Context: an optimization exercise on an open-source flow, tuned for small area, a short achievable clock period and few clock cycles. The choices shown serve that exercise and are no tape-out recipe.
RTL that was checked went through simulation tests only; none was proved equivalent to the original.
Not every run is shown, and edits may drop behaviour that the tests do not exercise.
For runs 2 to 11, only the layout was checked, not whether the RTL still works.
Power and IR drop assume default switching activity.

run_1/m3.png
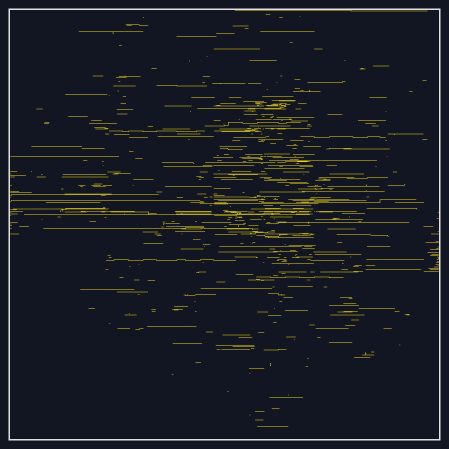
run_1/m2.png
The bar under the picture is 100 µm long. Cells faint in the background.
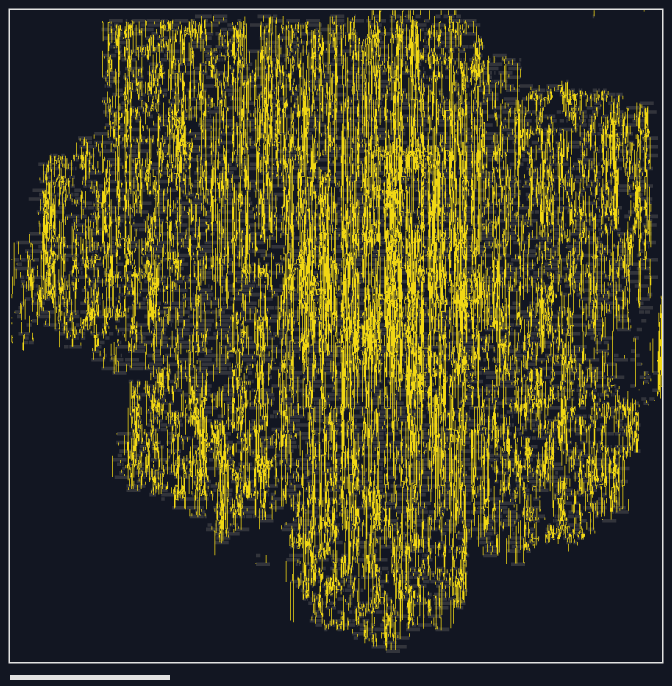
run_1/m1.png
The bar under the picture is 100 µm long.
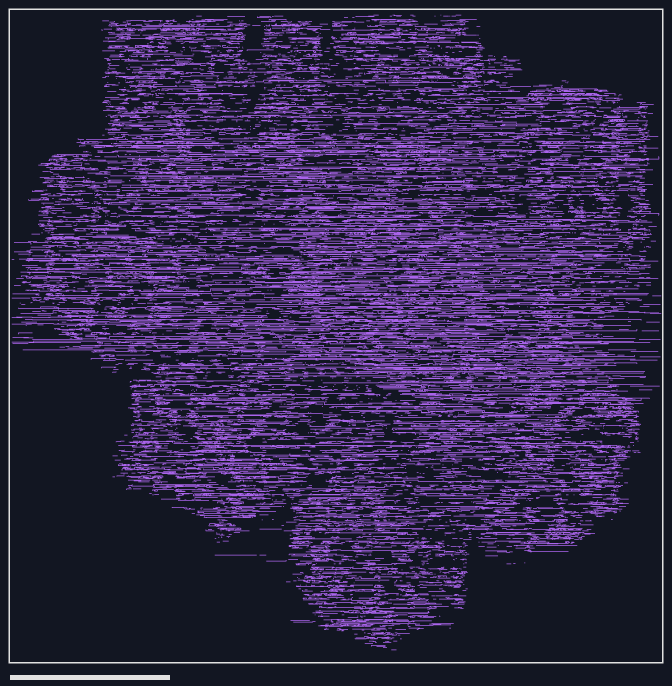
$ cat design/flow/run.sh
#!/bin/bash
# synth_recipe.tcl (not shown) runs the flow's synth.tcl, then flattens the netlist and writes it again
# the make line also repeats each setting of config.mk as NAME=value (left out here)
make -C /OpenROAD-flow-scripts/flow DESIGN_CONFIG=/design/flow/config.mk WORK_HOME=/design/flow/orfs CLKGATE_MAP_FILE= SYNTH_SCRIPT=/design/flow/synth_recipe.tcl finish
$ cat design/flow/config.mk
export PLATFORM = sky130hd
export DESIGN_NAME = ULA
export DESIGN_NICKNAME = ULA
export VERILOG_FILES = /design/flow/design.v
export SDC_FILE = /design/flow/constraint.sdc
export NUM_CORES = 4
export LEC_CHECK = 0
export CAP_MARGIN = 20
export CORE_MARGIN = 2
export CORE_UTILIZATION = 40
export PLACE_DENSITY = 0.6
export SLEW_MARGIN = 20
$ cat design/flow/design.v
module rep_pixel(
    input clk,
    input reset,
	 input [2:0] fator,
    output reg [18:0] rom_addr,
    input [7:0] rom_data,
    output reg [18:0] ram_wraddr,
    output reg [7:0] ram_data,
    output reg ram_wren,
    output reg done
);
    parameter LARGURA = 160;
    parameter ALTURA = 120;
    wire [11:0] NEW_LARG = LARGURA * fator;
    wire [11:0] NEW_ALTURA = ALTURA * fator;
    reg [10:0] linha, coluna, di, dj;
    reg fim;
    reg [18:0] wa0, wa1, wa2;
    reg v0, v1, v2, d1, d2;
    always @(posedge clk or negedge reset) begin
        if (!reset) begin
            rom_addr <= 0;
            ram_wraddr <= 0;
            ram_data <= 0;
            ram_wren <= 0;
            done <= 0;
            fim <= 0;
            linha <= 0;
            coluna <= 0;
            di <= 0;
            dj <= 0;
            wa0 <= 0; wa1 <= 0; wa2 <= 0;
            v0 <= 0; v1 <= 0; v2 <= 0; d1 <= 0; d2 <= 0;
        end else begin
            wa1 <= wa0; wa2 <= wa1;
            v1 <= v0; v2 <= v1;
            d1 <= fim; d2 <= d1;
            ram_wraddr <= wa2;
            ram_wren   <= v2;
            ram_data   <= rom_data;
            done       <= d2;
            if (!fim) begin
                rom_addr <= linha * LARGURA + coluna;
                wa0 <= (linha * fator + di) * NEW_LARG + (coluna * fator + dj);
                v0  <= 1;
                if (dj == fator - 1) begin
                    dj <= 0;
                    if (di == fator - 1) begin
                        di <= 0;
                        if (coluna == LARGURA - 1) begin
                            coluna <= 0;
                            if (linha == ALTURA - 1) begin
                                linha <= 0;
                                fim <= 1;
                            end else begin
                                linha <= linha + 1;
                            end
                        end else begin
                            coluna <= coluna + 1;
                        end
                    end else begin
                        di <= di + 1;
                    end
                end else begin
                    dj <= dj + 1;
                end
            end else begin
                v0 <= 0;
            end
        end
    end
endmodule
module decimacao(
    input clk,
    input rst,
	 input [2:0] fator,
    input [7:0] pixel_rom,
    output reg [18:0] rom_addr,
    output reg [18:0] addr_ram_vga,
    output reg [7:0] pixel_saida,
    output reg ram_wren,
    output reg done
);
	 parameter LARGURA = 160;
    parameter ALTURA = 120;
    wire [11:0] NEW_LARG = LARGURA / fator;
    wire [11:0] NEW_ALTURA = ALTURA / fator;
    reg [10:0] x_in, y_in;
    reg fim;
    reg [18:0] wa0, wa1, wa2;
    reg v0, v1, v2, d1, d2;
    always @(posedge clk or negedge rst) begin
        if (!rst) begin
            rom_addr <= 0;
            addr_ram_vga <= 0;
            x_in <= 0;
            y_in <= 0;
            done <= 0;
            fim <= 0;
            pixel_saida <= 0;
            ram_wren <= 0;
            wa0 <= 0; wa1 <= 0; wa2 <= 0;
            v0 <= 0; v1 <= 0; v2 <= 0; d1 <= 0; d2 <= 0;
        end else begin
            wa1 <= wa0; wa2 <= wa1;
            v1 <= v0; v2 <= v1;
            d1 <= fim; d2 <= d1;
            addr_ram_vga <= wa2;
            ram_wren     <= v2;
            pixel_saida  <= pixel_rom;
            done         <= d2;
            if (~fim) begin
                rom_addr <= y_in * LARGURA + x_in;
                wa0 <= (y_in / fator) * NEW_LARG + (x_in / fator);
                v0  <= 1;
                if (x_in >= LARGURA - fator) begin
                    x_in <= 0;
                    if (y_in >= ALTURA - fator) begin
                        y_in <= 0;
                        fim <= 1;
                    end else begin
                        y_in <= y_in + fator;
                    end
                end else begin
                    x_in <= x_in + fator;
                end
            end else begin
                v0 <= 0;
            end
        end
    end
endmodule
module zoom_nn (
    input clk,
    input reset,
    input [2:0] fator,
    output reg [18:0] rom_addr,
    input [7:0] rom_data,
    output reg [18:0] ram_wraddr,
    output reg [7:0] ram_data,
    output reg ram_wren,
    output reg done
);
    parameter LARGURA = 160;
    parameter ALTURA  = 120;
    reg [11:0] NEW_LARG;
    reg [10:0] linha, coluna, di, dj;
    reg fim;
    reg [18:0] wa0, wa1, wa2;
    reg v0, v1, v2, d1, d2;
    always @(posedge clk or negedge reset) begin
        if (!reset) begin
            linha <= 0; coluna <= 0; di <= 0; dj <= 0;
            rom_addr <= 0; ram_wraddr <= 0;
            ram_data <= 0;
            ram_wren <= 0; done <= 0; fim <= 0;
            NEW_LARG <= 0;
            wa0 <= 0; wa1 <= 0; wa2 <= 0;
            v0 <= 0; v1 <= 0; v2 <= 0; d1 <= 0; d2 <= 0;
        end else begin
            wa1 <= wa0; wa2 <= wa1;
            v1 <= v0; v2 <= v1;
            d1 <= fim; d2 <= d1;
            ram_wraddr <= wa2;
            ram_wren   <= v2;
            ram_data   <= rom_data;
            done       <= d2;
            if (NEW_LARG == 0)
                NEW_LARG <= LARGURA * fator;
            else if (!fim) begin
                v0 <= 1;
                if (di == 0 && dj == 0)
                    rom_addr <= linha * LARGURA + coluna;
                wa0 <= (linha * fator + di) * NEW_LARG + (coluna * fator + dj);
                if (dj == fator - 1) begin
                    dj <= 0;
                    if (di == fator - 1) begin
                        di <= 0;
                        if (coluna == LARGURA - 1) begin
                            coluna <= 0;
                            if (linha == ALTURA - 1) begin
                                linha <= 0;
                                fim <= 1;
                            end else begin
                                linha <= linha + 1;
                            end
                        end else begin
                            coluna <= coluna + 1;
                        end
                    end else begin
                        di <= di + 1;
                    end
                end else begin
                    dj <= dj + 1;
                end
            end else begin
                v0 <= 0;
            end
        end
    end
endmodule
module copia_direta (
    input clk,
    input reset,
    output reg [18:0] rom_addr,
    input [7:0] rom_data,
    output reg [18:0] ram_wraddr,
    output reg [7:0] ram_data,
    output reg ram_wren,
    output reg done
);
    parameter TOTAL_PIXELS = 160*120;  
    reg [18:0] counter;
    reg fim;
    reg [18:0] wa0, wa1, wa2;
    reg v0, v1, v2, d1, d2;
    always @(posedge clk or negedge reset) begin
        if (!reset) begin
            counter <= 0;
            rom_addr <= 0;
            ram_wraddr <= 0;
            ram_data <= 0;
            ram_wren <= 0;
            done <= 0;
            fim <= 0;
            wa0 <= 0; wa1 <= 0; wa2 <= 0;
            v0 <= 0; v1 <= 0; v2 <= 0; d1 <= 0; d2 <= 0;
        end else begin
            wa1 <= wa0; wa2 <= wa1;
            v1 <= v0; v2 <= v1;
            d1 <= fim; d2 <= d1;
            ram_wraddr <= wa2;
            ram_wren   <= v2;
            ram_data   <= rom_data;
            done       <= d2;
            if (counter < TOTAL_PIXELS) begin
                rom_addr   <= counter;
                wa0        <= counter;
                v0         <= 1;
                counter    <= counter + 1;
            end else begin
                v0  <= 0;
                fim <= 1;
            end
        end
    end
endmodule
module media_blocos (
    input clk,
    input reset,
    input [2:0] fator,
    input [7:0] pixel_rom,
    output reg [18:0] rom_addr,
    output reg [18:0] ram_wraddr,
    output reg [7:0] pixel_saida,
    output reg ram_wren,
    output reg done
);
    parameter LARGURA = 160;
    parameter ALTURA  = 120;
    reg [11:0] NEW_LARG, NEW_ALTURA;
    reg [10:0] bloco_x, bloco_y;
    reg [3:0] sub_x, sub_y;
    reg [15:0] soma_pixels;
    reg [1:0] estado;
    localparam IDLE = 2'b00, READ_BLOCK = 2'b01, CALC_AVERAGE = 2'b10, WRITE_OUTPUT = 2'b11;
    reg fim;
    reg [18:0] wa0, wa1, wa2;
    reg v0, v1, v2, p0, p1, p2, u0, u1, u2, d1, d2;
    wire [15:0] soma_prox = (p2 ? 16'd0 : soma_pixels) + pixel_rom;
    always @(posedge clk or negedge reset) begin
        if (!reset) begin
            rom_addr <= 0; ram_wraddr <= 0; pixel_saida <= 0; done <= 0;
            bloco_x <= 0; bloco_y <= 0; sub_x <= 0; sub_y <= 0;
            soma_pixels <= 0; estado <= IDLE;
            NEW_LARG <= 0; NEW_ALTURA <= 0;
            ram_wren <= 0; fim <= 0;
            wa0 <= 0; wa1 <= 0; wa2 <= 0;
            v0 <= 0; v1 <= 0; v2 <= 0; p0 <= 0; p1 <= 0; p2 <= 0;
            u0 <= 0; u1 <= 0; u2 <= 0; d1 <= 0; d2 <= 0;
        end else begin
            wa1 <= wa0; wa2 <= wa1;
            v1 <= v0; v2 <= v1;
            p1 <= p0; p2 <= p1;
            u1 <= u0; u2 <= u1;
            d1 <= fim; d2 <= d1;
            done <= d2;
            ram_wren <= v2 & u2;
            if (v2) begin
                soma_pixels <= soma_prox;
                if (u2) begin
                    if (fator == 2)
                        pixel_saida <= soma_prox >> 2;
                    else if (fator == 4)
                        pixel_saida <= soma_prox >> 4;
                    else
                        pixel_saida <= soma_prox / (fator*fator);
                    ram_wraddr <= wa2;
                end
            end
            if (NEW_LARG == 0) begin
                NEW_LARG <= LARGURA / fator;
                NEW_ALTURA <= ALTURA / fator;
            end
            v0 <= 0;
            case(estado)
                IDLE: begin
                    sub_x <= 0; sub_y <= 0;
                    estado <= READ_BLOCK;
                end
                READ_BLOCK: if (!fim) begin
                    rom_addr <= (bloco_y*fator + sub_y)*LARGURA + (bloco_x*fator + sub_x);
                    wa0 <= bloco_y * NEW_LARG + bloco_x;
                    v0 <= 1;
                    p0 <= (sub_x == 0) && (sub_y == 0);
                    u0 <= (sub_x >= fator - 1) && (sub_y >= fator - 1);
                    if (sub_x >= fator - 1) begin
                        sub_x <= 0;
                        if (sub_y >= fator - 1)
                            estado <= CALC_AVERAGE;
                        else
                            sub_y <= sub_y + 1;
                    end else
                        sub_x <= sub_x + 1;
                end
                CALC_AVERAGE: begin
                    estado <= WRITE_OUTPUT;
                end
                WRITE_OUTPUT: begin
                    if (bloco_x >= NEW_LARG - 1) begin
                        bloco_x <= 0;
                        if (bloco_y >= NEW_ALTURA - 1) begin
                            bloco_y <= 0;
                            fim <= 1;
                        end else
                            bloco_y <= bloco_y + 1;
                    end else
                        bloco_x <= bloco_x + 1;
                    sub_x <= 0; sub_y <= 0;
                    estado <= READ_BLOCK;
                end
            endcase
        end
    end
endmodule
module ULA (
    input clk,
    input reset,                 
    input [3:0] seletor,         
    output reg saida,
    output reg [18:0] rom_addr,
    input [7:0] rom_data,
    output reg [18:0] ram_wraddr,
    output reg [7:0] ram_data,
    output reg ram_wren,
    output reg done
);
    reg [3:0] state;  
    parameter ST_RESET       = 4'b0111,
              ST_REPLICACAO  = 4'b0000,
              ST_DECIMACAO   = 4'b0001,
              ST_ZOOMNN      = 4'b0010,
				  ST_MEDIA       = 4'b0011,
              ST_COPIA_DIRETA = 4'b0100,
              ST_REPLICACAO4  = 4'b1000,
              ST_DECIMACAO4 = 4'b1001,
              ST_ZOOMNN4 = 4'b1010,
              ST_MED4 = 4'b1011;
    wire [18:0] rom_addr_rep;
    wire [18:0] ram_wraddr_rep;
    wire [7:0]  ram_data_rep;
    wire        ram_wren_rep;
    wire        done_rep;
	 wire [18:0] rom_addr_rep4;
    wire [18:0] ram_wraddr_rep4;
    wire [7:0]  ram_data_rep4;
    wire        ram_wren_rep4;
    wire        done_rep4;
    wire [18:0] rom_addr_dec;
    wire [18:0] ram_wraddr_dec;
    wire [7:0]  ram_data_dec;
    wire        ram_wren_dec;
    wire        done_dec;
    wire [18:0] rom_addr_dec4;
    wire [18:0] ram_wraddr_dec4;
    wire [7:0]  ram_data_dec4;
    wire        ram_wren_dec4;
    wire        done_dec4;
    wire [18:0] rom_addr_zoom;
    wire [18:0] ram_wraddr_zoom;
    wire [7:0]  ram_data_zoom;
    wire        ram_wren_zoom;
    wire        done_zoom;
	 wire [18:0] rom_addr_zoom4;
    wire [18:0] ram_wraddr_zoom4;
    wire [7:0]  ram_data_zoom4;
    wire        ram_wren_zoom4;
    wire        done_zoom4;
    wire [18:0] rom_addr_copia;
    wire [18:0] ram_wraddr_copia;
    wire [7:0]  ram_data_copia;
    wire        ram_wren_copia;
    wire        done_copia;
	 wire [18:0] rom_addr_med;
    wire [18:0] ram_wraddr_med;
    wire [7:0]  ram_data_med;
    wire        ram_wren_med;
    wire        done_med;
	 wire [18:0] rom_addr_med4;
    wire [18:0] ram_wraddr_med4;
    wire [7:0]  ram_data_med4;
    wire        ram_wren_med4;
    wire        done_med4;
    reg reset_rep;
    reg reset_rep4;
    reg reset_dec;
    reg reset_dec4;
    reg reset_zoom;
    reg reset_zoom4;
    reg reset_copia;
	 reg reset_med;
	 reg reset_med4;
    rep_pixel rep_inst(
        .clk(clk),
        .reset(reset_rep),
		  .fator(2),
        .rom_addr(rom_addr_rep),
        .rom_data(rom_data),
        .ram_wraddr(ram_wraddr_rep),
        .ram_data(ram_data_rep),
        .ram_wren(ram_wren_rep),
        .done(done_rep)
    );
	  rep_pixel rep_inst4(
        .clk(clk),
        .reset(reset_rep4),
        .fator(4),
        .rom_addr(rom_addr_rep4),
        .rom_data(rom_data),
        .ram_wraddr(ram_wraddr_rep4),
        .ram_data(ram_data_rep4),
        .ram_wren(ram_wren_rep4),
        .done(done_rep4)
    ); 
    decimacao dec_inst(
        .clk(clk),
        .rst(reset_dec),
		  .fator(2),
        .pixel_rom(rom_data),
        .rom_addr(rom_addr_dec),
        .addr_ram_vga(ram_wraddr_dec),
        .pixel_saida(ram_data_dec),
        .ram_wren(ram_wren_dec),
        .done(done_dec)
    );
	 decimacao dec_inst4(
        .clk(clk),
        .rst(reset_dec4),
		  .fator(4),
        .pixel_rom(rom_data),
        .rom_addr(rom_addr_dec4),
        .addr_ram_vga(ram_wraddr_dec4),
        .pixel_saida(ram_data_dec4),
        .ram_wren(ram_wren_dec4),
        .done(done_dec4)
    );
    zoom_nn zoom_inst(
        .clk(clk),
        .reset(reset_zoom),
		  .fator(2),
        .rom_addr(rom_addr_zoom),
        .rom_data(rom_data),
        .ram_wraddr(ram_wraddr_zoom),
        .ram_data(ram_data_zoom),
        .ram_wren(ram_wren_zoom),
        .done(done_zoom)
    );
	 zoom_nn zoom_inst4(
        .clk(clk),
        .reset(reset_zoom4),
		  .fator(4),
        .rom_addr(rom_addr_zoom4),
        .rom_data(rom_data),
        .ram_wraddr(ram_wraddr_zoom4),
        .ram_data(ram_data_zoom4),
        .ram_wren(ram_wren_zoom4),
        .done(done_zoom4)
    );
    copia_direta copia_inst(
        .clk(clk),
        .reset(reset_copia),
        .rom_addr(rom_addr_copia),
        .rom_data(rom_data),
        .ram_wraddr(ram_wraddr_copia),
        .ram_data(ram_data_copia),
        .ram_wren(ram_wren_copia),
        .done(done_copia)
    );
	 media_blocos med_inst(
        .clk(clk),
        .reset(reset_med),
		  .fator(2),
        .pixel_rom(rom_data),
        .rom_addr(rom_addr_med),
        .ram_wraddr(ram_wraddr_med),
        .pixel_saida(ram_data_med),
        .ram_wren(ram_wren_med),
        .done(done_med)
    );
	 media_blocos med_inst4(
        .clk(clk),
        .reset(reset_med4),
		  .fator(4),
        .pixel_rom(rom_data),
        .rom_addr(rom_addr_med4),
        .ram_wraddr(ram_wraddr_med4),
        .pixel_saida(ram_data_med4),
        .ram_wren(ram_wren_med4),
        .done(done_med4)
    );
    always @(posedge clk or negedge reset) begin
        if (!reset) begin
            state <= ST_RESET;
            saida <= 1'b0;
            rom_addr <= 0;
            ram_wraddr <= 0;
            ram_data <= 0;
            ram_wren <= 0;
            done <= 0;
            reset_rep <= 1'b0;
		      reset_rep4 <= 1'b0;
            reset_dec <= 1'b0;
		      reset_dec4 <= 1'b0;
            reset_zoom <= 1'b0;
		      reset_zoom4 <= 1'b0;
            reset_copia <= 1'b0;
		      reset_med <= 1'b0;
				reset_med4 <= 1'b0;
        end else begin
            case(state)
                ST_RESET: begin
                    reset_rep <= 1'b0;
		              reset_rep4 <= 1'b0;
                    reset_dec <= 1'b0;
		              reset_dec4 <= 1'b0;
                    reset_zoom <= 1'b0;
		              reset_zoom4 <= 1'b0;
                    reset_copia <= 1'b0;
		              reset_med <= 1'b0;
						  reset_med4 <= 1'b0;
                    rom_addr    <= 0;
                    ram_wraddr  <= 0;
                    ram_data    <= 0;
                    ram_wren    <= 0;
                    done        <= 0;
                    case(seletor)
                        4'b0000: state <= ST_REPLICACAO;
                        4'b0001: state <= ST_DECIMACAO;
                        4'b0010: state <= ST_ZOOMNN;
								4'b0011: state <= ST_MEDIA;
                        4'b0100: state <= ST_COPIA_DIRETA;
								4'b1000: state <= ST_REPLICACAO4;
								4'b1001:state <= ST_DECIMACAO4;
								4'b1010: state <= ST_ZOOMNN4;
								4'b1011: state <= ST_MED4;
                        default: state <= ST_RESET;
                    endcase
                end
                ST_REPLICACAO: begin
                    reset_rep   <= 1'b1;
						  reset_rep4   <= 1'b0;
                    reset_dec   <= 1'b0;
						  reset_dec4   <= 1'b0;
                    reset_zoom  <= 1'b0;
						  reset_zoom4  <= 1'b0;
                    reset_copia <= 1'b0;
				  		  reset_med <= 1'b0;
						  reset_med4 <= 1'b0;
                    rom_addr    <= rom_addr_rep;
                    ram_wraddr  <= ram_wraddr_rep;
                    ram_data    <= ram_data_rep;
                    ram_wren    <= ram_wren_rep;
                    done        <= done_rep;
                    if (seletor != 4'b0000) state <= ST_RESET;
                end
					 ST_REPLICACAO4: begin
                    reset_rep   <= 1'b0;
						  reset_rep4   <= 1'b1;
                    reset_dec   <= 1'b0;
						  reset_dec4   <= 1'b0;
                    reset_zoom  <= 1'b0;
						  reset_zoom4  <= 1'b0;
                    reset_copia <= 1'b0;
				  		  reset_med <= 1'b0;
						  reset_med4 <= 1'b0;
                    rom_addr    <= rom_addr_rep4;
                    ram_wraddr  <= ram_wraddr_rep4;
                    ram_data    <= ram_data_rep4;
                    ram_wren    <= ram_wren_rep4;
                    done        <= done_rep4;
                    if (seletor != 4'b1000) state <= ST_RESET;
                end
                ST_DECIMACAO: begin
                    reset_rep   <= 1'b0;
						  reset_rep4   <= 1'b0;
                    reset_dec   <= 1'b1;
						  reset_dec4   <= 1'b0;
                    reset_zoom  <= 1'b0;
						  reset_zoom4  <= 1'b0;
                    reset_copia <= 1'b0;
				  		  reset_med <= 1'b0;
						  reset_med4 <= 1'b0;
                    rom_addr    <= rom_addr_dec;
                    ram_wraddr  <= ram_wraddr_dec;
                    ram_data    <= ram_data_dec;
                    ram_wren <= ram_wren_dec;
                    done        <= done_dec;
                    if (seletor != 4'b0001) state <= ST_RESET;
                end
					 ST_DECIMACAO4: begin
						  reset_rep   <= 1'b0;
						  reset_rep4   <= 1'b0;
                    reset_dec   <= 1'b0;
						  reset_dec4   <= 1'b1;
                    reset_zoom  <= 1'b0;
						  reset_zoom4  <= 1'b0;
                    reset_copia <= 1'b0;
				  		  reset_med <= 1'b0;
						  reset_med4 <= 1'b0;
                    rom_addr    <= rom_addr_dec4;
                    ram_wraddr  <= ram_wraddr_dec4;
                    ram_data    <= ram_data_dec4;
                    ram_wren <= ram_wren_dec4;
                    done        <= done_dec4;
						  if (seletor != 4'b1001) state <= ST_RESET;
					 end
                ST_ZOOMNN: begin
                    reset_rep   <= 1'b0;
						  reset_rep4   <= 1'b0;
                    reset_dec   <= 1'b0;
						  reset_dec4   <= 1'b0;
                    reset_zoom  <= 1'b1;
						  reset_zoom4  <= 1'b0;
                    reset_copia <= 1'b0;
				  		  reset_med <= 1'b0;
						  reset_med4 <= 1'b0;
                    rom_addr    <= rom_addr_zoom;
                    ram_wraddr  <= ram_wraddr_zoom;
                    ram_data    <= ram_data_zoom;
                    ram_wren    <= ram_wren_zoom;
                    done        <= done_zoom;
                    if (seletor != 4'b0010) state <= ST_RESET;
                end
					 ST_ZOOMNN4: begin
                    reset_rep   <= 1'b0;
						  reset_rep4   <= 1'b0;
                    reset_dec   <= 1'b0;
						  reset_dec4   <= 1'b0;
                    reset_zoom  <= 1'b0;
						  reset_zoom4  <= 1'b1;
                    reset_copia <= 1'b0;
					     reset_med4 <= 1'b0;
				  		  reset_med <= 1'b0;
						  reset_med4 <= 1'b0;
                    rom_addr    <= rom_addr_zoom4;
                    ram_wraddr  <= ram_wraddr_zoom4;
                    ram_data    <= ram_data_zoom4;
                    ram_wren    <= ram_wren_zoom4;
                    done        <= done_zoom4;
                    if (seletor != 4'b1010) state <= ST_RESET;
                end
					 ST_MEDIA: begin
                    reset_rep   <= 1'b0;
						  reset_rep4   <= 1'b0;
                    reset_dec   <= 1'b0;
						  reset_dec4   <= 1'b0;
                    reset_zoom  <= 1'b0;
						  reset_zoom4  <= 1'b0;
                    reset_copia <= 1'b0;
				  		  reset_med <= 1'b1;
						  reset_med4 <= 1'b0;
                    rom_addr <= rom_addr_med; 
						  ram_wraddr <= ram_wraddr_med; 
						  ram_data <= ram_data_med; 
						  ram_wren <= ram_wren_med;
						  done <= done_med;
                    if (seletor != 4'b0011) state <= ST_RESET;
                end
					 ST_MED4: begin
                    reset_rep   <= 1'b0;
						  reset_rep4   <= 1'b0;
                    reset_dec   <= 1'b0;
						  reset_dec4   <= 1'b0;
                    reset_zoom  <= 1'b0;
						  reset_zoom4  <= 1'b0;
                    reset_copia <= 1'b0;
				  		  reset_med <= 1'b0;
						  reset_med4 <= 1'b1;
                    rom_addr <= rom_addr_med4; 
						  ram_wraddr <= ram_wraddr_med4; 
						  ram_data <= ram_data_med4; 
						  ram_wren <= ram_wren_med4;
						  done <= done_med4;
                    if (seletor != 4'b1011) state <= ST_RESET;
                end
                ST_COPIA_DIRETA: begin
                    reset_rep   <= 1'b0;
				  		  reset_med <= 1'b0;  
						  reset_dec   <= 1'b0;
                    reset_zoom  <= 1'b0;
                    reset_copia <= 1'b1;
                    rom_addr    <= rom_addr_copia;
                    ram_wraddr  <= ram_wraddr_copia;
                    ram_data    <= ram_data_copia;
                    ram_wren    <= ram_wren_copia;
                    done        <= done_copia;
                    if (seletor != 4'b0100) state <= ST_RESET;
                end
                default: state <= ST_RESET;
            endcase
        end
    end
endmodule
$ cat design/flow/constraint.sdc
create_clock -name core_clock -period 6.0 [get_ports {clk}]
set_input_delay 1.2000 -clock core_clock [delete_from_list [all_inputs] [get_ports {clk}]]
set_output_delay 1.2000 -clock core_clock [all_outputs]
set_load 0.01 [all_outputs]
==> metrics.json, run 1 <==
{
  "status": "timing/DRC/antenna clean",
  "initial_core_util": 0.402,
  "crit_path_max_incr_delay_ps": 640,
  "largest_net_degree_at_the_start_of_global_routing": 142,
  "dr_total_vias": 44925,
  "synth.largest_area_cell": "sky130_fd_sc_hd__dfrtp_1",
  "synth_simple_gate_area_frac": 0.123,
  "hold_viol_final": 0,
  "seq-power_mw": 10.5,
  "via_density_per_instance": 5.35,
  "worst_setup_hold_path_clk_slew_ps": 70,
  "critPathRequiredTime_ps": 6680,
  "comb-power_mw": 2.47,
  "synth-compound-area-share": 0.123,
  "hold_class": "flop to asynchronous set/reset pin",
  "coreArea_um2": 162000,
  "nets": 6684,
  "wl_met2_mm": 76.9,
  "met1_usage": 0.300,
  "dp.cells": 8123,
  "cts_num_sinks": 1346,
  "finalCoreUtilization": 0.453,
  "fin_hold_ws_ps": 221,
  "totalWireLength_mm": 173,
  "async_flop_share": 1.00,
  "die_h_um": 408,
  "power_density_nw_per_um2": 306,
  "finalWeightedCongestion": 0.939,
  "timing.critical_path.to_type": "flop",
  "top_layer": "met5",
  "final-setup-viol-count": 0
}
Testbench counts for the RTL of run 1, summed over its fixed seeds: cycles 2,531,001.
Back to the opening pictures, m3.png:
wire length on this layer = 9,800 µm
longest straight run = 271 µm
main direction = horizontal

Back to the opening pictures, m2.png:
share of all routed wire = 44%
wire length on this layer = 76.9 mm

Back to the opening pictures, m1.png:
share of all routed wire = 46%
wire length on this layer = 80.3 mm
nets with wire on the layer = 6,362
main direction = horizontal

==> run 1: layout make-up <==
class	instances	area (µm²)	share of cell area
Timing Repair Buffer	104	963	0.0131
Clock inverter	63	933	0.0127
Inverter	307	1150	0.0157
Multi-Input combinational cell	4191	29800	0.405
Clock buffer	202	4260	0.0579
Sequential cell	1346	33700	0.458
Antenna cell	2	5.00	0.0000680
Tap cell	2175	2720	0.0370
==> run 1: worst max-delay path, delay by kind of cell, from the launching register on <==
family                   cells  cell delay, ps
adder cells (fa/ha/maj)      3             950
buffers and inverters        1              60
XOR/XNOR                     1             160
AO/OA/AOI/OAI               10            2090
flip-flops                   1             440
AND/OR/NAND/NOR              6             930
==> run 1: layout by cell type, fill, tap and decap left out, types with 70 or more instances in the layout <==
cell type,synthesis,final
sky130_fd_sc_hd__dfrtp_1,1343,1331
sky130_fd_sc_hd__nand2_1,667,666
sky130_fd_sc_hd__ha_1,531,531
sky130_fd_sc_hd__o21ai_0,459,459
sky130_fd_sc_hd__xnor2_1,347,347
sky130_fd_sc_hd__inv_1,304,304
sky130_fd_sc_hd__nor2_1,302,298
sky130_fd_sc_hd__a21oi_1,210,209
sky130_fd_sc_hd__nand3_1,168,168
sky130_fd_sc_hd__xor2_1,162,162
sky130_fd_sc_hd__clkbuf_16,0,149
sky130_fd_sc_hd__a22oi_1,136,136
sky130_fd_sc_hd__mux2_2,126,126
sky130_fd_sc_hd__a21o_1,105,105
sky130_fd_sc_hd__nor2b_1,88,87
sky130_fd_sc_hd__and3_1,87,87
sky130_fd_sc_hd__nand4_1,79,79
sky130_fd_sc_hd__nor3_1,72,70
==> run 1: cells in the mapped netlist (all sizes together) (50+ instances only) <==
cell    number
ha         531
a21oi      210
nand4       80
mux2       126
nor2       303
nand2      667
and3        90
nor2b       88
nor3        74
xnor2      347
a22oi      136
a21o       105
clkbuf     153
o21ai      459
nand3      169
xor2       162
and2        50
dfrtp     1343
inv        304
==> run 1: logic make-up after synthesis <==
| kind of cell | count (synthesis) |
|---|---|
| AOI/OAI and AO/OA | 1260 |
| and+or+nand+nor | 1685 |
| adders and majority gates | 574 |
| xor gates and xnor gates | 510 |
| muxes | 155 |
| other | 2 |
| buffers and inverters | 479 |
| DFF | 1346 |
==> run 2: a larger rewrite; changed files in full <==
==> design/flow/design.v <==
module ULA (
    input clk,
    input reset,
    input [3:0] seletor,
    output saida,
    output [18:0] rom_addr,
    input [7:0] rom_data,
    output reg [18:0] ram_wraddr,
    output reg [7:0] ram_data,
    output reg ram_wren,
    output reg done
);
    assign saida = 1'b0;
    reg [3:0] mode;
    reg start;
    always @(posedge clk or negedge reset) begin
        if (!reset) begin
            mode  <= 4'b1111;
            start <= 1'b0;
        end else begin
            mode  <= seletor;
            start <= (seletor != mode);
        end
    end
    wire f4     = mode[3];
    wire is_avg = ~mode[2] & mode[1] & mode[0];
    wire is_dec = ~mode[2] & ~mode[1] & mode[0];
    wire is_rep = ~mode[2] & ~mode[0];
    wire valid  = ~mode[2] | (mode == 4'b0100);
    reg [1:0] c0, c1;
    reg [7:0] x;
    reg [6:0] y;
    reg [14:0] ra;
    reg run;
    assign rom_addr = {4'b0, ra};
    wire [1:0] lim0 = (is_rep | is_avg) ? (f4 ? 2'd3 : 2'd1) : 2'd0;
    wire [1:0] lim2 = is_rep ? (f4 ? 2'd3 : 2'd1) : 2'd0;
    wire [7:0] limx = is_dec ? (f4 ? 8'd39 : 8'd79) : 8'd159;
    wire [6:0] limy = (is_dec | is_avg) ? (f4 ? 7'd29 : 7'd59) : 7'd119;
    wire e0 = (c0 == lim0);
    wire ex = (x == limx);
    wire e2 = (c1 == lim2);
    wire ey = (y == limy);
    wire last = e0 & ex & e2 & ey;
    wire wr = ~is_avg | (e0 & x[0] & (~f4 | x[1]));
    reg [14:0] k;
    always @* begin
        if (!e0)
            k = is_avg ? 15'd160 : 15'd0;
        else if (!ex)
            k = is_avg ? (f4 ? -15'd479 : -15'd159) :
                is_dec ? (f4 ? 15'd4 : 15'd2) : 15'd1;
        else if (!e2)
            k = -15'd159;
        else
            k = is_dec ? (f4 ? 15'd484 : 15'd162) : 15'd1;
    end
    always @(posedge clk) begin
        if (start) begin
            c0 <= 0; c1 <= 0; x <= 0; y <= 0; ra <= 0;
        end else if (run) begin
            ra <= ra + k;
            if (!e0) c0 <= c0 + 1'b1;
            else begin
                c0 <= 0;
                if (!ex) x <= x + 1'b1;
                else begin
                    x <= 0;
                    if (!e2) c1 <= c1 + 1'b1;
                    else begin
                        c1 <= 0;
                        y <= y + 1'b1;
                    end
                end
            end
        end
    end
    reg v1, l1, r1;
    always @(posedge clk or negedge reset) begin
        if (!reset) begin
            run <= 1'b0; v1 <= 1'b0; l1 <= 1'b0; r1 <= 1'b0;
            ram_wren <= 1'b0; done <= 1'b0;
        end else begin
            if (start) run <= valid;
            else if (last) run <= 1'b0;
            v1 <= run & wr & ~start;
            l1 <= run & last & ~start;
            r1 <= run & ~start;
            ram_wren <= v1 & ~start;
            done <= ~start & (done | l1);
        end
    end
    reg [11:0] sum;
    wire [11:0] nsum = sum + rom_data;
    always @(posedge clk) begin
        if (start) ram_wraddr <= {19{1'b1}};
        else ram_wraddr <= ram_wraddr + v1;
        sum <= (v1 | ~r1) ? 12'd0 : nsum;
        ram_data <= !is_avg ? rom_data : f4 ? nsum[11:4] : nsum[9:2];
    end
endmodule
run_2/m1.png
The bar under the picture is 20 µm long.
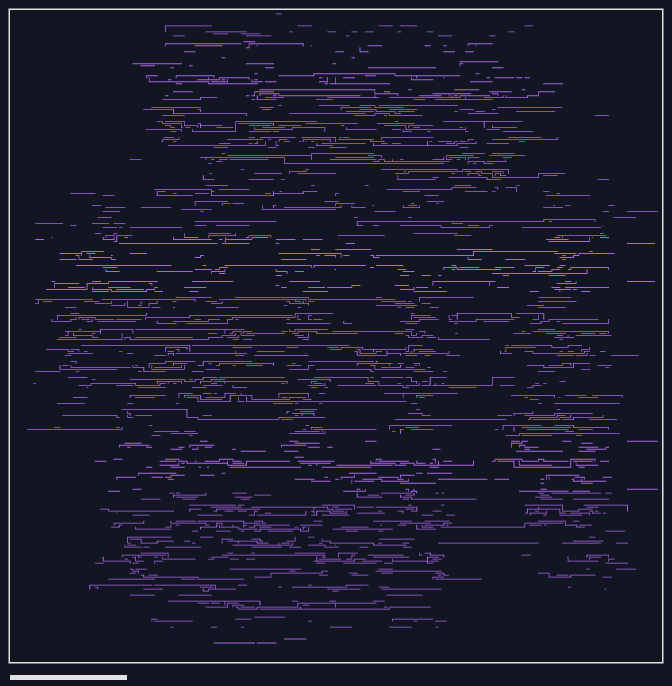
wire length on this layer = 4,820 µm
share of all routed wire = 49%
longest straight run = 31.7 µm

run_2/critical_path.png
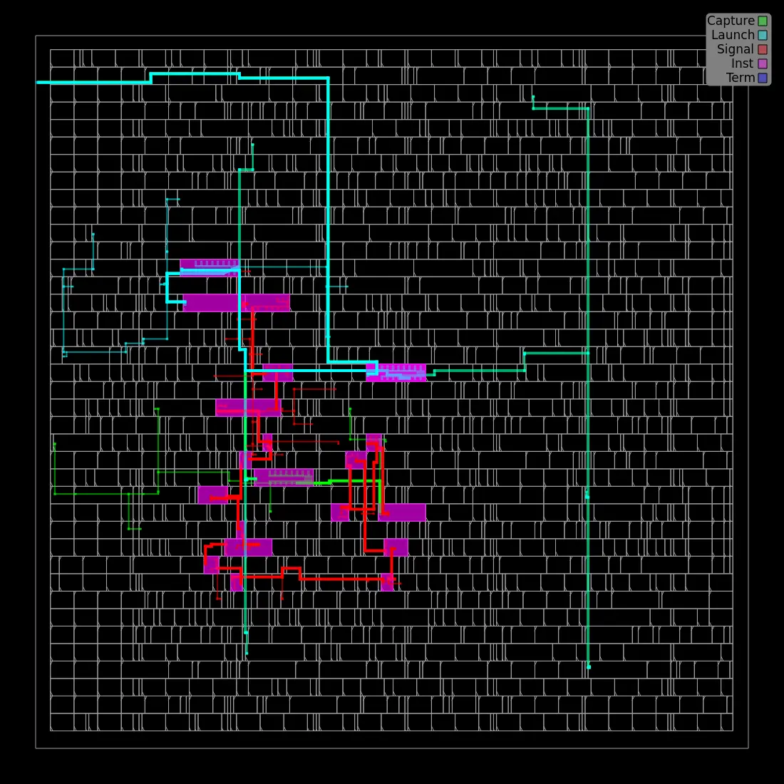
aggregate negative setup slack: 0 ps
fin worst setup slack: 1680 ps
number of non-filler instances in the completed layout: 714

==> metrics.json, run 2 <==
{
  "die_h": {"value": 111, "unit": "µm", "change": "-73%"},
  "final_common_cell": "sky130_fd_sc_hd__dfxtp_1",
  "totalWireLength": {"value": 9.86, "unit": "mm", "change": "-94%"},
  "dp.cells": {"value": 698, "change": "-91%"},
  "async_flop_share": {"value": 0.131, "change": "-0.869"},
  "pin_count": 63,
  "synth_commonest_cells": "73 x sky130_fd_sc_hd__dfxtp_1, 57 x sky130_fd_sc_hd__nor2_1, 32 x sky130_fd_sc_hd__nand2_1",
  "yosysMostFrequentCell": "sky130_fd_sc_hd__dfxtp_1",
  "cts_inserted_buffers": 9,
  "cp.buffers_inverters": {"value": 1, "change": "unchanged"},
  "coreArea": {"value": 11300, "unit": "µm²", "change": "-93%"},
  "leading_cell_types_in_the_layout_fill_and_taps_excluded": "73 x sky130_fd_sc_hd__dfxtp_1, 57 x sky130_fd_sc_hd__nor2_1, 57 x sky130_fd_sc_hd__clkdlybuf4s50_1",
  "power_density": {"value": 235, "unit": "nW/µm²", "change": "-23%"},
  "hold_class": "flop to flop",
  "finalWeightedCongestion": {"value": 0.803, "change": "-15%"},
  "crit_path_max_incr_delay": {"value": 630, "unit": "ps", "change": "about the same"},
  "synth.largest_area_cell": "sky130_fd_sc_hd__dfxtp_1",
  "timing.critical_path.to_type": "flop",
  "status": "timing/DRC/antenna clean",
  "hold_viol_final": {"value": 0, "change": "unchanged"},
  "cts_num_sinks": {"value": 84, "change": "-94%"},
  "final-setup-viol-count": {"value": 0, "change": "unchanged"},
  "num-fill-cells": 1094,
  "route.antenna.remaining_nets": 0,
  "clock_tree_from_tritoncts": "built",
  "critical_path.startpoint_type": "flop",
  "io_buffer_count": 57,
  "via_density_per_instance": {"value": 5.25, "change": "-2.0%"},
  "worst_setup_hold_path_clk_slew": {"value": 60, "unit": "ps", "change": "about the same"},
  "dr_total_vias": {"value": 3746, "change": "-92%"},
  "critPathRequiredTime": {"value": 6290, "unit": "ps", "change": "-390 ps"},
  "largest_net_degree_at_the_start_of_global_routing": {"value": 57, "change": "-60%"},
  "report.power.total_mw": 1.31,
  "insertedDiodeCount": {"value": 0, "change": "-2"},
  "met1_usage": {"value": 0.225, "change": "-0.0747"},
  "cts_post_setup_buffers_inserted": 0,
  "final_area_um2": 5580
}
-- run 2: power groups by stage --
stage               sequential (mW)  combinational [mW]  clock, mW
floorplan                     0.590              0.0789          0
global placement              0.590               0.114          0
detailed placement            0.591               0.115          0
CTS                           0.579               0.115      0.638
global route                  0.580               0.126      0.660
finish                        0.579               0.114      0.621
-- run 2: through the flow --
| stage | util | hold WS, ps |
|---|---|---|
| 6_report | 0.495 | 473 |
| 5_1_grt | 0.495 | 517 |
| 4_1_cts | 0.495 | 479 |
| 3_5_place_dp | 0.465 | 465 |
| 3_3_place_gp | 0.465 | 456 |
| 2_1_floorplan | - | 442 |
-- run 2: cell families after synthesis --
family,share of synthesized area
buf+inv,0.0374
simple gates,0.242
mux,0.0301
other cells,0.000819
xor+xnor,0.0861
compound gates,0.148
flops,0.380
fa+ha+maj,0.0743
-- run 2: worst max path at each step --
stage                  from      to  slack, ps  cells past startpoint
floorplan           mode[1]  ra[14]       2160                     16
global placement    mode[0]  ra[14]       1870                     15
detailed placement  mode[0]  ra[14]       1660                     15
CTS                 mode[0]  ra[14]       1660                     15
global route        mode[0]  ra[14]       1290                     15
finish              mode[0]  ra[14]       1680                     15
-- run 2: final cells by class --
cell class / count / area, µm² / area share
Clock buffer: 11 / 253 / 0.0453
Clock inverter: 5 / 83.8 / 0.0150
Inverter: 16 / 60.1 / 0.0108
Timing Repair Buffer: 59 / 586 / 0.105
Sequential cell: 84 / 1740 / 0.312
Tap cell: 143 / 179 / 0.0320
Multi-Input combinational cell: 396 / 2680 / 0.480
-- run 2: tightest hold or removal path, cell delays in order, from the launching register on --
cell	delay [ps]
sky130_fd_sc_hd__dfrtp_1	320
sky130_fd_sc_hd__nor2_1	40
sky130_fd_sc_hd__nor2_1	70
-- run 2: metal layers --
metal	wire, µm	vias up	part of all wire
li1	-	1910	-
met4	251	0	0.025
met1	4820	1770	0.49
met2	4460	53	0.45
met3	325	13	0.033
met5	0	-	0
## Run 3: what changed since run 2
--- a/design/flow/config.mk
+++ b/design/flow/config.mk
@@ -9,4 +9,5 @@
 export CORE_MARGIN = 2
 export CORE_UTILIZATION = 40
 export PLACE_DENSITY = 0.6
+export SETUP_SLACK_MARGIN = 3.8
 export SLEW_MARGIN = 20
==> metrics.json, run 3 <==
{
  "status": "timing/DRC/antenna clean",
  "powerClk": {"value": 0.695, "unit": "mW", "change": "+12%"},
  "hold_viol_final": {"value": 0, "change": "unchanged"},
  "die_h": {"value": 111, "unit": "µm", "change": "unchanged"},
  "via_density_per_instance": {"value": 5.32, "change": "+1.3%"},
  "async_flop_share": {"value": 0.131, "change": "unchanged"},
  "io_buffer_count": {"value": 57, "change": "unchanged"},
  "fin_cells": {"value": 770, "change": "+7.8%"},
  "cts_post_setup_buffers_inserted": {"value": 35, "change": "+35"},
  "worst_slack": {"value": 2510, "unit": "ps", "change": "+831 ps"},
  "comb-power": {"value": 0.158, "unit": "mW", "change": "+39%"},
  "critPathRequiredTime": {"value": 6220, "unit": "ps", "change": "-70 ps"},
  "dr_total_vias": {"value": 4094, "change": "+9.3%"},
  "power_density": {"value": 211, "unit": "nW/µm²", "change": "-10%"},
  "final_area": {"value": 6790, "unit": "µm²", "change": "+22%"},
  "worst_setup_hold_path_clk_slew": {"value": 60, "unit": "ps", "change": "about the same"},
  "power-top-group": "the clock network",
  "cts_num_sinks": {"value": 84, "change": "unchanged"},
  "finalCoreUtilization": {"value": 0.602, "change": "+0.107"},
  "seq-power": {"value": 0.577, "unit": "mW", "change": "about the same"},
  "largest_net_degree_at_the_start_of_global_routing": {"value": 57, "change": "unchanged"},
  "synth_commonest_cells": "73 x sky130_fd_sc_hd__dfxtp_1, 57 x sky130_fd_sc_hd__nor2_1, 32 x sky130_fd_sc_hd__nand2_1",
  "clock_tree_from_tritoncts": "built",
  "totalWireLength": {"value": 11.8, "unit": "mm", "change": "+20%"},
  "critical_path.startpoint_type": "flop",
  "setup-tns-final": {"value": 0, "unit": "ps", "change": "unchanged"},
  "finalWeightedCongestion": {"value": 0.835, "change": "+3.9%"},
  "leading_cell_types_in_the_layout_fill_and_taps_excluded": "52 x sky130_fd_sc_hd__dfxtp_1, 48 x sky130_fd_sc_hd__nor2_1, 45 x sky130_fd_sc_hd__buf_4",
  "num-fill-cells": {"value": 968, "change": "-12%"},
  "final-setup-viol-count": {"value": 0, "change": "unchanged"},
  "timing.critical_path.to_type": "flop"
}
==> run 3: worst max path at each step <==
stage                  from  endpoint  cells after the start
detailed placement  mode[0]    ra[14]                     15
global route        mode[0]    ra[14]                     16
finish              mode[0]    ra[14]                     16
CTS                 mode[0]    ra[14]                     16
global placement    mode[0]    ra[14]                     15
floorplan           mode[1]    ra[14]                     16
==> run 3: cells by family after synthesis <==
logic type / Yosys count / synth area share
compound gates: 103 / 0.148
xor+xnor: 45 / 0.0861
fa+ha+maj: 26 / 0.0743
buf+inv: 38 / 0.0374
flops: 84 / 0.380
mux: 13 / 0.0301
other cells: 1 / 0.000819
simple gates: 204 / 0.242
==> run 3: routing by layer <==
metal | share of wire | global-route usage | vias to the layer above
met5 | 0 | 0 | -
met4 | 0.019 | 0.0875 | 0
met3 | 0.034 | 0.0399 | 21
met2 | 0.49 | 0.305 | 90
met1 | 0.46 | 0.229 | 1965
li1 | - | - | 2018
==> run 3: through the flow <==
| step | hold slack [ps] | power [mW] |
|---|---|---|
| after floorplan | 442 | 0.676 |
| after global placement | 453 | 0.713 |
| after detailed placement | 467 | 0.715 |
| after CTS | 479 | 1.43 |
| after global routing | 496 | 1.48 |
| final | 473 | 1.43 |
==> run 3: critical path, stage by stage, from the launching register on <==
cell	delay [ps]
sky130_fd_sc_hd__dfstp_2	390
sky130_fd_sc_hd__buf_4	140
sky130_fd_sc_hd__nor2_1	300
sky130_fd_sc_hd__nor3_1	140
sky130_fd_sc_hd__a31oi_4	520
sky130_fd_sc_hd__nand2_4	130
sky130_fd_sc_hd__a21oi_4	160
sky130_fd_sc_hd__ha_4	150
sky130_fd_sc_hd__inv_2	30
sky130_fd_sc_hd__fa_2	340
sky130_fd_sc_hd__nand2b_4	170
sky130_fd_sc_hd__a21oi_4	210
sky130_fd_sc_hd__o21ai_1	110
sky130_fd_sc_hd__o211a_1	260
sky130_fd_sc_hd__nand4b_1	100
sky130_fd_sc_hd__mux2_2	140
sky130_fd_sc_hd__nand4_1	80
==> run 3: layout make-up <==
type | count | area [µm²] | share of cell area
Inverter | 16 | 65.1 | 0.00959
Sequential cell | 84 | 1780 | 0.262
Tap cell | 143 | 179 | 0.0264
Multi-Input combinational cell | 396 | 3380 | 0.498
Timing Repair Buffer | 115 | 1010 | 0.149
Clock buffer | 10 | 239 | 0.0352
Clock inverter | 6 | 134 | 0.0197
run_3/m2.png
The bar under the picture is 20 µm long. Cells faint in the background.
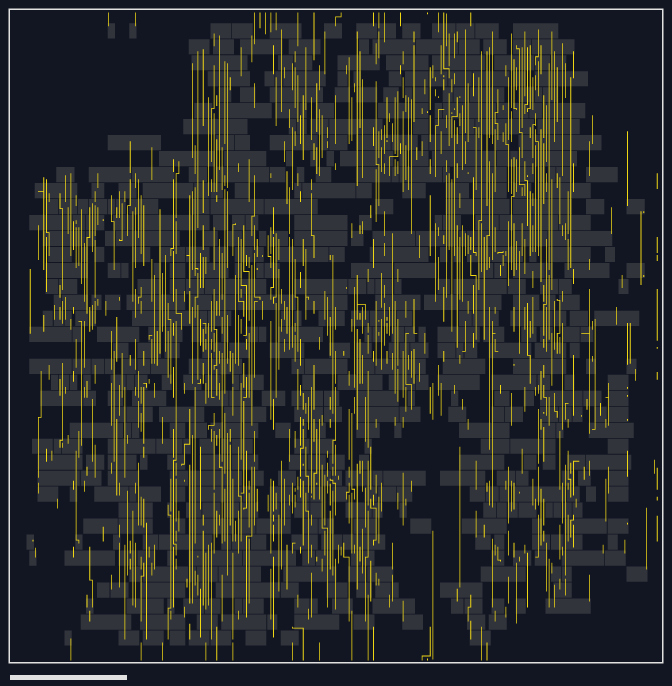
share of all routed wire = 49%
main direction = vertical
wire length on this layer = 5,760 µm
longest straight run = 35.0 µm

run_3/m3.png
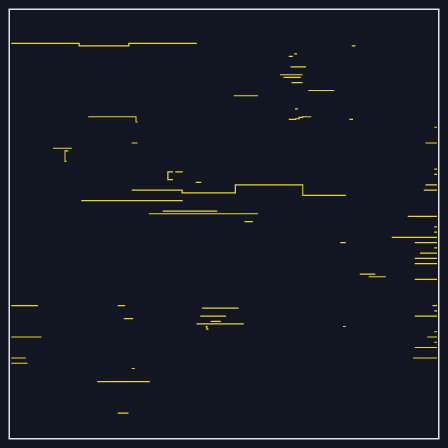
nets with wire on the layer = 54
wire length on this layer = 406 µm
main direction = horizontal
share of all routed wire = 3.4%

## Run 4: what changed since run 3
--- a/design/flow/design.v
+++ b/design/flow/design.v
@@ -30,17 +30,12 @@
     reg [1:0] c0, c1;
     reg [7:0] x;
     reg [6:0] y;
+    reg e0, ex, e2, ey;
     reg [14:0] ra;
     reg run;
     assign rom_addr = {4'b0, ra};
-    wire [1:0] lim0 = (is_rep | is_avg) ? (f4 ? 2'd3 : 2'd1) : 2'd0;
-    wire [1:0] lim2 = is_rep ? (f4 ? 2'd3 : 2'd1) : 2'd0;
-    wire [7:0] limx = is_dec ? (f4 ? 8'd39 : 8'd79) : 8'd159;
-    wire [6:0] limy = (is_dec | is_avg) ? (f4 ? 7'd29 : 7'd59) : 7'd119;
-    wire e0 = (c0 == lim0);
-    wire ex = (x == limx);
-    wire e2 = (c1 == lim2);
-    wire ey = (y == limy);
+    wire [7:0] limx1 = is_dec ? (f4 ? 8'd38 : 8'd78) : 8'd158;
+    wire [6:0] limy1 = (is_dec | is_avg) ? (f4 ? 7'd28 : 7'd58) : 7'd118;
     wire last = e0 & ex & e2 & ey;
     wire wr = ~is_avg | (e0 & x[0] & (~f4 | x[1]));
     reg [14:0] k;
@@ -58,18 +53,29 @@
     always @(posedge clk) begin
         if (start) begin
             c0 <= 0; c1 <= 0; x <= 0; y <= 0; ra <= 0;
-        end else if (run) begin
+            e0 <= ~(is_rep | is_avg); ex <= 1'b0; e2 <= ~is_rep; ey <= 1'b0;
+        end else begin
             ra <= ra + k;
-            if (!e0) c0 <= c0 + 1'b1;
-            else begin
+            if (!e0) begin
+                c0 <= c0 + 1'b1;
+                e0 <= ~f4 | (c0 == 2'd2);
+            end else begin
                 c0 <= 0;
-                if (!ex) x <= x + 1'b1;
-                else begin
+                e0 <= ~(is_rep | is_avg);
+                if (!ex) begin
+                    x <= x + 1'b1;
+                    ex <= (x == limx1);
+                end else begin
                     x <= 0;
-                    if (!e2) c1 <= c1 + 1'b1;
-                    else begin
+                    ex <= 1'b0;
+                    if (!e2) begin
+                        c1 <= c1 + 1'b1;
+                        e2 <= ~f4 | (c1 == 2'd2);
+                    end else begin
                         c1 <= 0;
+                        e2 <= ~is_rep;
                         y <= y + 1'b1;
+                        ey <= (y == limy1);
                     end
                 end
             end
--- a/design/flow/config.mk
+++ b/design/flow/config.mk
@@ -9,5 +9,5 @@
 export CORE_MARGIN = 2
 export CORE_UTILIZATION = 40
 export PLACE_DENSITY = 0.6
-export SETUP_SLACK_MARGIN = 3.8
+export SETUP_SLACK_MARGIN = 3.6
 export SLEW_MARGIN = 20
run_4/m3.png
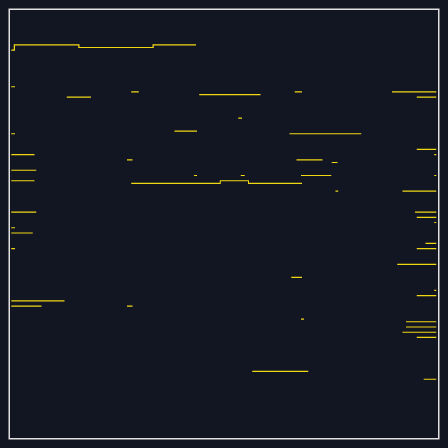
wire length on this layer = 328 µm
longest straight run = 23.0 µm
main direction = horizontal
nets with wire on the layer = 40
share of all routed wire = 3.1%

==> metrics.json, run 4 <==
{
  "status": "timing/DRC/antenna clean",
  "timing.critical_path.to_type": "flop",
  "critPathRequiredTime": {"value": 6210, "unit": "ps", "change": "about the same"},
  "synth-compound-area-share": {"value": 0.153, "change": "+0.00499"},
  "setup-tns-final": {"value": 0, "unit": "ps", "change": "unchanged"},
  "timing.critical_path.from": "mode[0]",
  "synthAdderAreaFrac": {"value": 0.0818, "change": "+0.00751"},
  "worst-path-stages": {"value": 10, "change": "-6"},
  "cp.buffers_inverters": {"value": 1, "change": "-1"},
  "io_buffer_count": {"value": 57, "change": "unchanged"},
  "worst_path_max_delay_cell": "sky130_fd_sc_hd__dfstp_2",
  "via_density_per_instance": {"value": 5.12, "change": "-3.8%"},
  "finalWeightedCongestion": {"value": 0.844, "change": "+1.1%"},
  "critical_path.startpoint_type": "flop",
  "totalWireLength": {"value": 10.7, "unit": "mm", "change": "-8.8%"},
  "yosys-mux-area-fraction": {"value": 0.00650, "change": "-0.0236"},
  "synth.ff_latch_count": 88,
  "crit_path_max_incr_delay": {"value": 570, "unit": "ps", "change": "+50 ps"},
  "largest_net_degree_at_the_start_of_global_routing": {"value": 56, "change": "-1.8%"},
  "leading_cell_types_in_the_layout_fill_and_taps_excluded": "68 x sky130_fd_sc_hd__dfxtp_1, 58 x sky130_fd_sc_hd__nor2_1, 38 x sky130_fd_sc_hd__dlygate4sd2_1",
  "synth_top_family_by_area": "simple AND/OR/NAND/NOR gates",
  "synth_simple_gate_area_frac": {"value": 0.221, "change": "-0.0218"},
  "worst_setup_hold_path_clk_slew": {"value": 60, "unit": "ps", "change": "about the same"},
  "async_flop_share": {"value": 0.125, "change": "-0.00595"},
  "dr_total_vias": {"value": 3853, "change": "-5.9%"},
  "synth_commonest_cells": "76 x sky130_fd_sc_hd__dfxtp_1, 62 x sky130_fd_sc_hd__nor2_1, 30 x sky130_fd_sc_hd__a21oi_1, 30 x sky130_fd_sc_hd__nand2_1, 27 x sky130_fd_sc_hd__ha_1",
  "clock_tree_from_tritoncts": "built",
  "final-setup-viol-count": {"value": 0, "change": "unchanged"},
  "cts_num_sinks": {"value": 88, "change": "+4.8%"},
  "setup.worst_path.end": "ra[12]",
  "power_density": {"value": 204, "unit": "nW/µm²", "change": "-3.3%"},
  "cpMostUsedCell": "sky130_fd_sc_hd__a21o_1",
  "cp_cell_sequence": "buf_4 -> nand3b_4 -> nor2_2 -> o21a_4 -> ha_2 -> a21o_1 -> a21o_1 -> a221oi_4 -> xnor2_1 -> nor2_1",
  "critical_path.top_delay_family": "compound AO/OA/AOI/OAI gates"
}
run_4/critical_path.png
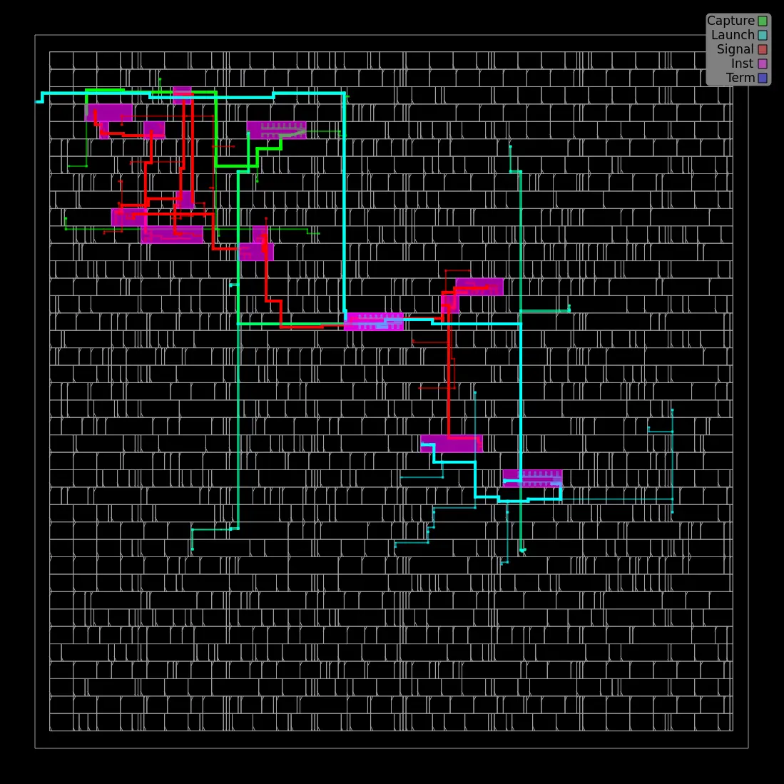
final cell utilization of the core: 0.559
fin worst setup slack: 3460 ps
number of non-filler instances in the completed layout: 753
Tmin final: 2540 ps

-- run 4: cell count changes in the layout (fill, tap and decap cells not counted), sizes merged, moves of 6 or more --
| cell | change |
|---|---|
| and2 | -6 |
| xor2 | +7 |
| nor2 | +6 |
| clkdlybuf4s15 | -25 |
| nand4 | -8 |
| dlygate4sd2 | +27 |
| mux2i | -7 |
| buf | -7 |
-- run 4: worst reg2reg max path: stages, from the launching register on --
cell,delay [ps]
sky130_fd_sc_hd__dfstp_2,570
sky130_fd_sc_hd__buf_4,140
sky130_fd_sc_hd__nand3b_4,120
sky130_fd_sc_hd__nor2_2,110
sky130_fd_sc_hd__o21a_4,190
sky130_fd_sc_hd__ha_2,350
sky130_fd_sc_hd__a21o_1,220
sky130_fd_sc_hd__a21o_1,210
sky130_fd_sc_hd__a221oi_4,300
sky130_fd_sc_hd__xnor2_1,160
sky130_fd_sc_hd__nor2_1,50
-- run 4: routing by layer --
metal | wire [µm] | part of all wire | track usage
met1 | 4980 | 0.46 | 0.220
met2 | 5270 | 0.49 | 0.294
met3 | 328 | 0.031 | 0.0332
met4 | 171 | 0.016 | 0.0634
met5 | 0 | 0 | 0
-- run 4: power by group through the flow --
| stage | registers, mW | clock network, mW | logic (mW) |
|---|---|---|---|
| after floorplan | 0.619 | 0 | 0.0765 |
| after global placement | 0.624 | 0 | 0.105 |
| after detailed placement | 0.624 | 0 | 0.106 |
| after CTS | 0.610 | 0.558 | 0.124 |
| after global routing | 0.611 | 0.584 | 0.149 |
| final | 0.610 | 0.541 | 0.136 |
-- run 4: final cells by class --
cell class / count / area, µm² / share of cell area
multi-input combinational: 377 / 2960 / 0.468
sequential: 88 / 1850 / 0.292
timing repair buffer: 107 / 972 / 0.154
clock buffer: 14 / 274 / 0.0433
tap: 143 / 179 / 0.0283
inverter: 22 / 82.6 / 0.0131
clock inverter: 2 / 12.5 / 0.00198
-- run 4: per-stage QoR --
step	power [mW]	cell area [µm²]	utilization	hold WS (ps)
floorplan	0.696	4770	-	397
global placement	0.729	5370	0.474	406
detailed placement	0.730	5370	0.474	412
CTS	1.29	6040	0.534	422
global route	1.34	6320	0.559	454
finish	1.29	6320	0.559	429
-- run 4: repair_timing --
action,in CTS,in global routing
resized for setup,105,50
pin swaps,45,31
setup endpoints to repair,67,30
setup buffers,36,13
## Run 5: what changed since run 4
--- a/design/flow/config.mk
+++ b/design/flow/config.mk
@@ -9,5 +9,4 @@
 export CORE_MARGIN = 2
 export CORE_UTILIZATION = 40
 export PLACE_DENSITY = 0.6
-export SETUP_SLACK_MARGIN = 3.6
 export SLEW_MARGIN = 20
run_5/critical_path.png
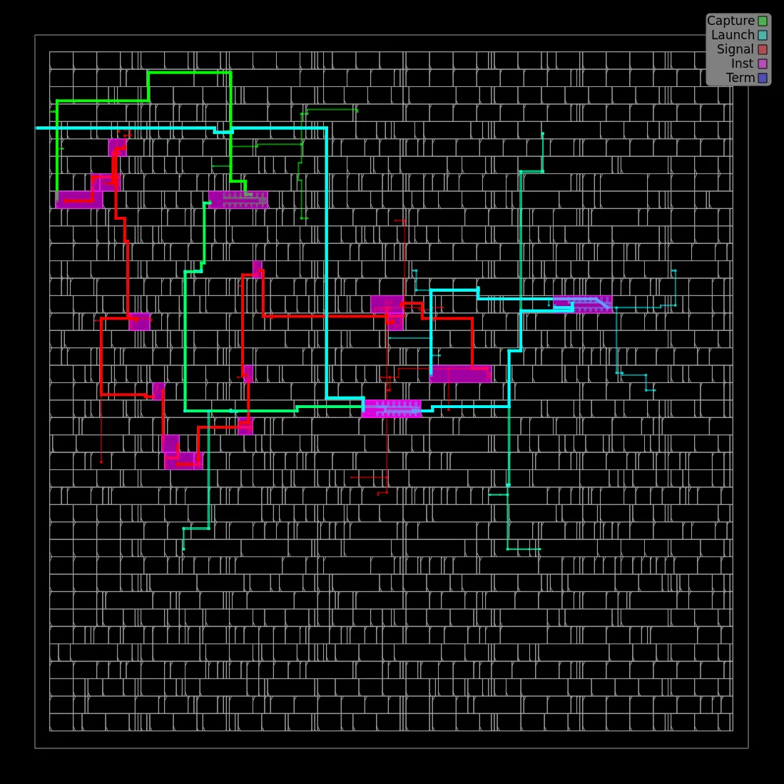
fin worst setup slack: 2860 ps
number of non-filler instances in the completed layout: 704
Tmin final: 3140 ps

==> metrics.json, run 5 <==
{
  "power_density": {"value": 243, "unit": "nW/µm²", "change": "+19%"},
  "synth_commonest_cells": "76 x sky130_fd_sc_hd__dfxtp_1, 62 x sky130_fd_sc_hd__nor2_1, 30 x sky130_fd_sc_hd__a21oi_1, 30 x sky130_fd_sc_hd__nand2_1, 27 x sky130_fd_sc_hd__ha_1",
  "timing.critical_path.to_type": "flop",
  "clock_tree_from_tritoncts": "built",
  "cts_num_sinks": {"value": 88, "change": "unchanged"},
  "cp.buffers_inverters": {"value": 1, "change": "unchanged"},
  "totalWireLength": {"value": 9.55, "unit": "mm", "change": "-11%"},
  "global_route.peak_usage_layer": "met2",
  "yosysMostFrequentCell": "sky130_fd_sc_hd__dfxtp_1",
  "critical_path.startpoint_type": "flop",
  "worst_slew_pin_slew_ps": 541,
  "cpMostUsedCell": "sky130_fd_sc_hd__nor2_1",
  "report.power.total": {"value": 1.36, "unit": "mW", "change": "+5.4%"},
  "synthDistinctLibCells": 72,
  "met2_track_demand_over_resource": {"value": 0.270, "change": "-0.0240"},
  "worst_setup_hold_path_clk_slew": {"value": 60, "unit": "ps", "change": "about the same"},
  "vias_in_the_first_global_route": 3643,
  "via_density_per_instance": {"value": 5.13, "change": "+0.27%"},
  "largest_net_degree_at_the_start_of_global_routing": {"value": 56, "change": "unchanged"},
  "final.setup_skew_ps": 5.56,
  "worst-path-stages": {"value": 13, "change": "+3"},
  "synth-compound-area-share": {"value": 0.153, "change": "unchanged"},
  "synthAdderAreaFrac": {"value": 0.0818, "change": "unchanged"},
  "coreArea_um2": 11300,
  "crit_path_max_incr_delay": {"value": 620, "unit": "ps", "change": "+50 ps"},
  "leading_cell_types_in_the_layout_fill_and_taps_excluded": "76 x sky130_fd_sc_hd__dfxtp_1, 62 x sky130_fd_sc_hd__nor2_1, 57 x sky130_fd_sc_hd__clkdlybuf4s50_1",
  "worst_path_max_delay_cell": "sky130_fd_sc_hd__dfstp_2",
  "async_flop_share": {"value": 0.125, "change": "unchanged"},
  "setup-tns-final": {"value": 0, "unit": "ps", "change": "unchanged"},
  "postCtsResizedCells": {"value": 0, "change": "-100%"},
  "grt_util_met3": {"value": 0.0338, "change": "+0.000544"},
  "final-setup-viol-count": {"value": 0, "change": "unchanged"},
  "die_h_um": 111,
  "power.ir.vdd_worst_mv": 0.109,
  "synth.ff_latch_count": {"value": 88, "change": "unchanged"},
  "hold_class": "flop to flop",
  "met1_usage": {"value": 0.206, "change": "-0.0145"},
  "finalCoreUtilization": {"value": 0.494, "change": "-0.0650"},
  "critPathRequiredTime": {"value": 6210, "unit": "ps", "change": "about the same"},
  "dr_total_vias": {"value": 3612, "change": "-6.3%"},
  "status": "timing/DRC/antenna clean",
  "yosys-mux-area-fraction": {"value": 0.00650, "change": "unchanged"},
  "cts_post_setup_buffers_inserted": {"value": 0, "change": "-100%"},
  "cp_cell_sequence": "nor2b_4 -> nand2b_1 -> nor2_1 -> nand2_1 -> or2_2 -> inv_1 -> ha_1 -> a21o_1 -> a21oi_1 -> o31a_1 -> o21bai_1 -> xnor2_1 -> nor2_1",
  "cts.root.buffer_cell": "sky130_fd_sc_hd__clkbuf_16"
}
run_5/m2.png
The bar under the picture is 20 µm long. Cells faint in the background.
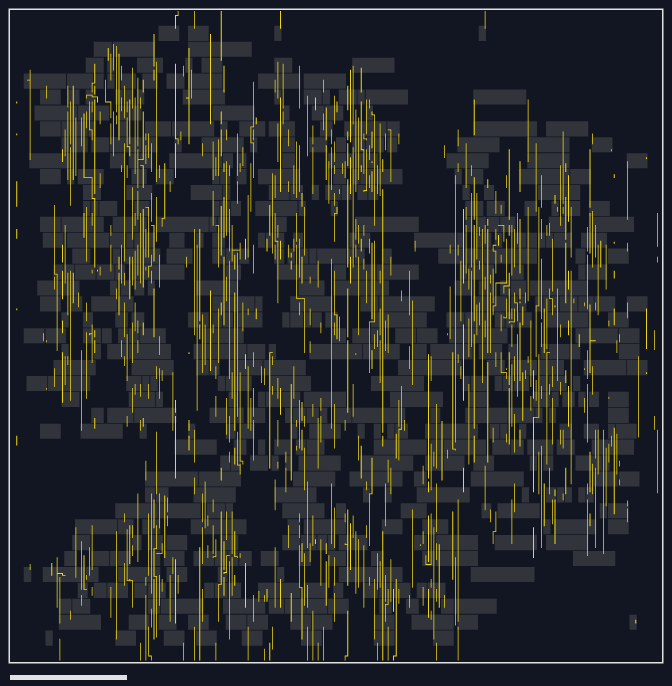
share of all routed wire = 47%
longest straight run = 45.6 µm
wire length on this layer = 4,450 µm
main direction = vertical
nets with wire on the layer = 504

run 5: cell type report:
cell class                 count  area [µm²]  area share
clock buffer                   9         225      0.0403
multi-input combinational    377        2570       0.460
timing repair buffer          58         578       0.103
sequential                    88        1830       0.328
clock inverter                 7         119      0.0213
tap                          143         179      0.0320
inverter                      22        82.6      0.0148
run 5: layer usage:
layer / vias up / wire length [µm]
li1: 1837 / -
met1: 1704 / 4560
met2: 61 / 4450
met3: 10 / 407
met4: 0 / 133
met5: - / 0
run 5: logic make-up (layout without fill, tap and decap cells):
kind of cell | after synthesis | count (layout)
and+or+nand+nor | 194 | 194
AOI/OAI and AO/OA | 99 | 99
DFF | 88 | 88
adders and majority gates | 29 | 29
buffers and inverters | 47 | 96
xor gates and xnor gates | 47 | 47
other | 1 | 5
muxes | 3 | 3
run 5: per-stage QoR:
step                cell area [µm²]  hold slack [ps]  setup WS [ps]
finish                         5590              427           2860
global placement               5240              405           2640
global route                   5590              466           2640
CTS                            5590              430           2810
floorplan                      4630              397           3230
detailed placement             5240              421           2580
run 5: worst register-to-register path: cells and delay by family (launching register included):
kind | cells | cell delay, ps
adders and majority gates | 1 | 210
AOI/OAI and AO/OA | 4 | 920
xor gates and xnor gates | 1 | 150
DFF | 1 | 620
buffers and inverters | 1 | 60
and+or+nand+nor | 6 | 1030
run 5: final timing paths:
path / to / slack (ps) / startpoint
min: c0[0] / 430 / c0[0]
max in group asynchronous: mode[2] / 4480 / reset
max reg2reg: ra[11] / 2860 / mode[0]
min in group asynchronous: ram_wren / 1170 / reset
min reg2reg: c0[0] / 430 / c0[0]
max: ra[11] / 2860 / mode[0]
run 5: power breakdown:
| group | leakage [nW] | internal (mW) | total (mW) | switching [mW] |
|---|---|---|---|---|
| combinational | 1.33 | 0.0468 | 0.100 | 0.0534 |
| sequential | 0.758 | 0.599 | 0.611 | 0.0122 |
| clock | 0.162 | 0.408 | 0.646 | 0.238 |
| total | 2.25 | 1.05 | 1.36 | 0.304 |
## Run 6: what changed since run 5
==> design/flow/design.v (replaced) <==
module ULA (
    input clk,
    input reset,
    input [3:0] seletor,
    output saida,
    output [18:0] rom_addr,
    input [7:0] rom_data,
    output reg [18:0] ram_wraddr,
    output reg [7:0] ram_data,
    output reg ram_wren,
    output reg done
);
    assign saida = 1'b0;
    reg [3:0] mode;
    reg start;
    always @(posedge clk or negedge reset) begin
        if (!reset) begin
            mode  <= 4'b1111;
            start <= 1'b0;
        end else begin
            mode  <= seletor;
            start <= (seletor != mode);
        end
    end
    reg is_avg, is_dec, is_rep;
    always @(posedge clk) begin
        is_avg <= ~seletor[2] & seletor[1] & seletor[0];
        is_dec <= ~seletor[2] & ~seletor[1] & seletor[0];
        is_rep <= ~seletor[2] & ~seletor[0];
    end
    wire f4    = mode[3];
    wire valid = ~mode[2] | (mode == 4'b0100);
    reg [1:0] c0, c1;
    reg [2:0] xh;
    reg [4:0] rl;
    reg [9:0] rh;
    reg run;
    assign rom_addr = {4'b0, rh, rl};
    wire [1:0] lim0 = (is_rep | is_avg) ? {f4, 1'b1} : 2'd0;
    wire [1:0] lim2 = is_rep ? {f4, 1'b1} : 2'd0;
    wire e0 = (c0 == 2'd0);
    wire e2 = (c1 == 2'd0);
    wire ex = xh[2] & rl[4] & rl[3] & rl[2] & (rl[1] | (is_dec & f4)) & (rl[0] | is_dec);
    wire ey = (rh == (is_dec ? (f4 ? 10'd584 : 10'd594) : 10'd599));
    wire last = e0 & ex & e2 & ey;
    wire wr = ~is_avg | (e0 & rl[0] & (~f4 | rl[1]));
    reg [2:0] kl;
    reg [9:0] kh;
    always @* begin
        if (!e0) begin
            kl = 3'd0;
            kh = is_avg ? 10'd5 : 10'd0;
        end else if (!ex) begin
            kl = is_dec ? {f4, ~f4, 1'b0} : 3'd1;
            kh = is_avg ? (f4 ? -10'd15 : -10'd5) : 10'd0;
        end else if (!e2) begin
            kl = 3'd1;
            kh = -10'd5;
        end else begin
            kl = is_dec ? {f4, ~f4, 1'b0} : 3'd1;
            kh = is_dec ? (f4 ? 10'd15 : 10'd5) : 10'd0;
        end
    end
    wire [5:0] nl = rl + kl;
    always @(posedge clk) begin
        if (start) begin
            c0 <= lim0; c1 <= lim2; xh <= 0; rl <= 0; rh <= 0;
        end else begin
            rl <= nl[4:0];
            rh <= rh + kh + nl[5];
            if (!e0) c0 <= c0 - 1'b1;
            else begin
                c0 <= lim0;
                if (!ex) xh <= xh + nl[5];
                else begin
                    xh <= 0;
                    if (!e2) c1 <= c1 - 1'b1;
                    else c1 <= lim2;
                end
            end
        end
    end
    reg v1, l1, r1;
    always @(posedge clk or negedge reset) begin
        if (!reset) begin
            run <= 1'b0; v1 <= 1'b0; l1 <= 1'b0; r1 <= 1'b0;
            ram_wren <= 1'b0; done <= 1'b0;
        end else begin
            if (start) run <= valid;
            else if (last) run <= 1'b0;
            v1 <= run & wr & ~start;
            l1 <= run & last & ~start;
            r1 <= run & ~start;
            ram_wren <= v1 & ~start;
            done <= ~start & (done | l1);
        end
    end
    reg [3:0] ext;
    wire [11:0] nsum = (ram_wren ? 12'd0 : {ext, ram_data}) + rom_data;
    always @(posedge clk) begin
        if (start) ram_wraddr <= {19{1'b1}};
        else ram_wraddr <= ram_wraddr + v1;
        ext <= r1 ? nsum[11:8] : 4'd0;
        if (!is_avg) ram_data <= rom_data;
        else if (!r1) ram_data <= 8'd0;
        else if (v1) ram_data <= f4 ? nsum[11:4] : nsum[9:2];
        else ram_data <= nsum[7:0];
    end
endmodule
run_6/m3.png
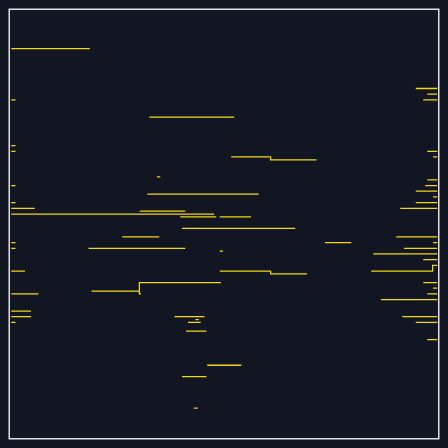
wire length on this layer = 458 µm
nets with wire on the layer = 52
main direction = horizontal
share of all routed wire = 5.2%

==> metrics.json, run 6 <==
{
  "status": "timing/DRC/antenna clean",
  "seq_cell_count": {"value": 67, "change": "-24%"},
  "area_share_clock_buf_inv": {"value": 0.0558, "change": "-0.00576"},
  "worst_setup_hold_path_clk_slew": {"value": 80, "unit": "ps", "change": "+20 ps"},
  "global_route.peak_usage_layer": "met2",
  "coreArea": {"value": 9280, "unit": "µm²", "change": "-18%"},
  "totalWireLength": {"value": 8.77, "unit": "mm", "change": "-8.2%"},
  "vias_in_the_first_global_route": {"value": 3184, "change": "-13%"},
  "synth_commonest_cells": "54 x sky130_fd_sc_hd__dfxtp_1, 45 x sky130_fd_sc_hd__nor2_1, 42 x sky130_fd_sc_hd__nand2_1",
  "multi_input_area_share": {"value": 0.474, "change": "+0.0141"},
  "area.share.sequential": {"value": 0.299, "change": "-0.0287"},
  "power_frac_seq": {"value": 0.426, "change": "-0.024"},
  "cts_num_sinks": {"value": 67, "change": "-24%"},
  "setup-tns-final": {"value": 0, "unit": "ps", "change": "unchanged"},
  "crit-reg2reg-capture": "rh[8]",
  "timing.hold.worst.start": "xh[1]",
  "worst_path_max_delay_cell": "sky130_fd_sc_hd__dfstp_2",
  "grt_util_met3": {"value": 0.0616, "change": "+0.0278"},
  "largest_net_degree_at_the_start_of_global_routing": {"value": 26, "change": "-54%"},
  "power.ir.vdd_worst": {"value": 0.223, "unit": "mV", "change": "+110%"},
  "power_density": {"value": 233, "unit": "nW/µm²", "change": "-3.9%"},
  "leading_cell_types_in_the_layout_fill_and_taps_excluded": "57 x sky130_fd_sc_hd__clkdlybuf4s50_1, 54 x sky130_fd_sc_hd__dfxtp_1, 45 x sky130_fd_sc_hd__nor2_1",
  "switching_share": {"value": 0.253, "change": "+0.0291"},
  "layout.cells.largest_class": "multi-input combinational cells",
  "via_density_per_instance": {"value": 5.24, "change": "+2.2%"},
  "final-setup-viol-count": {"value": 0, "change": "unchanged"},
  "bufAreaShareNonClock": {"value": 0.122, "change": "+0.0182"},
  "synthDistinctLibCells": {"value": 64, "change": "-11%"},
  "multi_input_area": {"value": 2250, "unit": "µm²", "change": "-12%"},
  "met2_track_demand_over_resource": {"value": 0.286, "change": "+0.0165"},
  "cts_post_setup_buffers_inserted": {"value": 0, "change": "unchanged"},
  "nMultiInputCombCells": {"value": 343, "change": "-9.0%"},
  "clock_power_share": {"value": 0.444, "change": "-0.032"},
  "register_area": {"value": 1420, "unit": "µm²", "change": "-22%"},
  "num-clock-buffers": {"value": 10, "change": "+1"},
  "critPathRequiredTime": {"value": 6230, "unit": "ps", "change": "+20 ps"}
}
run_6/m4.png
The bar under the picture is 20 µm long.
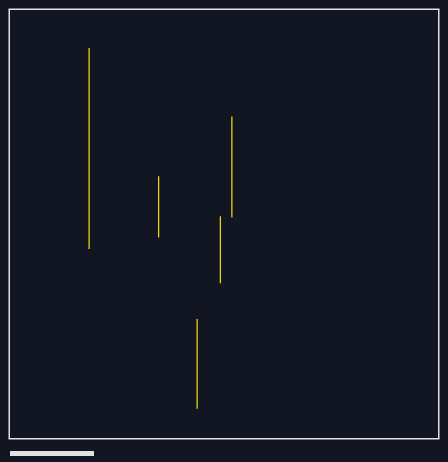
wire length on this layer = 122 µm
longest straight run = 47.6 µm
nets with wire on the layer = 4
share of all routed wire = 1.4%
main direction = vertical

run 6: changes by cell type after synthesis, moves of 5 or more:
| cell | change |
|---|---|
| sky130_fd_sc_hd__nor2b_1 | +9 |
| sky130_fd_sc_hd__dfxtp_1 | -22 |
| sky130_fd_sc_hd__nor3b_1 | +5 |
| sky130_fd_sc_hd__nor2_1 | -17 |
| sky130_fd_sc_hd__nand2b_1 | -16 |
| sky130_fd_sc_hd__a21oi_1 | -8 |
| sky130_fd_sc_hd__xnor2_1 | -7 |
| sky130_fd_sc_hd__nand2_1 | +12 |
| sky130_fd_sc_hd__xor2_1 | -6 |
run 6: cell families after synthesis:
kind of cell / after synthesis / synth area share
and+or+nand+nor: 183 / 0.241
AOI/OAI and AO/OA: 94 / 0.168
DFF: 67 / 0.370
buffers and inverters: 39 / 0.0472
xor gates and xnor gates: 33 / 0.0752
adders and majority gates: 27 / 0.0957
other: 1 / 0.000976
muxes: 1 / 0.00261
run 6: power by group through the flow:
stage	clock network, mW	logic (mW)	registers, mW
floorplan	0	0.101	0.480
global placement	0	0.143	0.482
detailed placement	0	0.144	0.482
CTS	0.508	0.144	0.472
global route	0.531	0.161	0.474
finish	0.493	0.144	0.472
run 6: routing by layer:
layer	vias to the layer above	part of all wire
met5	-	0
li1	1679	-
met1	1549	0.49
met2	72	0.45
met4	0	0.014
met3	13	0.052
run 6: through the flow:
stage / cell area [µm²] / hold slack (ps) / setup WS (ps) / utilization / total power [mW]
after floorplan: 3860 / 441 / 2070 / - / 0.581
after global placement: 4490 / 448 / 1640 / 0.483 / 0.624
after detailed placement: 4490 / 454 / 1460 / 0.483 / 0.626
after CTS: 4750 / 464 / 1430 / 0.512 / 1.12
after global routing: 4750 / 482 / 878 / 0.512 / 1.17
final: 4750 / 464 / 1440 / 0.512 / 1.11
run 6: how the worst max path moves through the flow:
stage / start / to / slack (ps)
2_1_floorplan: rl[3] / rh[8] / 2070
3_3_place_gp: mode[3] / rh[8] / 1640
3_5_place_dp: mode[3] / rh[8] / 1460
4_1_cts: mode[3] / rh[8] / 1430
5_1_grt: mode[3] / rh[8] / 880
6_report: mode[3] / rh[8] / 1440
run 6: tightest hold or removal path, cell delays in order, from the launching register on:
cell and delay, ps:
sky130_fd_sc_hd__dfxtp_1 320, sky130_fd_sc_hd__nand2_1 50, sky130_fd_sc_hd__a21oi_1 50
## Run 7: what changed since run 6
--- a/design/flow/config.mk
+++ b/design/flow/config.mk
@@ -9,4 +9,5 @@
 export CORE_MARGIN = 2
 export CORE_UTILIZATION = 40
 export PLACE_DENSITY = 0.6
+export SETUP_SLACK_MARGIN = 3.6
 export SLEW_MARGIN = 20
run_7/m3.png
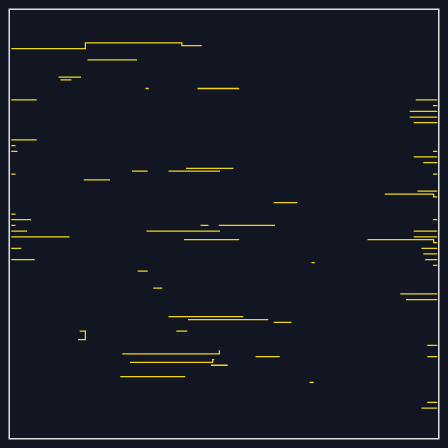
longest straight run = 23.0 µm
main direction = horizontal
nets with wire on the layer = 55
wire length on this layer = 437 µm
share of all routed wire = 4.3%

run_7/critical_path.png
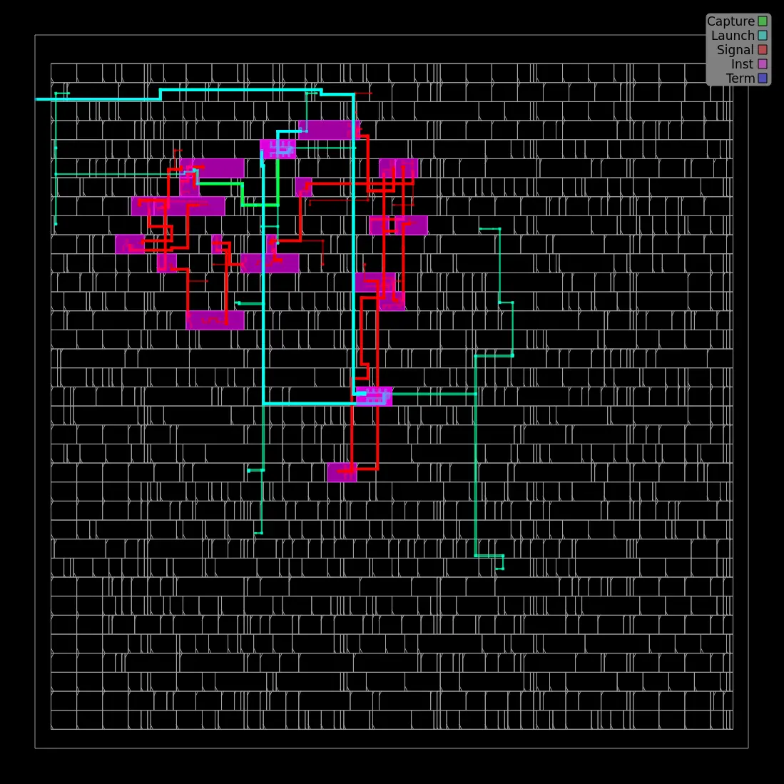
fin worst setup slack: 2260 ps
Tmin final: 3740 ps
final cell utilization of the core: 0.597

==> metrics.json, run 7 <==
{
  "vias_in_the_first_global_route": {"value": 3410, "change": "+7.1%"},
  "ys.warnings.count": 1,
  "final_area": {"value": 5540, "unit": "µm²", "change": "+17%"},
  "crit-reg2reg-capture": "rh[8]",
  "fin_hold_ws": {"value": 485, "unit": "ps", "change": "+21.0 ps"},
  "report.power.total": {"value": 1.16, "unit": "mW", "change": "+4.5%"},
  "synthDistinctLibCells": {"value": 64, "change": "unchanged"},
  "worst_path_max_delay_cell": "sky130_fd_sc_hd__or3_4",
  "clock_power_share": {"value": 0.408, "change": "-0.036"},
  "global_route.peak_usage_layer": "met2",
  "post-route-period-util": 0.624,
  "timing.critical_path.from": "rl[3]",
  "synth.ff_latch_count": 67,
  "via_density_per_instance": {"value": 5.32, "change": "+1.6%"},
  "setup-tns-final": {"value": 0, "unit": "ps", "change": "unchanged"},
  "met2_track_demand_over_resource": {"value": 0.314, "change": "+0.0278"},
  "critPathRequiredTime": {"value": 6220, "unit": "ps", "change": "about the same"},
  "status": "timing/DRC/antenna clean",
  "postPlaceCellArea": {"value": 4640, "unit": "µm²", "change": "+3.3%"},
  "syn_to_final_growth_pct": 44.3,
  "grt_first_pass_wirelength_mm": 16.4,
  "pin_count": 63,
  "power_frac_seq": {"value": 0.408, "change": "-0.018"},
  "post-place-ws": {"value": 1920, "unit": "ps", "change": "+465 ps"},
  "power_density": {"value": 209, "unit": "nW/µm²", "change": "-10%"},
  "coreArea": {"value": 9280, "unit": "µm²", "change": "unchanged"},
  "worst_setup_hold_path_clk_slew": {"value": 80, "unit": "ps", "change": "about the same"},
  "leading_cell_types_in_the_layout_fill_and_taps_excluded": "47 x sky130_fd_sc_hd__buf_4, 43 x sky130_fd_sc_hd__nor2_1, 42 x sky130_fd_sc_hd__dlygate4sd2_1",
  "switching_share": {"value": 0.265, "change": "+0.0121"},
  "cp.buffers_inverters": 2,
  "power.ir.vdd_worst": {"value": 0.107, "unit": "mV", "change": "-52%"},
  "dr_total_vias": 3631,
  "cts_num_sinks": {"value": 67, "change": "unchanged"},
  "met1_usage": 0.283,
  "setup.worst_path.end": "rh[8]",
  "syn_avg_cell_area_um2": 8.63,
  "synth_commonest_cells": "54 x sky130_fd_sc_hd__dfxtp_1, 45 x sky130_fd_sc_hd__nor2_1, 42 x sky130_fd_sc_hd__nand2_1",
  "drt-wirelength-per-cell_um": 15.1,
  "largest_net_degree_at_the_start_of_global_routing": {"value": 26, "change": "unchanged"},
  "totalWireLength": {"value": 10.3, "unit": "mm", "change": "+17%"},
  "grt_util_met3": {"value": 0.0253, "change": "-0.0363"},
  "final-setup-viol-count": {"value": 0, "change": "unchanged"},
  "clock_tree_from_tritoncts": "built"
}
[run 7: cell counts after synthesis]
No cell type changed its count.
[run 7: per-stage QoR]
stage,util,cells
after floorplan,-,449
after global placement,0.499,615
after detailed placement,0.499,615
after CTS,0.572,672
after global routing,0.597,682
final,0.597,682
[run 7: worst min path at each step]
stage | startpoint | end | slack, ps | cells after the start
final | c0[1] | c0[1] | 480 | 2
after detailed placement | xh[1] | xh[1] | 460 | 2
after CTS | l1 | done | 490 | 2
after global placement | xh[1] | xh[1] | 450 | 2
after global routing | c0[1] | c0[0] | 520 | 2
after floorplan | xh[0] | xh[0] | 440 | 2
[run 7: timing repair]
| action | in CTS | in global routing |
|---|---|---|
| pin swaps | 34 | 19 |
| hold buffers | 0 | 0 |
| cloned | 0 | 0 |
| gates resized for setup | 125 | 30 |
| endpoints found under the setup margin | 72 | 34 |
| buffers inserted | 41 | 10 |
[run 7: power groups by stage]
stage,sequential (mW),clock (mW),combinational (mW)
floorplan,0.480,0,0.119
global placement,0.485,0,0.156
detailed placement,0.485,0,0.157
CTS,0.473,0.483,0.185
global route,0.476,0.499,0.230
finish,0.473,0.473,0.213
[run 7: area by class of cell]
type | count | area [µm²] | share of cell area
timing repair buffer | 108 | 908 | 0.164
inverter | 19 | 71.3 | 0.0129
multi-input combinational | 343 | 2700 | 0.488
clock inverter | 6 | 111 | 0.0201
tap | 129 | 161 | 0.0291
clock buffer | 10 | 138 | 0.0248
sequential | 67 | 1450 | 0.262
[run 7: layer usage]
| layer | part of all wire | up-vias |
|---|---|---|
| li1 | - | 1778 |
| met1 | 0.48 | 1756 |
| met2 | 0.46 | 86 |
| met3 | 0.042 | 11 |
| met4 | 0.014 | 0 |
| met5 | 0 | - |
[run 7: logic make-up (layout without fill, tap and decap cells)]
logic type,Yosys count,count (layout),synth area share
mux,1,1,0.00261
compound gates,94,94,0.168
flops,67,67,0.370
other cells,1,5,0.000976
simple gates,183,183,0.241
buf+inv,39,143,0.0472
fa+ha+maj,27,27,0.0957
xor+xnor,33,33,0.0752
run_7/m2.png
The bar under the picture is 20 µm long. Cells faint in the background.
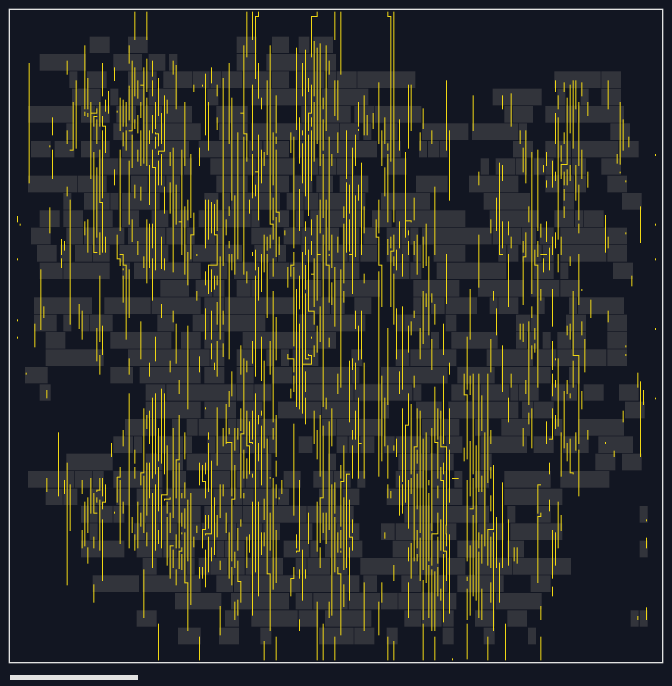

## Run 8: what changed since run 7
==> design/flow/flow/run.sh (new file) <==
#!/bin/bash
# Layout flow: the standard ORFS flow, with plain buf_2 cells as the
# port buffers instead of the delay buffers buffer_ports picks by default.
set -euo pipefail
bash standard.sh "BUFFER_PORTS_ARGS=-buffer_cell sky130_fd_sc_hd__buf_2" finish > orfs_make.log 2>&1
==> design/flow/standard.sh (new file) <==
#!/bin/bash
# synth_recipe.tcl (not shown) runs the flow's synth.tcl, then flattens the netlist and writes it again
# the make line also repeats each setting of config.mk as NAME=value (left out here)
make -C /OpenROAD-flow-scripts/flow DESIGN_CONFIG=/design/flow/config.mk WORK_HOME=/design/flow/orfs CLKGATE_MAP_FILE= SYNTH_SCRIPT=/design/flow/synth_recipe.tcl "${@:-finish}"
removed: design/flow/run.sh
run_8/m2.png
The bar under the picture is 20 µm long. Cells faint in the background.
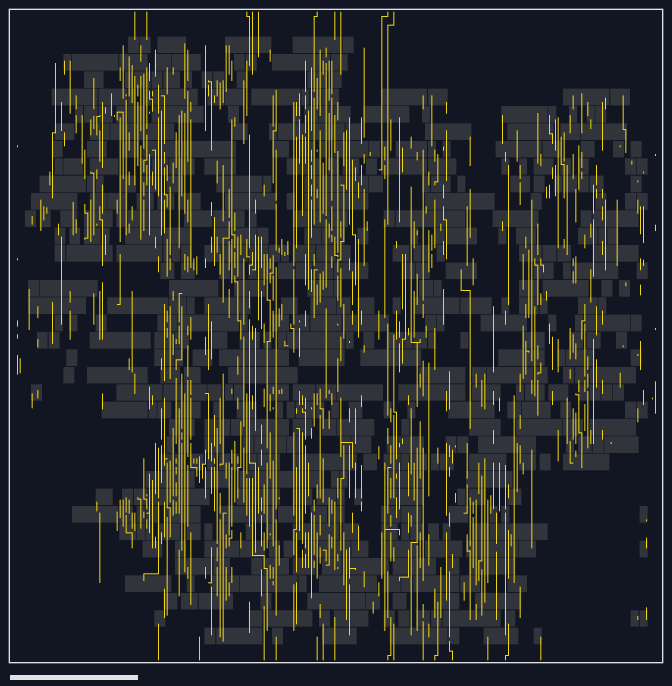
longest straight run = 37.7 µm
main direction = vertical

run_8/critical_path.png
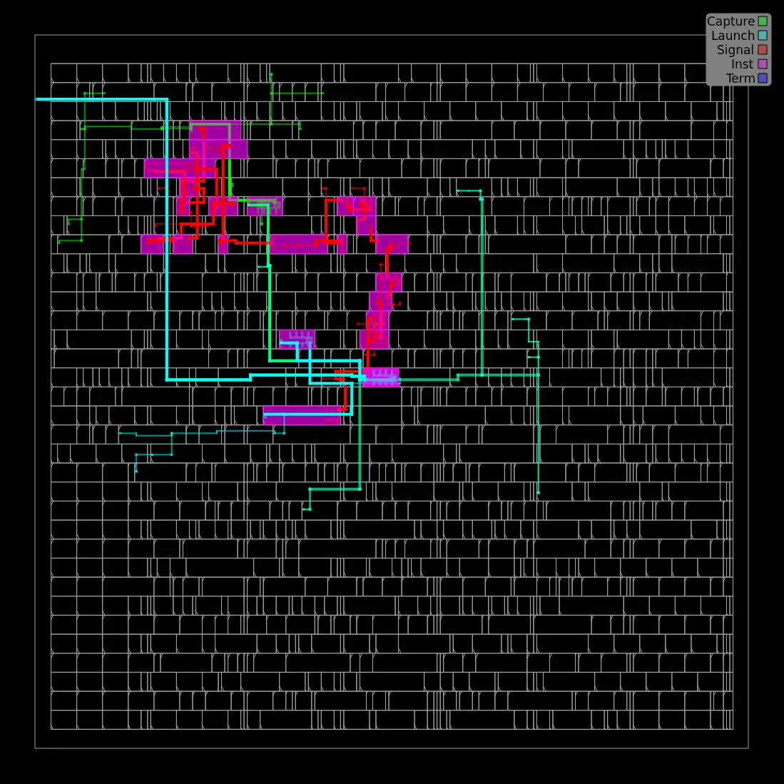
final cell utilization of the core: 0.552
fin worst setup slack: 2250 ps

==> metrics.json, run 8 <==
{
  "global_route.peak_usage_layer": "met2",
  "status": "timing/DRC/antenna clean",
  "route.met3.wl": {"value": 438, "unit": "µm", "change": "+0.46%"},
  "power.ir.vdd_worst": {"value": 0.0966, "unit": "mV", "change": "-9.5%"},
  "holdBufCountCts": {"value": 0, "change": "unchanged"},
  "fin_cells": {"value": 664, "change": "-2.6%"},
  "synth-compound-area-share": {"value": 0.168, "change": "unchanged"},
  "final-setup-viol-count": {"value": 0, "change": "unchanged"},
  "leading_cell_types_in_the_layout_fill_and_taps_excluded": "52 x sky130_fd_sc_hd__buf_2, 50 x sky130_fd_sc_hd__dfxtp_1, 42 x sky130_fd_sc_hd__nor2_1",
  "via_density_per_instance": {"value": 5.29, "change": "-0.60%"},
  "cts_num_sinks": {"value": 67, "change": "unchanged"},
  "met1_usage": {"value": 0.276, "change": "-0.00708"},
  "synthDistinctLibCells": {"value": 64, "change": "unchanged"},
  "yosys-mux-area-fraction": {"value": 0.00261, "change": "unchanged"},
  "post-place-ws": {"value": 1940, "unit": "ps", "change": "+15.9 ps"},
  "vias_in_the_first_global_route": {"value": 3314, "change": "-2.8%"},
  "synth.ff_latch_count": {"value": 67, "change": "unchanged"},
  "period_needed": {"value": 3750, "unit": "ps", "change": "+7.02 ps"},
  "postCtsResizedCells": {"value": 36, "change": "-71%"},
  "fin_hold_ws": {"value": 478, "unit": "ps", "change": "-6.55 ps"},
  "syn_to_final_growth_pct": 33.3,
  "power_density": {"value": 211, "unit": "nW/µm²", "change": "+0.90%"},
  "report.power.total": {"value": 1.08, "unit": "mW", "change": "-6.8%"},
  "synth_commonest_cells": "54 x sky130_fd_sc_hd__dfxtp_1, 45 x sky130_fd_sc_hd__nor2_1, 42 x sky130_fd_sc_hd__nand2_1",
  "critPathRequiredTime": {"value": 6210, "unit": "ps", "change": "about the same"},
  "dp.cells": {"value": 615, "change": "unchanged"},
  "post-route-period-util": {"value": 0.625, "change": "+0.00117"},
  "coreArea": {"value": 9280, "unit": "µm²", "change": "unchanged"},
  "ys.warnings.count": {"value": 1, "change": "unchanged"},
  "drt-wirelength-per-cell": {"value": 14.4, "unit": "µm", "change": "-4.1%"},
  "pin_count": {"value": 63, "change": "unchanged"},
  "grt_first_pass_wirelength": {"value": 15.9, "unit": "mm", "change": "-3.0%"},
  "wl_met2": {"value": 4.40, "unit": "mm", "change": "-7.4%"},
  "timing.critical_path.from": "mode[3]",
  "largest_net_degree_at_the_start_of_global_routing": {"value": 26, "change": "unchanged"},
  "grt_util_met3": {"value": 0.0363, "change": "+0.0109"},
  "synth_top_family_by_area": "simple AND/OR/NAND/NOR gates"
}
-- run 8: cell types whose count changed in the layout (fill, tap and decap cells not counted), moves of 3 or more --
cell and change:
sky130_fd_sc_hd__buf_2 +48, sky130_fd_sc_hd__buf_4 -17, sky130_fd_sc_hd__clkdlybuf4s50_1 -5, sky130_fd_sc_hd__dfxtp_1 +10, sky130_fd_sc_hd__dfxtp_2 -9, sky130_fd_sc_hd__dlygate4sd2_1 -42, sky130_fd_sc_hd__ha_4 -3
-- run 8: final timing paths --
check	to	slack [ps]	cells past startpoint
min in group asynchronous	done	710	1
worst min register to register	xh[0]	480	2
worst max register to register	rh[8]	2250	18
worst max-delay path	rh[8]	2250	18
worst min-delay path	xh[0]	480	2
max in group asynchronous	mode[3]	5010	1
-- run 8: worst max-delay path: stages, from the launching register on --
cell and delay (ps):
sky130_fd_sc_hd__dfstp_4 620, sky130_fd_sc_hd__a21oi_2 60, sky130_fd_sc_hd__or3_4 400, sky130_fd_sc_hd__o21ai_2 140
sky130_fd_sc_hd__nor3_2 60, sky130_fd_sc_hd__ha_1 270, sky130_fd_sc_hd__a21o_1 160, sky130_fd_sc_hd__a21oi_2 150
sky130_fd_sc_hd__nor2_2 60, sky130_fd_sc_hd__inv_2 60, sky130_fd_sc_hd__fa_2 200, sky130_fd_sc_hd__inv_2 40
sky130_fd_sc_hd__fa_2 340, sky130_fd_sc_hd__a21o_1 170, sky130_fd_sc_hd__a21oi_2 170, sky130_fd_sc_hd__o21bai_2 120
sky130_fd_sc_hd__a2111oi_4 350, sky130_fd_sc_hd__o21ai_1 90, sky130_fd_sc_hd__nor3b_1 140
-- run 8: report_power, final --
| part | internal (mW) | switching, mW | total [mW] |
|---|---|---|---|
| logic | 0.0898 | 0.103 | 0.193 |
| registers | 0.461 | 0.0126 | 0.474 |
| clock network | 0.243 | 0.171 | 0.414 |
-- run 8: layout make-up --
| cell class | count | area (µm²) | area share |
|---|---|---|---|
| multi-input cells | 343 | 2640 | 0.516 |
| flip-flops and latches | 67 | 1440 | 0.280 |
| repair buffers | 91 | 602 | 0.117 |
| well taps | 129 | 161 | 0.0315 |
| clock buffers | 12 | 145 | 0.0283 |
| inverters | 19 | 71.3 | 0.0139 |
| clock inverters | 3 | 65.1 | 0.0127 |
## Run 9: what changed since run 8
--- a/design/flow/design.v
+++ b/design/flow/design.v
@@ -40,7 +40,10 @@
     wire [1:0] lim2 = is_rep ? {f4, 1'b1} : 2'd0;
     wire e0 = (c0 == 2'd0);
     wire e2 = (c1 == 2'd0);
-    wire ex = xh[2] & rl[4] & rl[3] & rl[2] & (rl[1] | (is_dec & f4)) & (rl[0] | is_dec);
+    reg ex;
+    wire ex_next = xh[2] & rl[4] & rl[3] &
+                   (is_dec ? (f4 ? (rl[2:0] == 3'd0) : (rl[2:0] == 3'd4))
+                           : (rl[2:0] == 3'd6));
     wire ey = (rh == (is_dec ? (f4 ? 10'd584 : 10'd594) : 10'd599));
     wire last = e0 & ex & e2 & ey;
     wire wr = ~is_avg | (e0 & rl[0] & (~f4 | rl[1]));
@@ -62,18 +65,23 @@
         end
     end
     wire [5:0] nl = rl + kl;
+    wire [9:0] rh0 = rh + kh;
+    wire [9:0] rh1 = rh + kh + 10'd1;
     always @(posedge clk) begin
         if (start) begin
-            c0 <= lim0; c1 <= lim2; xh <= 0; rl <= 0; rh <= 0;
+            c0 <= lim0; c1 <= lim2; xh <= 0; rl <= 0; rh <= 0; ex <= 1'b0;
         end else begin
             rl <= nl[4:0];
-            rh <= rh + kh + nl[5];
+            rh <= nl[5] ? rh1 : rh0;
             if (!e0) c0 <= c0 - 1'b1;
             else begin
                 c0 <= lim0;
-                if (!ex) xh <= xh + nl[5];
-                else begin
+                if (!ex) begin
+                    xh <= xh + nl[5];
+                    ex <= ex_next;
+                end else begin
                     xh <= 0;
+                    ex <= 1'b0;
                     if (!e2) c1 <= c1 - 1'b1;
                     else c1 <= lim2;
                 end
--- a/design/flow/config.mk
+++ b/design/flow/config.mk
@@ -9,5 +9,5 @@
 export CORE_MARGIN = 2
 export CORE_UTILIZATION = 40
 export PLACE_DENSITY = 0.6
-export SETUP_SLACK_MARGIN = 3.6
+export SETUP_SLACK_MARGIN = 4.0
 export SLEW_MARGIN = 20
run_9/m1.png
The bar under the picture is 20 µm long.
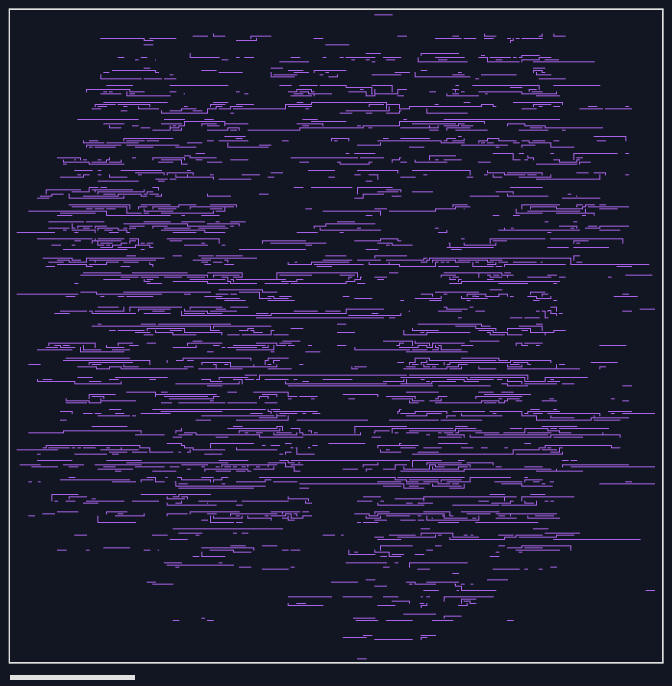
nets with wire on the layer = 608
share of all routed wire = 42%

==> metrics.json, run 9 <==
{
  "holdBufCountCts": {"value": 0, "change": "unchanged"},
  "cp_cell_sequence": "buf_6 -> nand2_4 -> a311oi_4 -> fa_2 -> buf_4 -> buf_6 -> xor2_4 -> nand3_2 -> nor3_4 -> nand2_2 -> nor4b_4 -> or4b_1 -> nand4_1",
  "power_density": {"value": 172, "unit": "nW/µm²", "change": "-18%"},
  "pin_count": {"value": 63, "change": "unchanged"},
  "worst_hold_path_endpoint": "done",
  "final-setup-viol-count": {"value": 0, "change": "unchanged"},
  "fin_cells": {"value": 752, "change": "+13%"},
  "fin_hold_ws": {"value": 490, "unit": "ps", "change": "+11.3 ps"},
  "rrSetupSlack": {"value": 2980, "unit": "ps", "change": "+730 ps"},
  "worstHoldPathCells": {"value": 2, "change": "unchanged"},
  "internal_power_consumption": {"value": 0.757, "unit": "mW", "change": "-4.6%"},
  "synth_commonest_cells": "55 x sky130_fd_sc_hd__dfxtp_1, 50 x sky130_fd_sc_hd__nand2_1, 48 x sky130_fd_sc_hd__nor2_1",
  "post-route-period-util": {"value": 0.504, "change": "-0.121"},
  "cpMostUsedCell": "sky130_fd_sc_hd__buf_6",
  "power.share.combinational": {"value": 0.184, "change": "+0.005"},
  "status": "timing/DRC/antenna clean",
  "syn_to_final_growth_pct": 56.9,
  "crit_path_max_incr_delay": {"value": 660, "unit": "ps", "change": "+40 ps"},
  "powerClk": {"value": 0.402, "unit": "mW", "change": "-3%"},
  "seq-power": {"value": 0.480, "unit": "mW", "change": "+1%"},
  "cts_num_sinks": {"value": 68, "change": "+1.5%"},
  "power.ir.vdd_worst": {"value": 0.105, "unit": "mV", "change": "+8.3%"},
  "worst_path_max_delay_cell": "sky130_fd_sc_hd__dfstp_4",
  "power-top-group": "registers",
  "period_needed": {"value": 3020, "unit": "ps", "change": "-727 ps"},
  "largest_net_degree_at_the_start_of_global_routing": {"value": 28, "change": "+7.7%"}
}
run_9/m2.png
The bar under the picture is 20 µm long. Cells faint in the background.
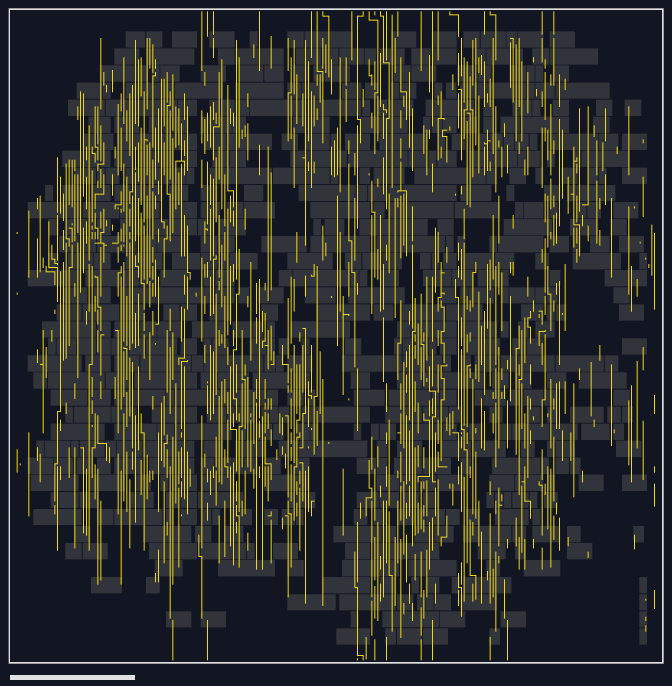
longest straight run = 38.1 µm
share of all routed wire = 52%
nets with wire on the layer = 596
wire length on this layer = 6,230 µm

-- run 9: cell count changes in the layout (fill, tap and decap cells not counted), sizes merged, moves of 4 or more --
cell,previous run,this run
o21a,4,0
a31oi,5,9
buf,91,152
nor3b,7,3
clkinvlp,0,4
xnor2,18,25
nand2,42,50
-- run 9: worst max path at each step --
stage / from / to / slack (ps) / depth (start not counted)
after floorplan: mode[3] / rh[9] / 3040 / 13
after global placement: is_avg / rh[9] / 2630 / 10
after detailed placement: is_avg / rh[9] / 2560 / 10
after CTS: mode[3] / rh[9] / 3010 / 12
after global routing: mode[3] / rh[9] / 2840 / 13
final: mode[3] / rh[9] / 2980 / 13
-- run 9: final cells by class --
type	count	area (µm²)
inverter	20	91.3
multi-input combinational	362	2930
timing repair inverter	1	5.00
fill	782	3460
tap	133	166
timing repair buffer	152	1340
clock buffer	9	124
sequential	68	1530
clock inverter	7	80.1
-- run 9: cell families after synthesis --
kind of cell	Yosys count	share of synthesized area
DFF	68	0.360
and+or+nand+nor	194	0.246
AOI/OAI and AO/OA	89	0.146
other	1	0.000938
buffers and inverters	41	0.0444
xor gates and xnor gates	42	0.0986
adders and majority gates	28	0.0932
muxes	4	0.0103
-- run 9: per-layer routing --
metal  global-route usage  part of all wire  wire length (µm)  vias to the layer above
met2                0.372              0.52              6230                      108
met4               0.0763             0.020               240                        0
met1                0.252              0.42              5050                     1920
met3               0.0426             0.032               377                       28
met5                    0                 0                 0                        -
li1                     -                 -                 -                     1927
-- run 9: worst max-delay path: cells and delay by family, from the launching register on --
kind / cells / cell delay [ps]
and+or+nand+nor: 7 / 1110
xor gates and xnor gates: 1 / 160
adders and majority gates: 1 / 290
DFF: 1 / 660
buffers and inverters: 3 / 330
AOI/OAI and AO/OA: 1 / 340
-- run 9: per-stage QoR --
stage / util / power (mW) / setup WS (ps)
after floorplan: - / 0.600 / 3040
after global placement: 0.467 / 0.628 / 2630
after detailed placement: 0.467 / 0.630 / 2560
after CTS: 0.602 / 1.07 / 3010
after global routing: 0.645 / 1.13 / 2840
final: 0.645 / 1.08 / 2980
-- run 9: what timing repair did --
action                     4_1_cts  5_1_grt
gates cloned                     0        1
buffers inserted                69       26
setup endpoints to repair       89       82
gates resized for setup        151       50
pin swaps                       49       39
## Run 10: what changed since run 9
--- a/design/flow/config.mk
+++ b/design/flow/config.mk
@@ -9,5 +9,5 @@
 export CORE_MARGIN = 2
 export CORE_UTILIZATION = 40
 export PLACE_DENSITY = 0.6
-export SETUP_SLACK_MARGIN = 4.0
+export SETUP_SLACK_MARGIN = 3.6
 export SLEW_MARGIN = 20
run_10/critical_path.png
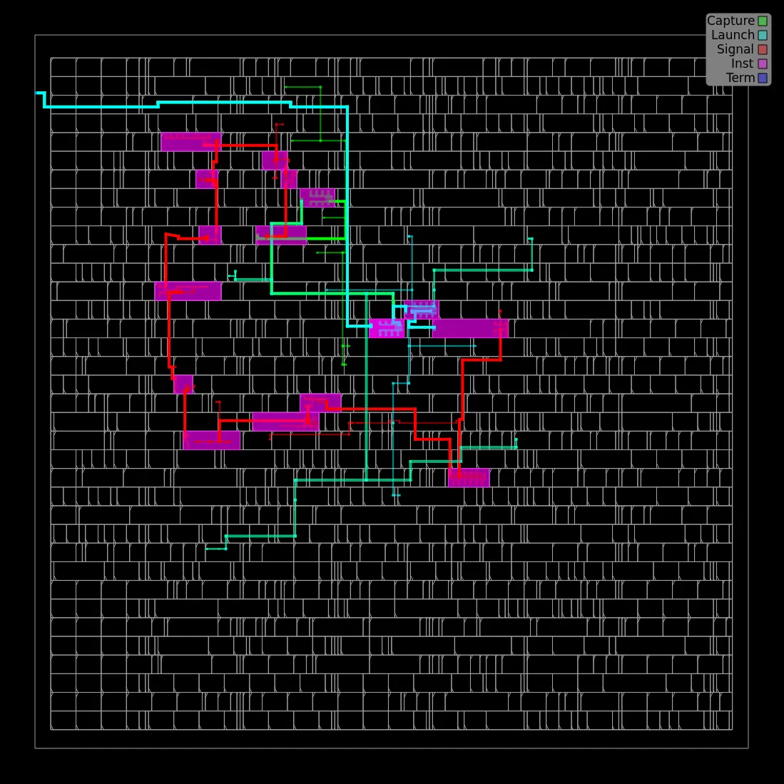
Tmin final: 2900 ps
final cell utilization of the core: 0.569
fin worst setup slack: 3100 ps
number of non-filler instances in the completed layout: 702

run_10/m1.png
The bar under the picture is 20 µm long.
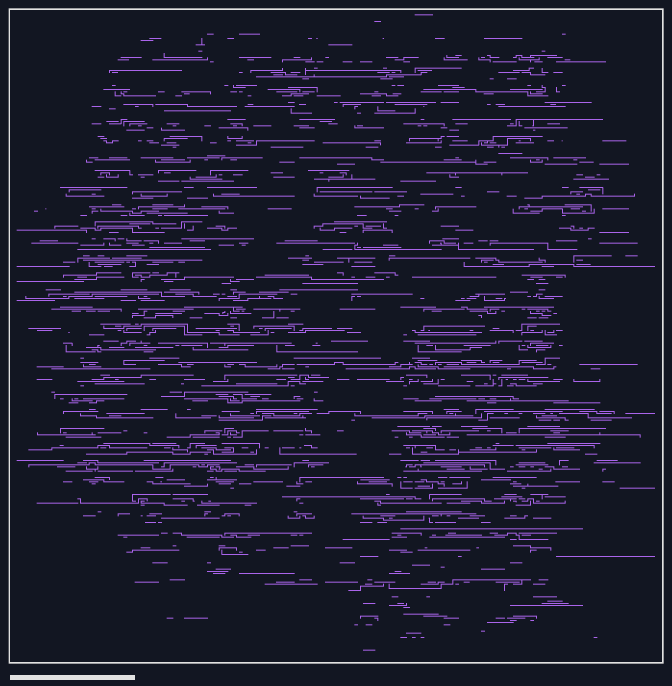
longest straight run = 29.0 µm
main direction = horizontal
nets with wire on the layer = 557
wire length on this layer = 4,550 µm
share of all routed wire = 43%

==> metrics.json, run 10 <==
{
  "status": "timing/DRC/antenna clean",
  "syn_to_final_growth_pct": 38.4,
  "wl_met2": {"value": 5.46, "unit": "mm", "change": "-12%"},
  "met2_track_demand_over_resource": {"value": 0.349, "change": "-0.0230"},
  "num-fill-cells": {"value": 890, "change": "+14%"},
  "top_layer": "met4",
  "met1_usage": {"value": 0.239, "change": "-0.0123"},
  "register_area": {"value": 1460, "unit": "µm²", "change": "-4.7%"},
  "synthAdderAreaFrac": {"value": 0.0932, "change": "unchanged"},
  "synthesized_area_fraction_occupied_by_xor_and_xnor_cells": {"value": 0.0986, "change": "unchanged"},
  "power.ir.vdd_worst": {"value": 0.103, "unit": "mV", "change": "-2.1%"},
  "cts_num_sinks": {"value": 68, "change": "unchanged"},
  "holdBufCountCts": {"value": 0, "change": "unchanged"},
  "synth-compound-area-share": {"value": 0.146, "change": "unchanged"},
  "power_density": {"value": 202, "unit": "nW/µm²", "change": "+17%"},
  "grt_util_met3": {"value": 0.0401, "change": "-0.00251"},
  "synth_commonest_cells": "55 x sky130_fd_sc_hd__dfxtp_1, 50 x sky130_fd_sc_hd__nand2_1, 48 x sky130_fd_sc_hd__nor2_1",
  "post-place-ws": {"value": 2530, "unit": "ps", "change": "-26.1 ps"},
  "yosys-mux-area-fraction": {"value": 0.0103, "change": "unchanged"},
  "final-setup-viol-count": {"value": 0, "change": "unchanged"},
  "wire_length_on_met1": {"value": 4.55, "unit": "mm", "change": "-9.8%"},
  "multi_input_area": {"value": 2920, "unit": "µm²", "change": "-0.26%"},
  "synth_simple_gate_area_frac": {"value": 0.246, "change": "unchanged"},
  "route.met3.wl": {"value": 391, "unit": "µm", "change": "+3.7%"},
  "drc": 0,
  "pin_count": {"value": 63, "change": "unchanged"},
  "largest_net_degree_at_the_start_of_global_routing": {"value": 28, "change": "unchanged"}
}
[run 10: cell counts after synthesis]
Identical to the previous run, type by type.
[run 10: where the power goes]
part / total (mW) / leakage (nW) / internal [mW] / switching, mW
clock: 0.434 / 0.115 / 0.237 / 0.197
combinational: 0.204 / 1.60 / 0.0963 / 0.107
sequential: 0.481 / 0.602 / 0.467 / 0.0149
total: 1.12 / 2.31 / 0.800 / 0.319
[run 10: logic make-up after synthesis]
family,Yosys count
buffers and inverters,41
AND/OR/NAND/NOR,194
other,1
adder cells (fa/ha/maj),28
XOR/XNOR,42
AO/OA/AOI/OAI,89
multiplexers,4
flip-flops,68
[run 10: worst max-delay path, stage by stage, from the launching register on]
cell	delay [ps]
sky130_fd_sc_hd__dfstp_4	690
sky130_fd_sc_hd__clkinv_8	60
sky130_fd_sc_hd__a21oi_4	130
sky130_fd_sc_hd__a311oi_4	60
sky130_fd_sc_hd__fa_2	380
sky130_fd_sc_hd__a21o_1	210
sky130_fd_sc_hd__a221oi_4	330
sky130_fd_sc_hd__a21oi_2	100
sky130_fd_sc_hd__xor2_1	160
sky130_fd_sc_hd__nor4b_4	150
sky130_fd_sc_hd__or4b_1	460
sky130_fd_sc_hd__nand4_1	100
[run 10: cell type report]
| cell class | count | share of cell area |
|---|---|---|
| Sequential cell | 68 | 0.264 |
| Clock inverter | 7 | 0.0176 |
| Clock buffer | 9 | 0.0224 |
| Inverter | 20 | 0.0158 |
| Timing Repair Buffer | 103 | 0.122 |
| Multi-Input combinational cell | 362 | 0.528 |
| Tap cell | 133 | 0.0301 |
[run 10: path summary, 6_finish.rpt]
kind	startpoint	end	slack [ps]	depth (start not counted)
max	mode[3]	rh[9]	3100	11
max reg2reg	mode[3]	rh[9]	3100	11
min	l1	done	480	2
min in group asynchronous	reset	done	700	1
max in group asynchronous	reset	mode[3]	5030	1
min reg2reg	l1	done	480	2
[run 10: stage by stage]
step                cell area, µm²   util  cells  hold WS, ps
finish                        5540  0.569    702          478
global route                  5540  0.569    702          500
CTS                           5270  0.541    691          472
detailed placement            4520  0.465    640          456
global placement              4520  0.465    640          447
floorplan                     4220      -    471          441
[run 10: what timing repair did]
action,4_1_cts,5_1_grt
pin swaps,51,31
resized for setup,55,41
cloned,0,0
setup buffers,35,11
endpoints found under the setup margin,25,34
## Run 11: what changed since run 10
==> design/flow/design.v (replaced) <==
module ULA (
    input clk,
    input reset,
    input [3:0] seletor,
    output saida,
    output [18:0] rom_addr,
    input [7:0] rom_data,
    output reg [18:0] ram_wraddr,
    output reg [7:0] ram_data,
    output reg ram_wren,
    output reg done
);
    assign saida = 1'b0;
    reg [3:0] mode;
    reg start;
    always @(posedge clk or negedge reset) begin
        if (!reset) begin
            mode  <= 4'b1111;
            start <= 1'b0;
        end else begin
            mode  <= seletor;
            start <= (seletor != mode);
        end
    end
    reg is_avg, is_dec, is_rep;
    always @(posedge clk) begin
        is_avg <= ~seletor[2] & seletor[1] & seletor[0];
        is_dec <= ~seletor[2] & ~seletor[1] & seletor[0];
        is_rep <= ~seletor[2] & ~seletor[0];
    end
    wire f4    = mode[3];
    wire valid = ~mode[2] | (mode == 4'b0100);
    reg [1:0] c0, c1;
    reg [7:0] col;
    reg [6:0] r;
    reg run;
    wire [1:0] lim0 = is_rep ? {f4, 1'b1} : 2'd0;
    wire [1:0] lim2 = is_rep ? {f4, 1'b1} : 2'd0;
    wire e0 = is_avg ? (r[0] & (~f4 | r[1])) : (c0 == 2'd0);
    wire e2 = (c1 == 2'd0);
    wire ex = (col == (is_dec ? (f4 ? 8'd156 : 8'd158) : 8'd159));
    wire ey = (r == (is_dec ? (f4 ? 7'd116 : 7'd118) : 7'd119));
    wire last = e0 & ex & e2 & ey;
    wire wr = ~is_avg | (e0 & col[0] & (~f4 | col[1]));
    wire [2:0] step = is_dec ? {f4, ~f4, 1'b0} : 3'd1;
    wire [7:0] col_p = col + step;
    wire [6:0] r_p = r + step;
    wire [6:0] r_top = {r[6:2], r[1] & ~f4, 1'b0};
    always @(posedge clk) begin
        if (start) begin
            c0 <= lim0; c1 <= lim2; col <= 0; r <= 0;
        end else if (!e0) begin
            c0 <= c0 - 1'b1;
            if (is_avg) r <= r_p;
        end else begin
            c0 <= lim0;
            if (!ex) begin
                col <= col_p;
                if (is_avg) r <= r_top;
            end else begin
                col <= 0;
                if (!e2) c1 <= c1 - 1'b1;
                else begin
                    c1 <= lim2;
                    r <= r_p;
                end
            end
        end
    end
    reg [9:0] rh;
    reg [4:0] rl;
    assign rom_addr = {4'b0, rh, rl};
    always @(posedge clk) begin
        rh <= {r, 2'b00} + r + col[7:5];
        rl <= col[4:0];
    end
    reg v0, l0, r0, v1, l1, r1;
    always @(posedge clk or negedge reset) begin
        if (!reset) begin
            run <= 1'b0;
            v0 <= 1'b0; l0 <= 1'b0; r0 <= 1'b0;
            v1 <= 1'b0; l1 <= 1'b0; r1 <= 1'b0;
            ram_wren <= 1'b0; done <= 1'b0;
        end else begin
            if (start) run <= valid;
            else if (last) run <= 1'b0;
            v0 <= run & wr & ~start;
            l0 <= run & last & ~start;
            r0 <= run & ~start;
            v1 <= v0 & ~start;
            l1 <= l0 & ~start;
            r1 <= r0 & ~start;
            ram_wren <= v1 & ~start;
            done <= ~start & (done | l1);
        end
    end
    reg [3:0] ext;
    wire [11:0] nsum = (ram_wren ? 12'd0 : {ext, ram_data}) + rom_data;
    always @(posedge clk) begin
        if (start) ram_wraddr <= {19{1'b1}};
        else ram_wraddr <= ram_wraddr + v1;
        ext <= r1 ? nsum[11:8] : 4'd0;
        if (!is_avg) ram_data <= rom_data;
        else if (!r1) ram_data <= 8'd0;
        else if (v1) ram_data <= f4 ? nsum[11:4] : nsum[9:2];
        else ram_data <= nsum[7:0];
    end
endmodule
--- a/design/flow/config.mk
+++ b/design/flow/config.mk
@@ -9,5 +9,5 @@
 export CORE_MARGIN = 2
 export CORE_UTILIZATION = 40
 export PLACE_DENSITY = 0.6
-export SETUP_SLACK_MARGIN = 3.6
+export SETUP_SLACK_MARGIN = 3.9
 export SLEW_MARGIN = 20
run_11/m2.png
The bar under the picture is 20 µm long. Cells faint in the background.
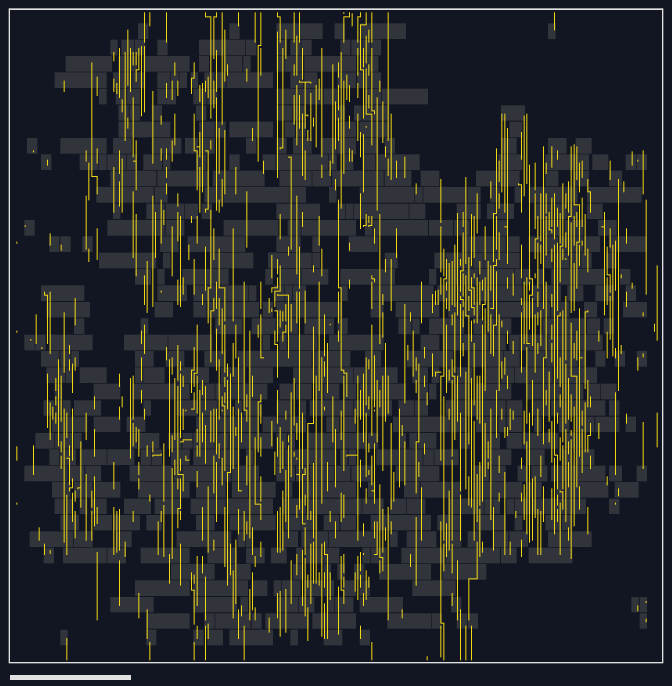
nets with wire on the layer = 554
wire length on this layer = 5,190 µm
main direction = vertical
share of all routed wire = 49%

==> metrics.json, run 11 <==
{
  "worst_rel_slew_slack": 0.524,
  "power.ir.vdd_worst": {"value": 0.121, "unit": "mV", "change": "+18%"},
  "setup.worst_path.end": "ram_data[6]",
  "status": "timing/DRC/antenna clean",
  "power_density": {"value": 191, "unit": "nW/µm²", "change": "-5.7%"},
  "synth_instances": 467,
  "pin_count": {"value": 63, "change": "unchanged"},
  "largest_net_degree_at_the_start_of_global_routing": {"value": 23, "change": "-18%"},
  "cts_inserted_buffers": 9,
  "dr_total_vias": 3767,
  "worst_path_max_delay_cell": "sky130_fd_sc_hd__or3b_1",
  "num-fill-cells": {"value": 944, "change": "+6.1%"},
  "drc": {"value": 0, "change": "unchanged"},
  "final-setup-viol-count": {"value": 0, "change": "unchanged"},
  "cts.root.buffer_cell": "sky130_fd_sc_hd__clkbuf_8",
  "reg2reg_from": "ram_wren",
  "cp_cell_sequence": "buf_2 -> ha_4 -> a21oi_2 -> o21ai_1 -> a31oi_4 -> a2bb2oi_1 -> or3b_1 -> a32oi_1",
  "finalWeightedCongestion": 0.824,
  "crit_path_max_incr_delay": {"value": 380, "unit": "ps", "change": "-310 ps"},
  "dp.cells": {"value": 648, "change": "+1.3%"},
  "via_density_per_instance": 5.22,
  "setup-tns-final_ps": 0,
  "die_area_um2": 11700,
  "timing.critical_path.from": "rom_data[7]",
  "syn_to_final_growth_pct": 38.0,
  "rrSetupSlack": {"value": 3620, "unit": "ps", "change": "+520 ps"},
  "seq_area_frac_synth": 0.400,
  "holdBufCountCts": {"value": 0, "change": "unchanged"},
  "cts_num_sinks": {"value": 82, "change": "+21%"},
  "period_needed": {"value": 2530, "unit": "ps", "change": "-371 ps"},
  "synth_commonest_cells": "66 x sky130_fd_sc_hd__dfxtp_1, 38 x sky130_fd_sc_hd__nand2_1, 38 x sky130_fd_sc_hd__nor2_1",
  "crit-reg2reg-capture": "ram_data[6]",
  "grt_first_pass_wirelength_mm": 17.0,
  "number_of_cells_on_the_worst_reg_to_reg_path": {"value": 12, "change": "+1"}
}
run_11/critical_path.png
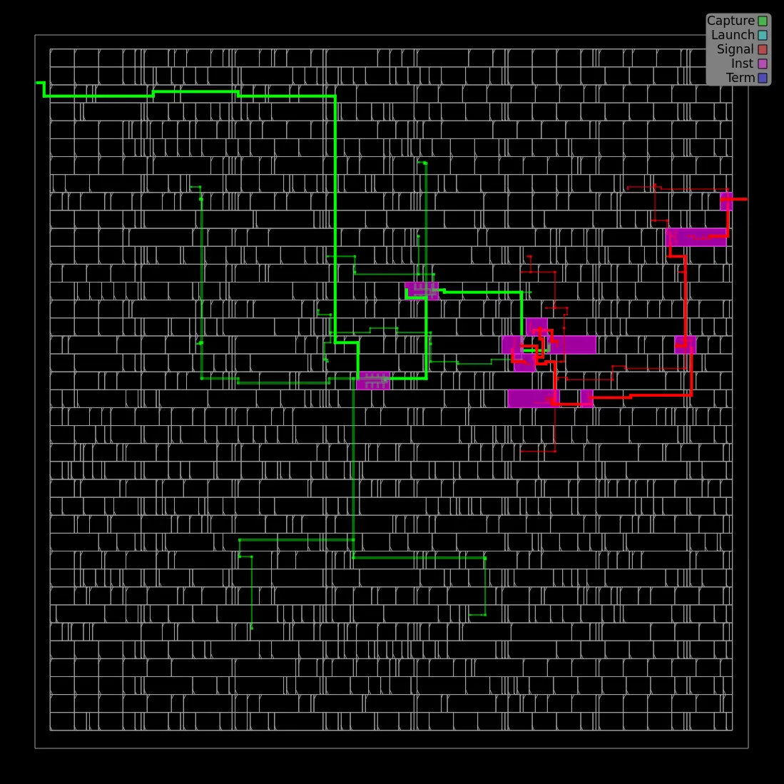
number of non-filler instances in the completed layout: 722
fin worst setup slack: 3470 ps
final cell utilization of the core: 0.560

## run 11: cell types whose count changed in the layout (fill, tap and decap cells not counted), sizes merged, moves of 8 or more
cell,previous run,this run
buf,103,114
dfxtp,55,66
o21ai,17,25
nand2,50,38
nand3,20,10
a21oi,23,32
nor2,48,38
## run 11: cell type report
class | count | area, µm² | share of cell area
multi-input cells | 350 | 2990 | 0.498
repair buffers | 114 | 753 | 0.126
flip-flops and latches | 82 | 1810 | 0.301
well taps | 140 | 175 | 0.0292
clock inverters | 5 | 38.8 | 0.00647
inverters | 20 | 81.3 | 0.0136
clock buffers | 11 | 153 | 0.0255
## run 11: cell families after synthesis
logic type / share of synthesized area
and+or+nand+nor: 0.192
AOI/OAI and AO/OA: 0.165
DFF: 0.400
buffers and inverters: 0.0403
xor gates and xnor gates: 0.0786
adders and majority gates: 0.109
muxes: 0.0141
other: 0.000863
## run 11: where the power goes
| part | switching [mW] | internal [mW] |
|---|---|---|
| sequential | 0.0102 | 0.555 |
| combinational | 0.0961 | 0.0910 |
| clock | 0.214 | 0.177 |
## run 11: routing by layer
| metal | vias to the layer above | global-route usage | part of all wire |
|---|---|---|---|
| met2 | 68 | 0.307 | 0.49 |
| li1 | 1860 | - | - |
| met5 | - | 0 | 0 |
| met1 | 1824 | 0.231 | 0.46 |
| met4 | 0 | 0.0806 | 0.015 |
| met3 | 15 | 0.0344 | 0.036 |
## run 11: how the worst min path moves through the flow
stage	startpoint	end	slack, ps	depth (start not counted)
3_5_place_dp	col[2]	rl[2]	400	0
3_3_place_gp	col[3]	rl[3]	400	0
4_1_cts	col[2]	rl[2]	410	0
2_1_floorplan	col[2]	rl[2]	370	0
6_report	col[0]	rl[0]	410	0
5_1_grt	col[0]	rl[0]	420	0
## run 11: what timing repair did
item                       in CTS  in global routing
cloned                          1                  0
pin swaps                      40                 37
resized for setup              67                 57
setup endpoints to repair      52                 51
setup buffers                  40                 17
## run 11: metrics by stage
stage	worst slack (ps)	hold WS (ps)	cell area [µm²]	utilization	power [mW]
CTS	3520	407	5640	0.527	1.14
floorplan	3240	368	4550	-	0.680
detailed placement	3000	396	4890	0.458	0.710
finish	3470	406	6000	0.560	1.14
global route	3380	415	6000	0.560	1.19
global placement	3050	400	4890	0.458	0.708
## run 11: critical path: cells and delay by family
kind            cells  cell delay (ps)
compound gates      5              830
buf+inv             1              130
simple gates        1              380
fa+ha+maj           1              270

==> screenshots <==
Met4 routing.
(a)
The bar under the picture is 20 µm long.
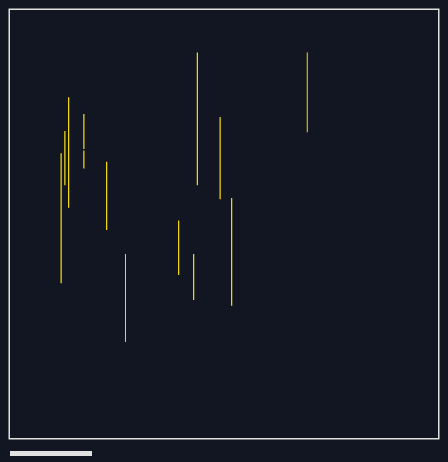
(b)
The bar under the picture is 100 µm long.
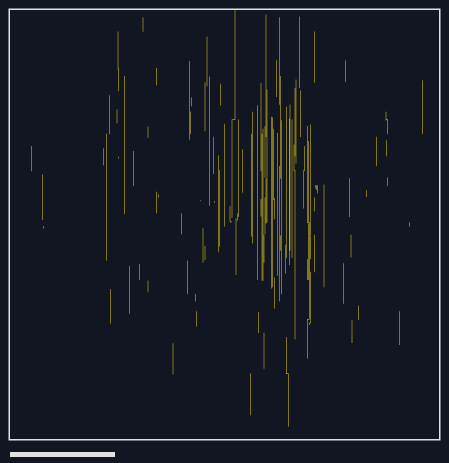
(a): run 9
(b): run 1
The one with the largest die is (b).

## re-timing with driven ports
In the flow no input, the clock included, has a driving cell. The finished layouts below were timed again as built, in two steps. Step 1 assumes that a clkbuf_16 drives the clock port and a buf_2 every other input. Step 2 also shifts input and output timing later by t, the mid clock arrival at the registers, as if the neighbouring blocks saw the same clock. a / b / c = no drivers / after step 1 / after step 2; a / b = the first two.
| run | shift t [ns] | slack for setup (ns) | worst hold slack (ns) |
|---|---|---|---|
| run 1 | 0.847 | 1.284 / 1.284 / 1.284 | 0.221 / 0.221 / 0.221 |
| run 2 | 0.385 | 1.680 / 1.680 / 1.680 | 0.473 / 0.473 / 0.473 |
| run 3 | 0.380 | 2.511 / 2.511 / 2.511 | 0.473 / 0.473 / 0.473 |
| run 4 | 0.370 | 3.458 / 3.458 / 3.166 | 0.429 / 0.429 / 0.429 |
| run 5 | 0.375 | 2.864 / 2.864 / 2.583 | 0.427 / 0.427 / 0.427 |
| run 6 | 0.378 | 1.442 / 1.442 / 1.442 | 0.464 / 0.464 / 0.464 |
| run 7 | 0.376 | 2.258 / 2.258 / 2.258 | 0.485 / 0.485 / 0.485 |
| run 8 | 0.369 | 2.251 / 2.251 / 2.251 | 0.478 / 0.478 / 0.478 |
| run 9 | 0.378 | 2.977 / 2.977 / 2.857 | 0.490 / 0.490 / 0.490 |
| run 10 | 0.376 | 3.100 / 3.100 / 2.783 | 0.478 / 0.478 / 0.478 |
| run 11 | 0.392 | 3.471 / 3.471 / 3.079 | 0.406 / 0.406 / 0.406 |
After both steps every run listed still meets setup and hold. The setup slack of run 11, which loses most, moves by 0.000 ns with the drivers and by -0.392 ns with both steps.
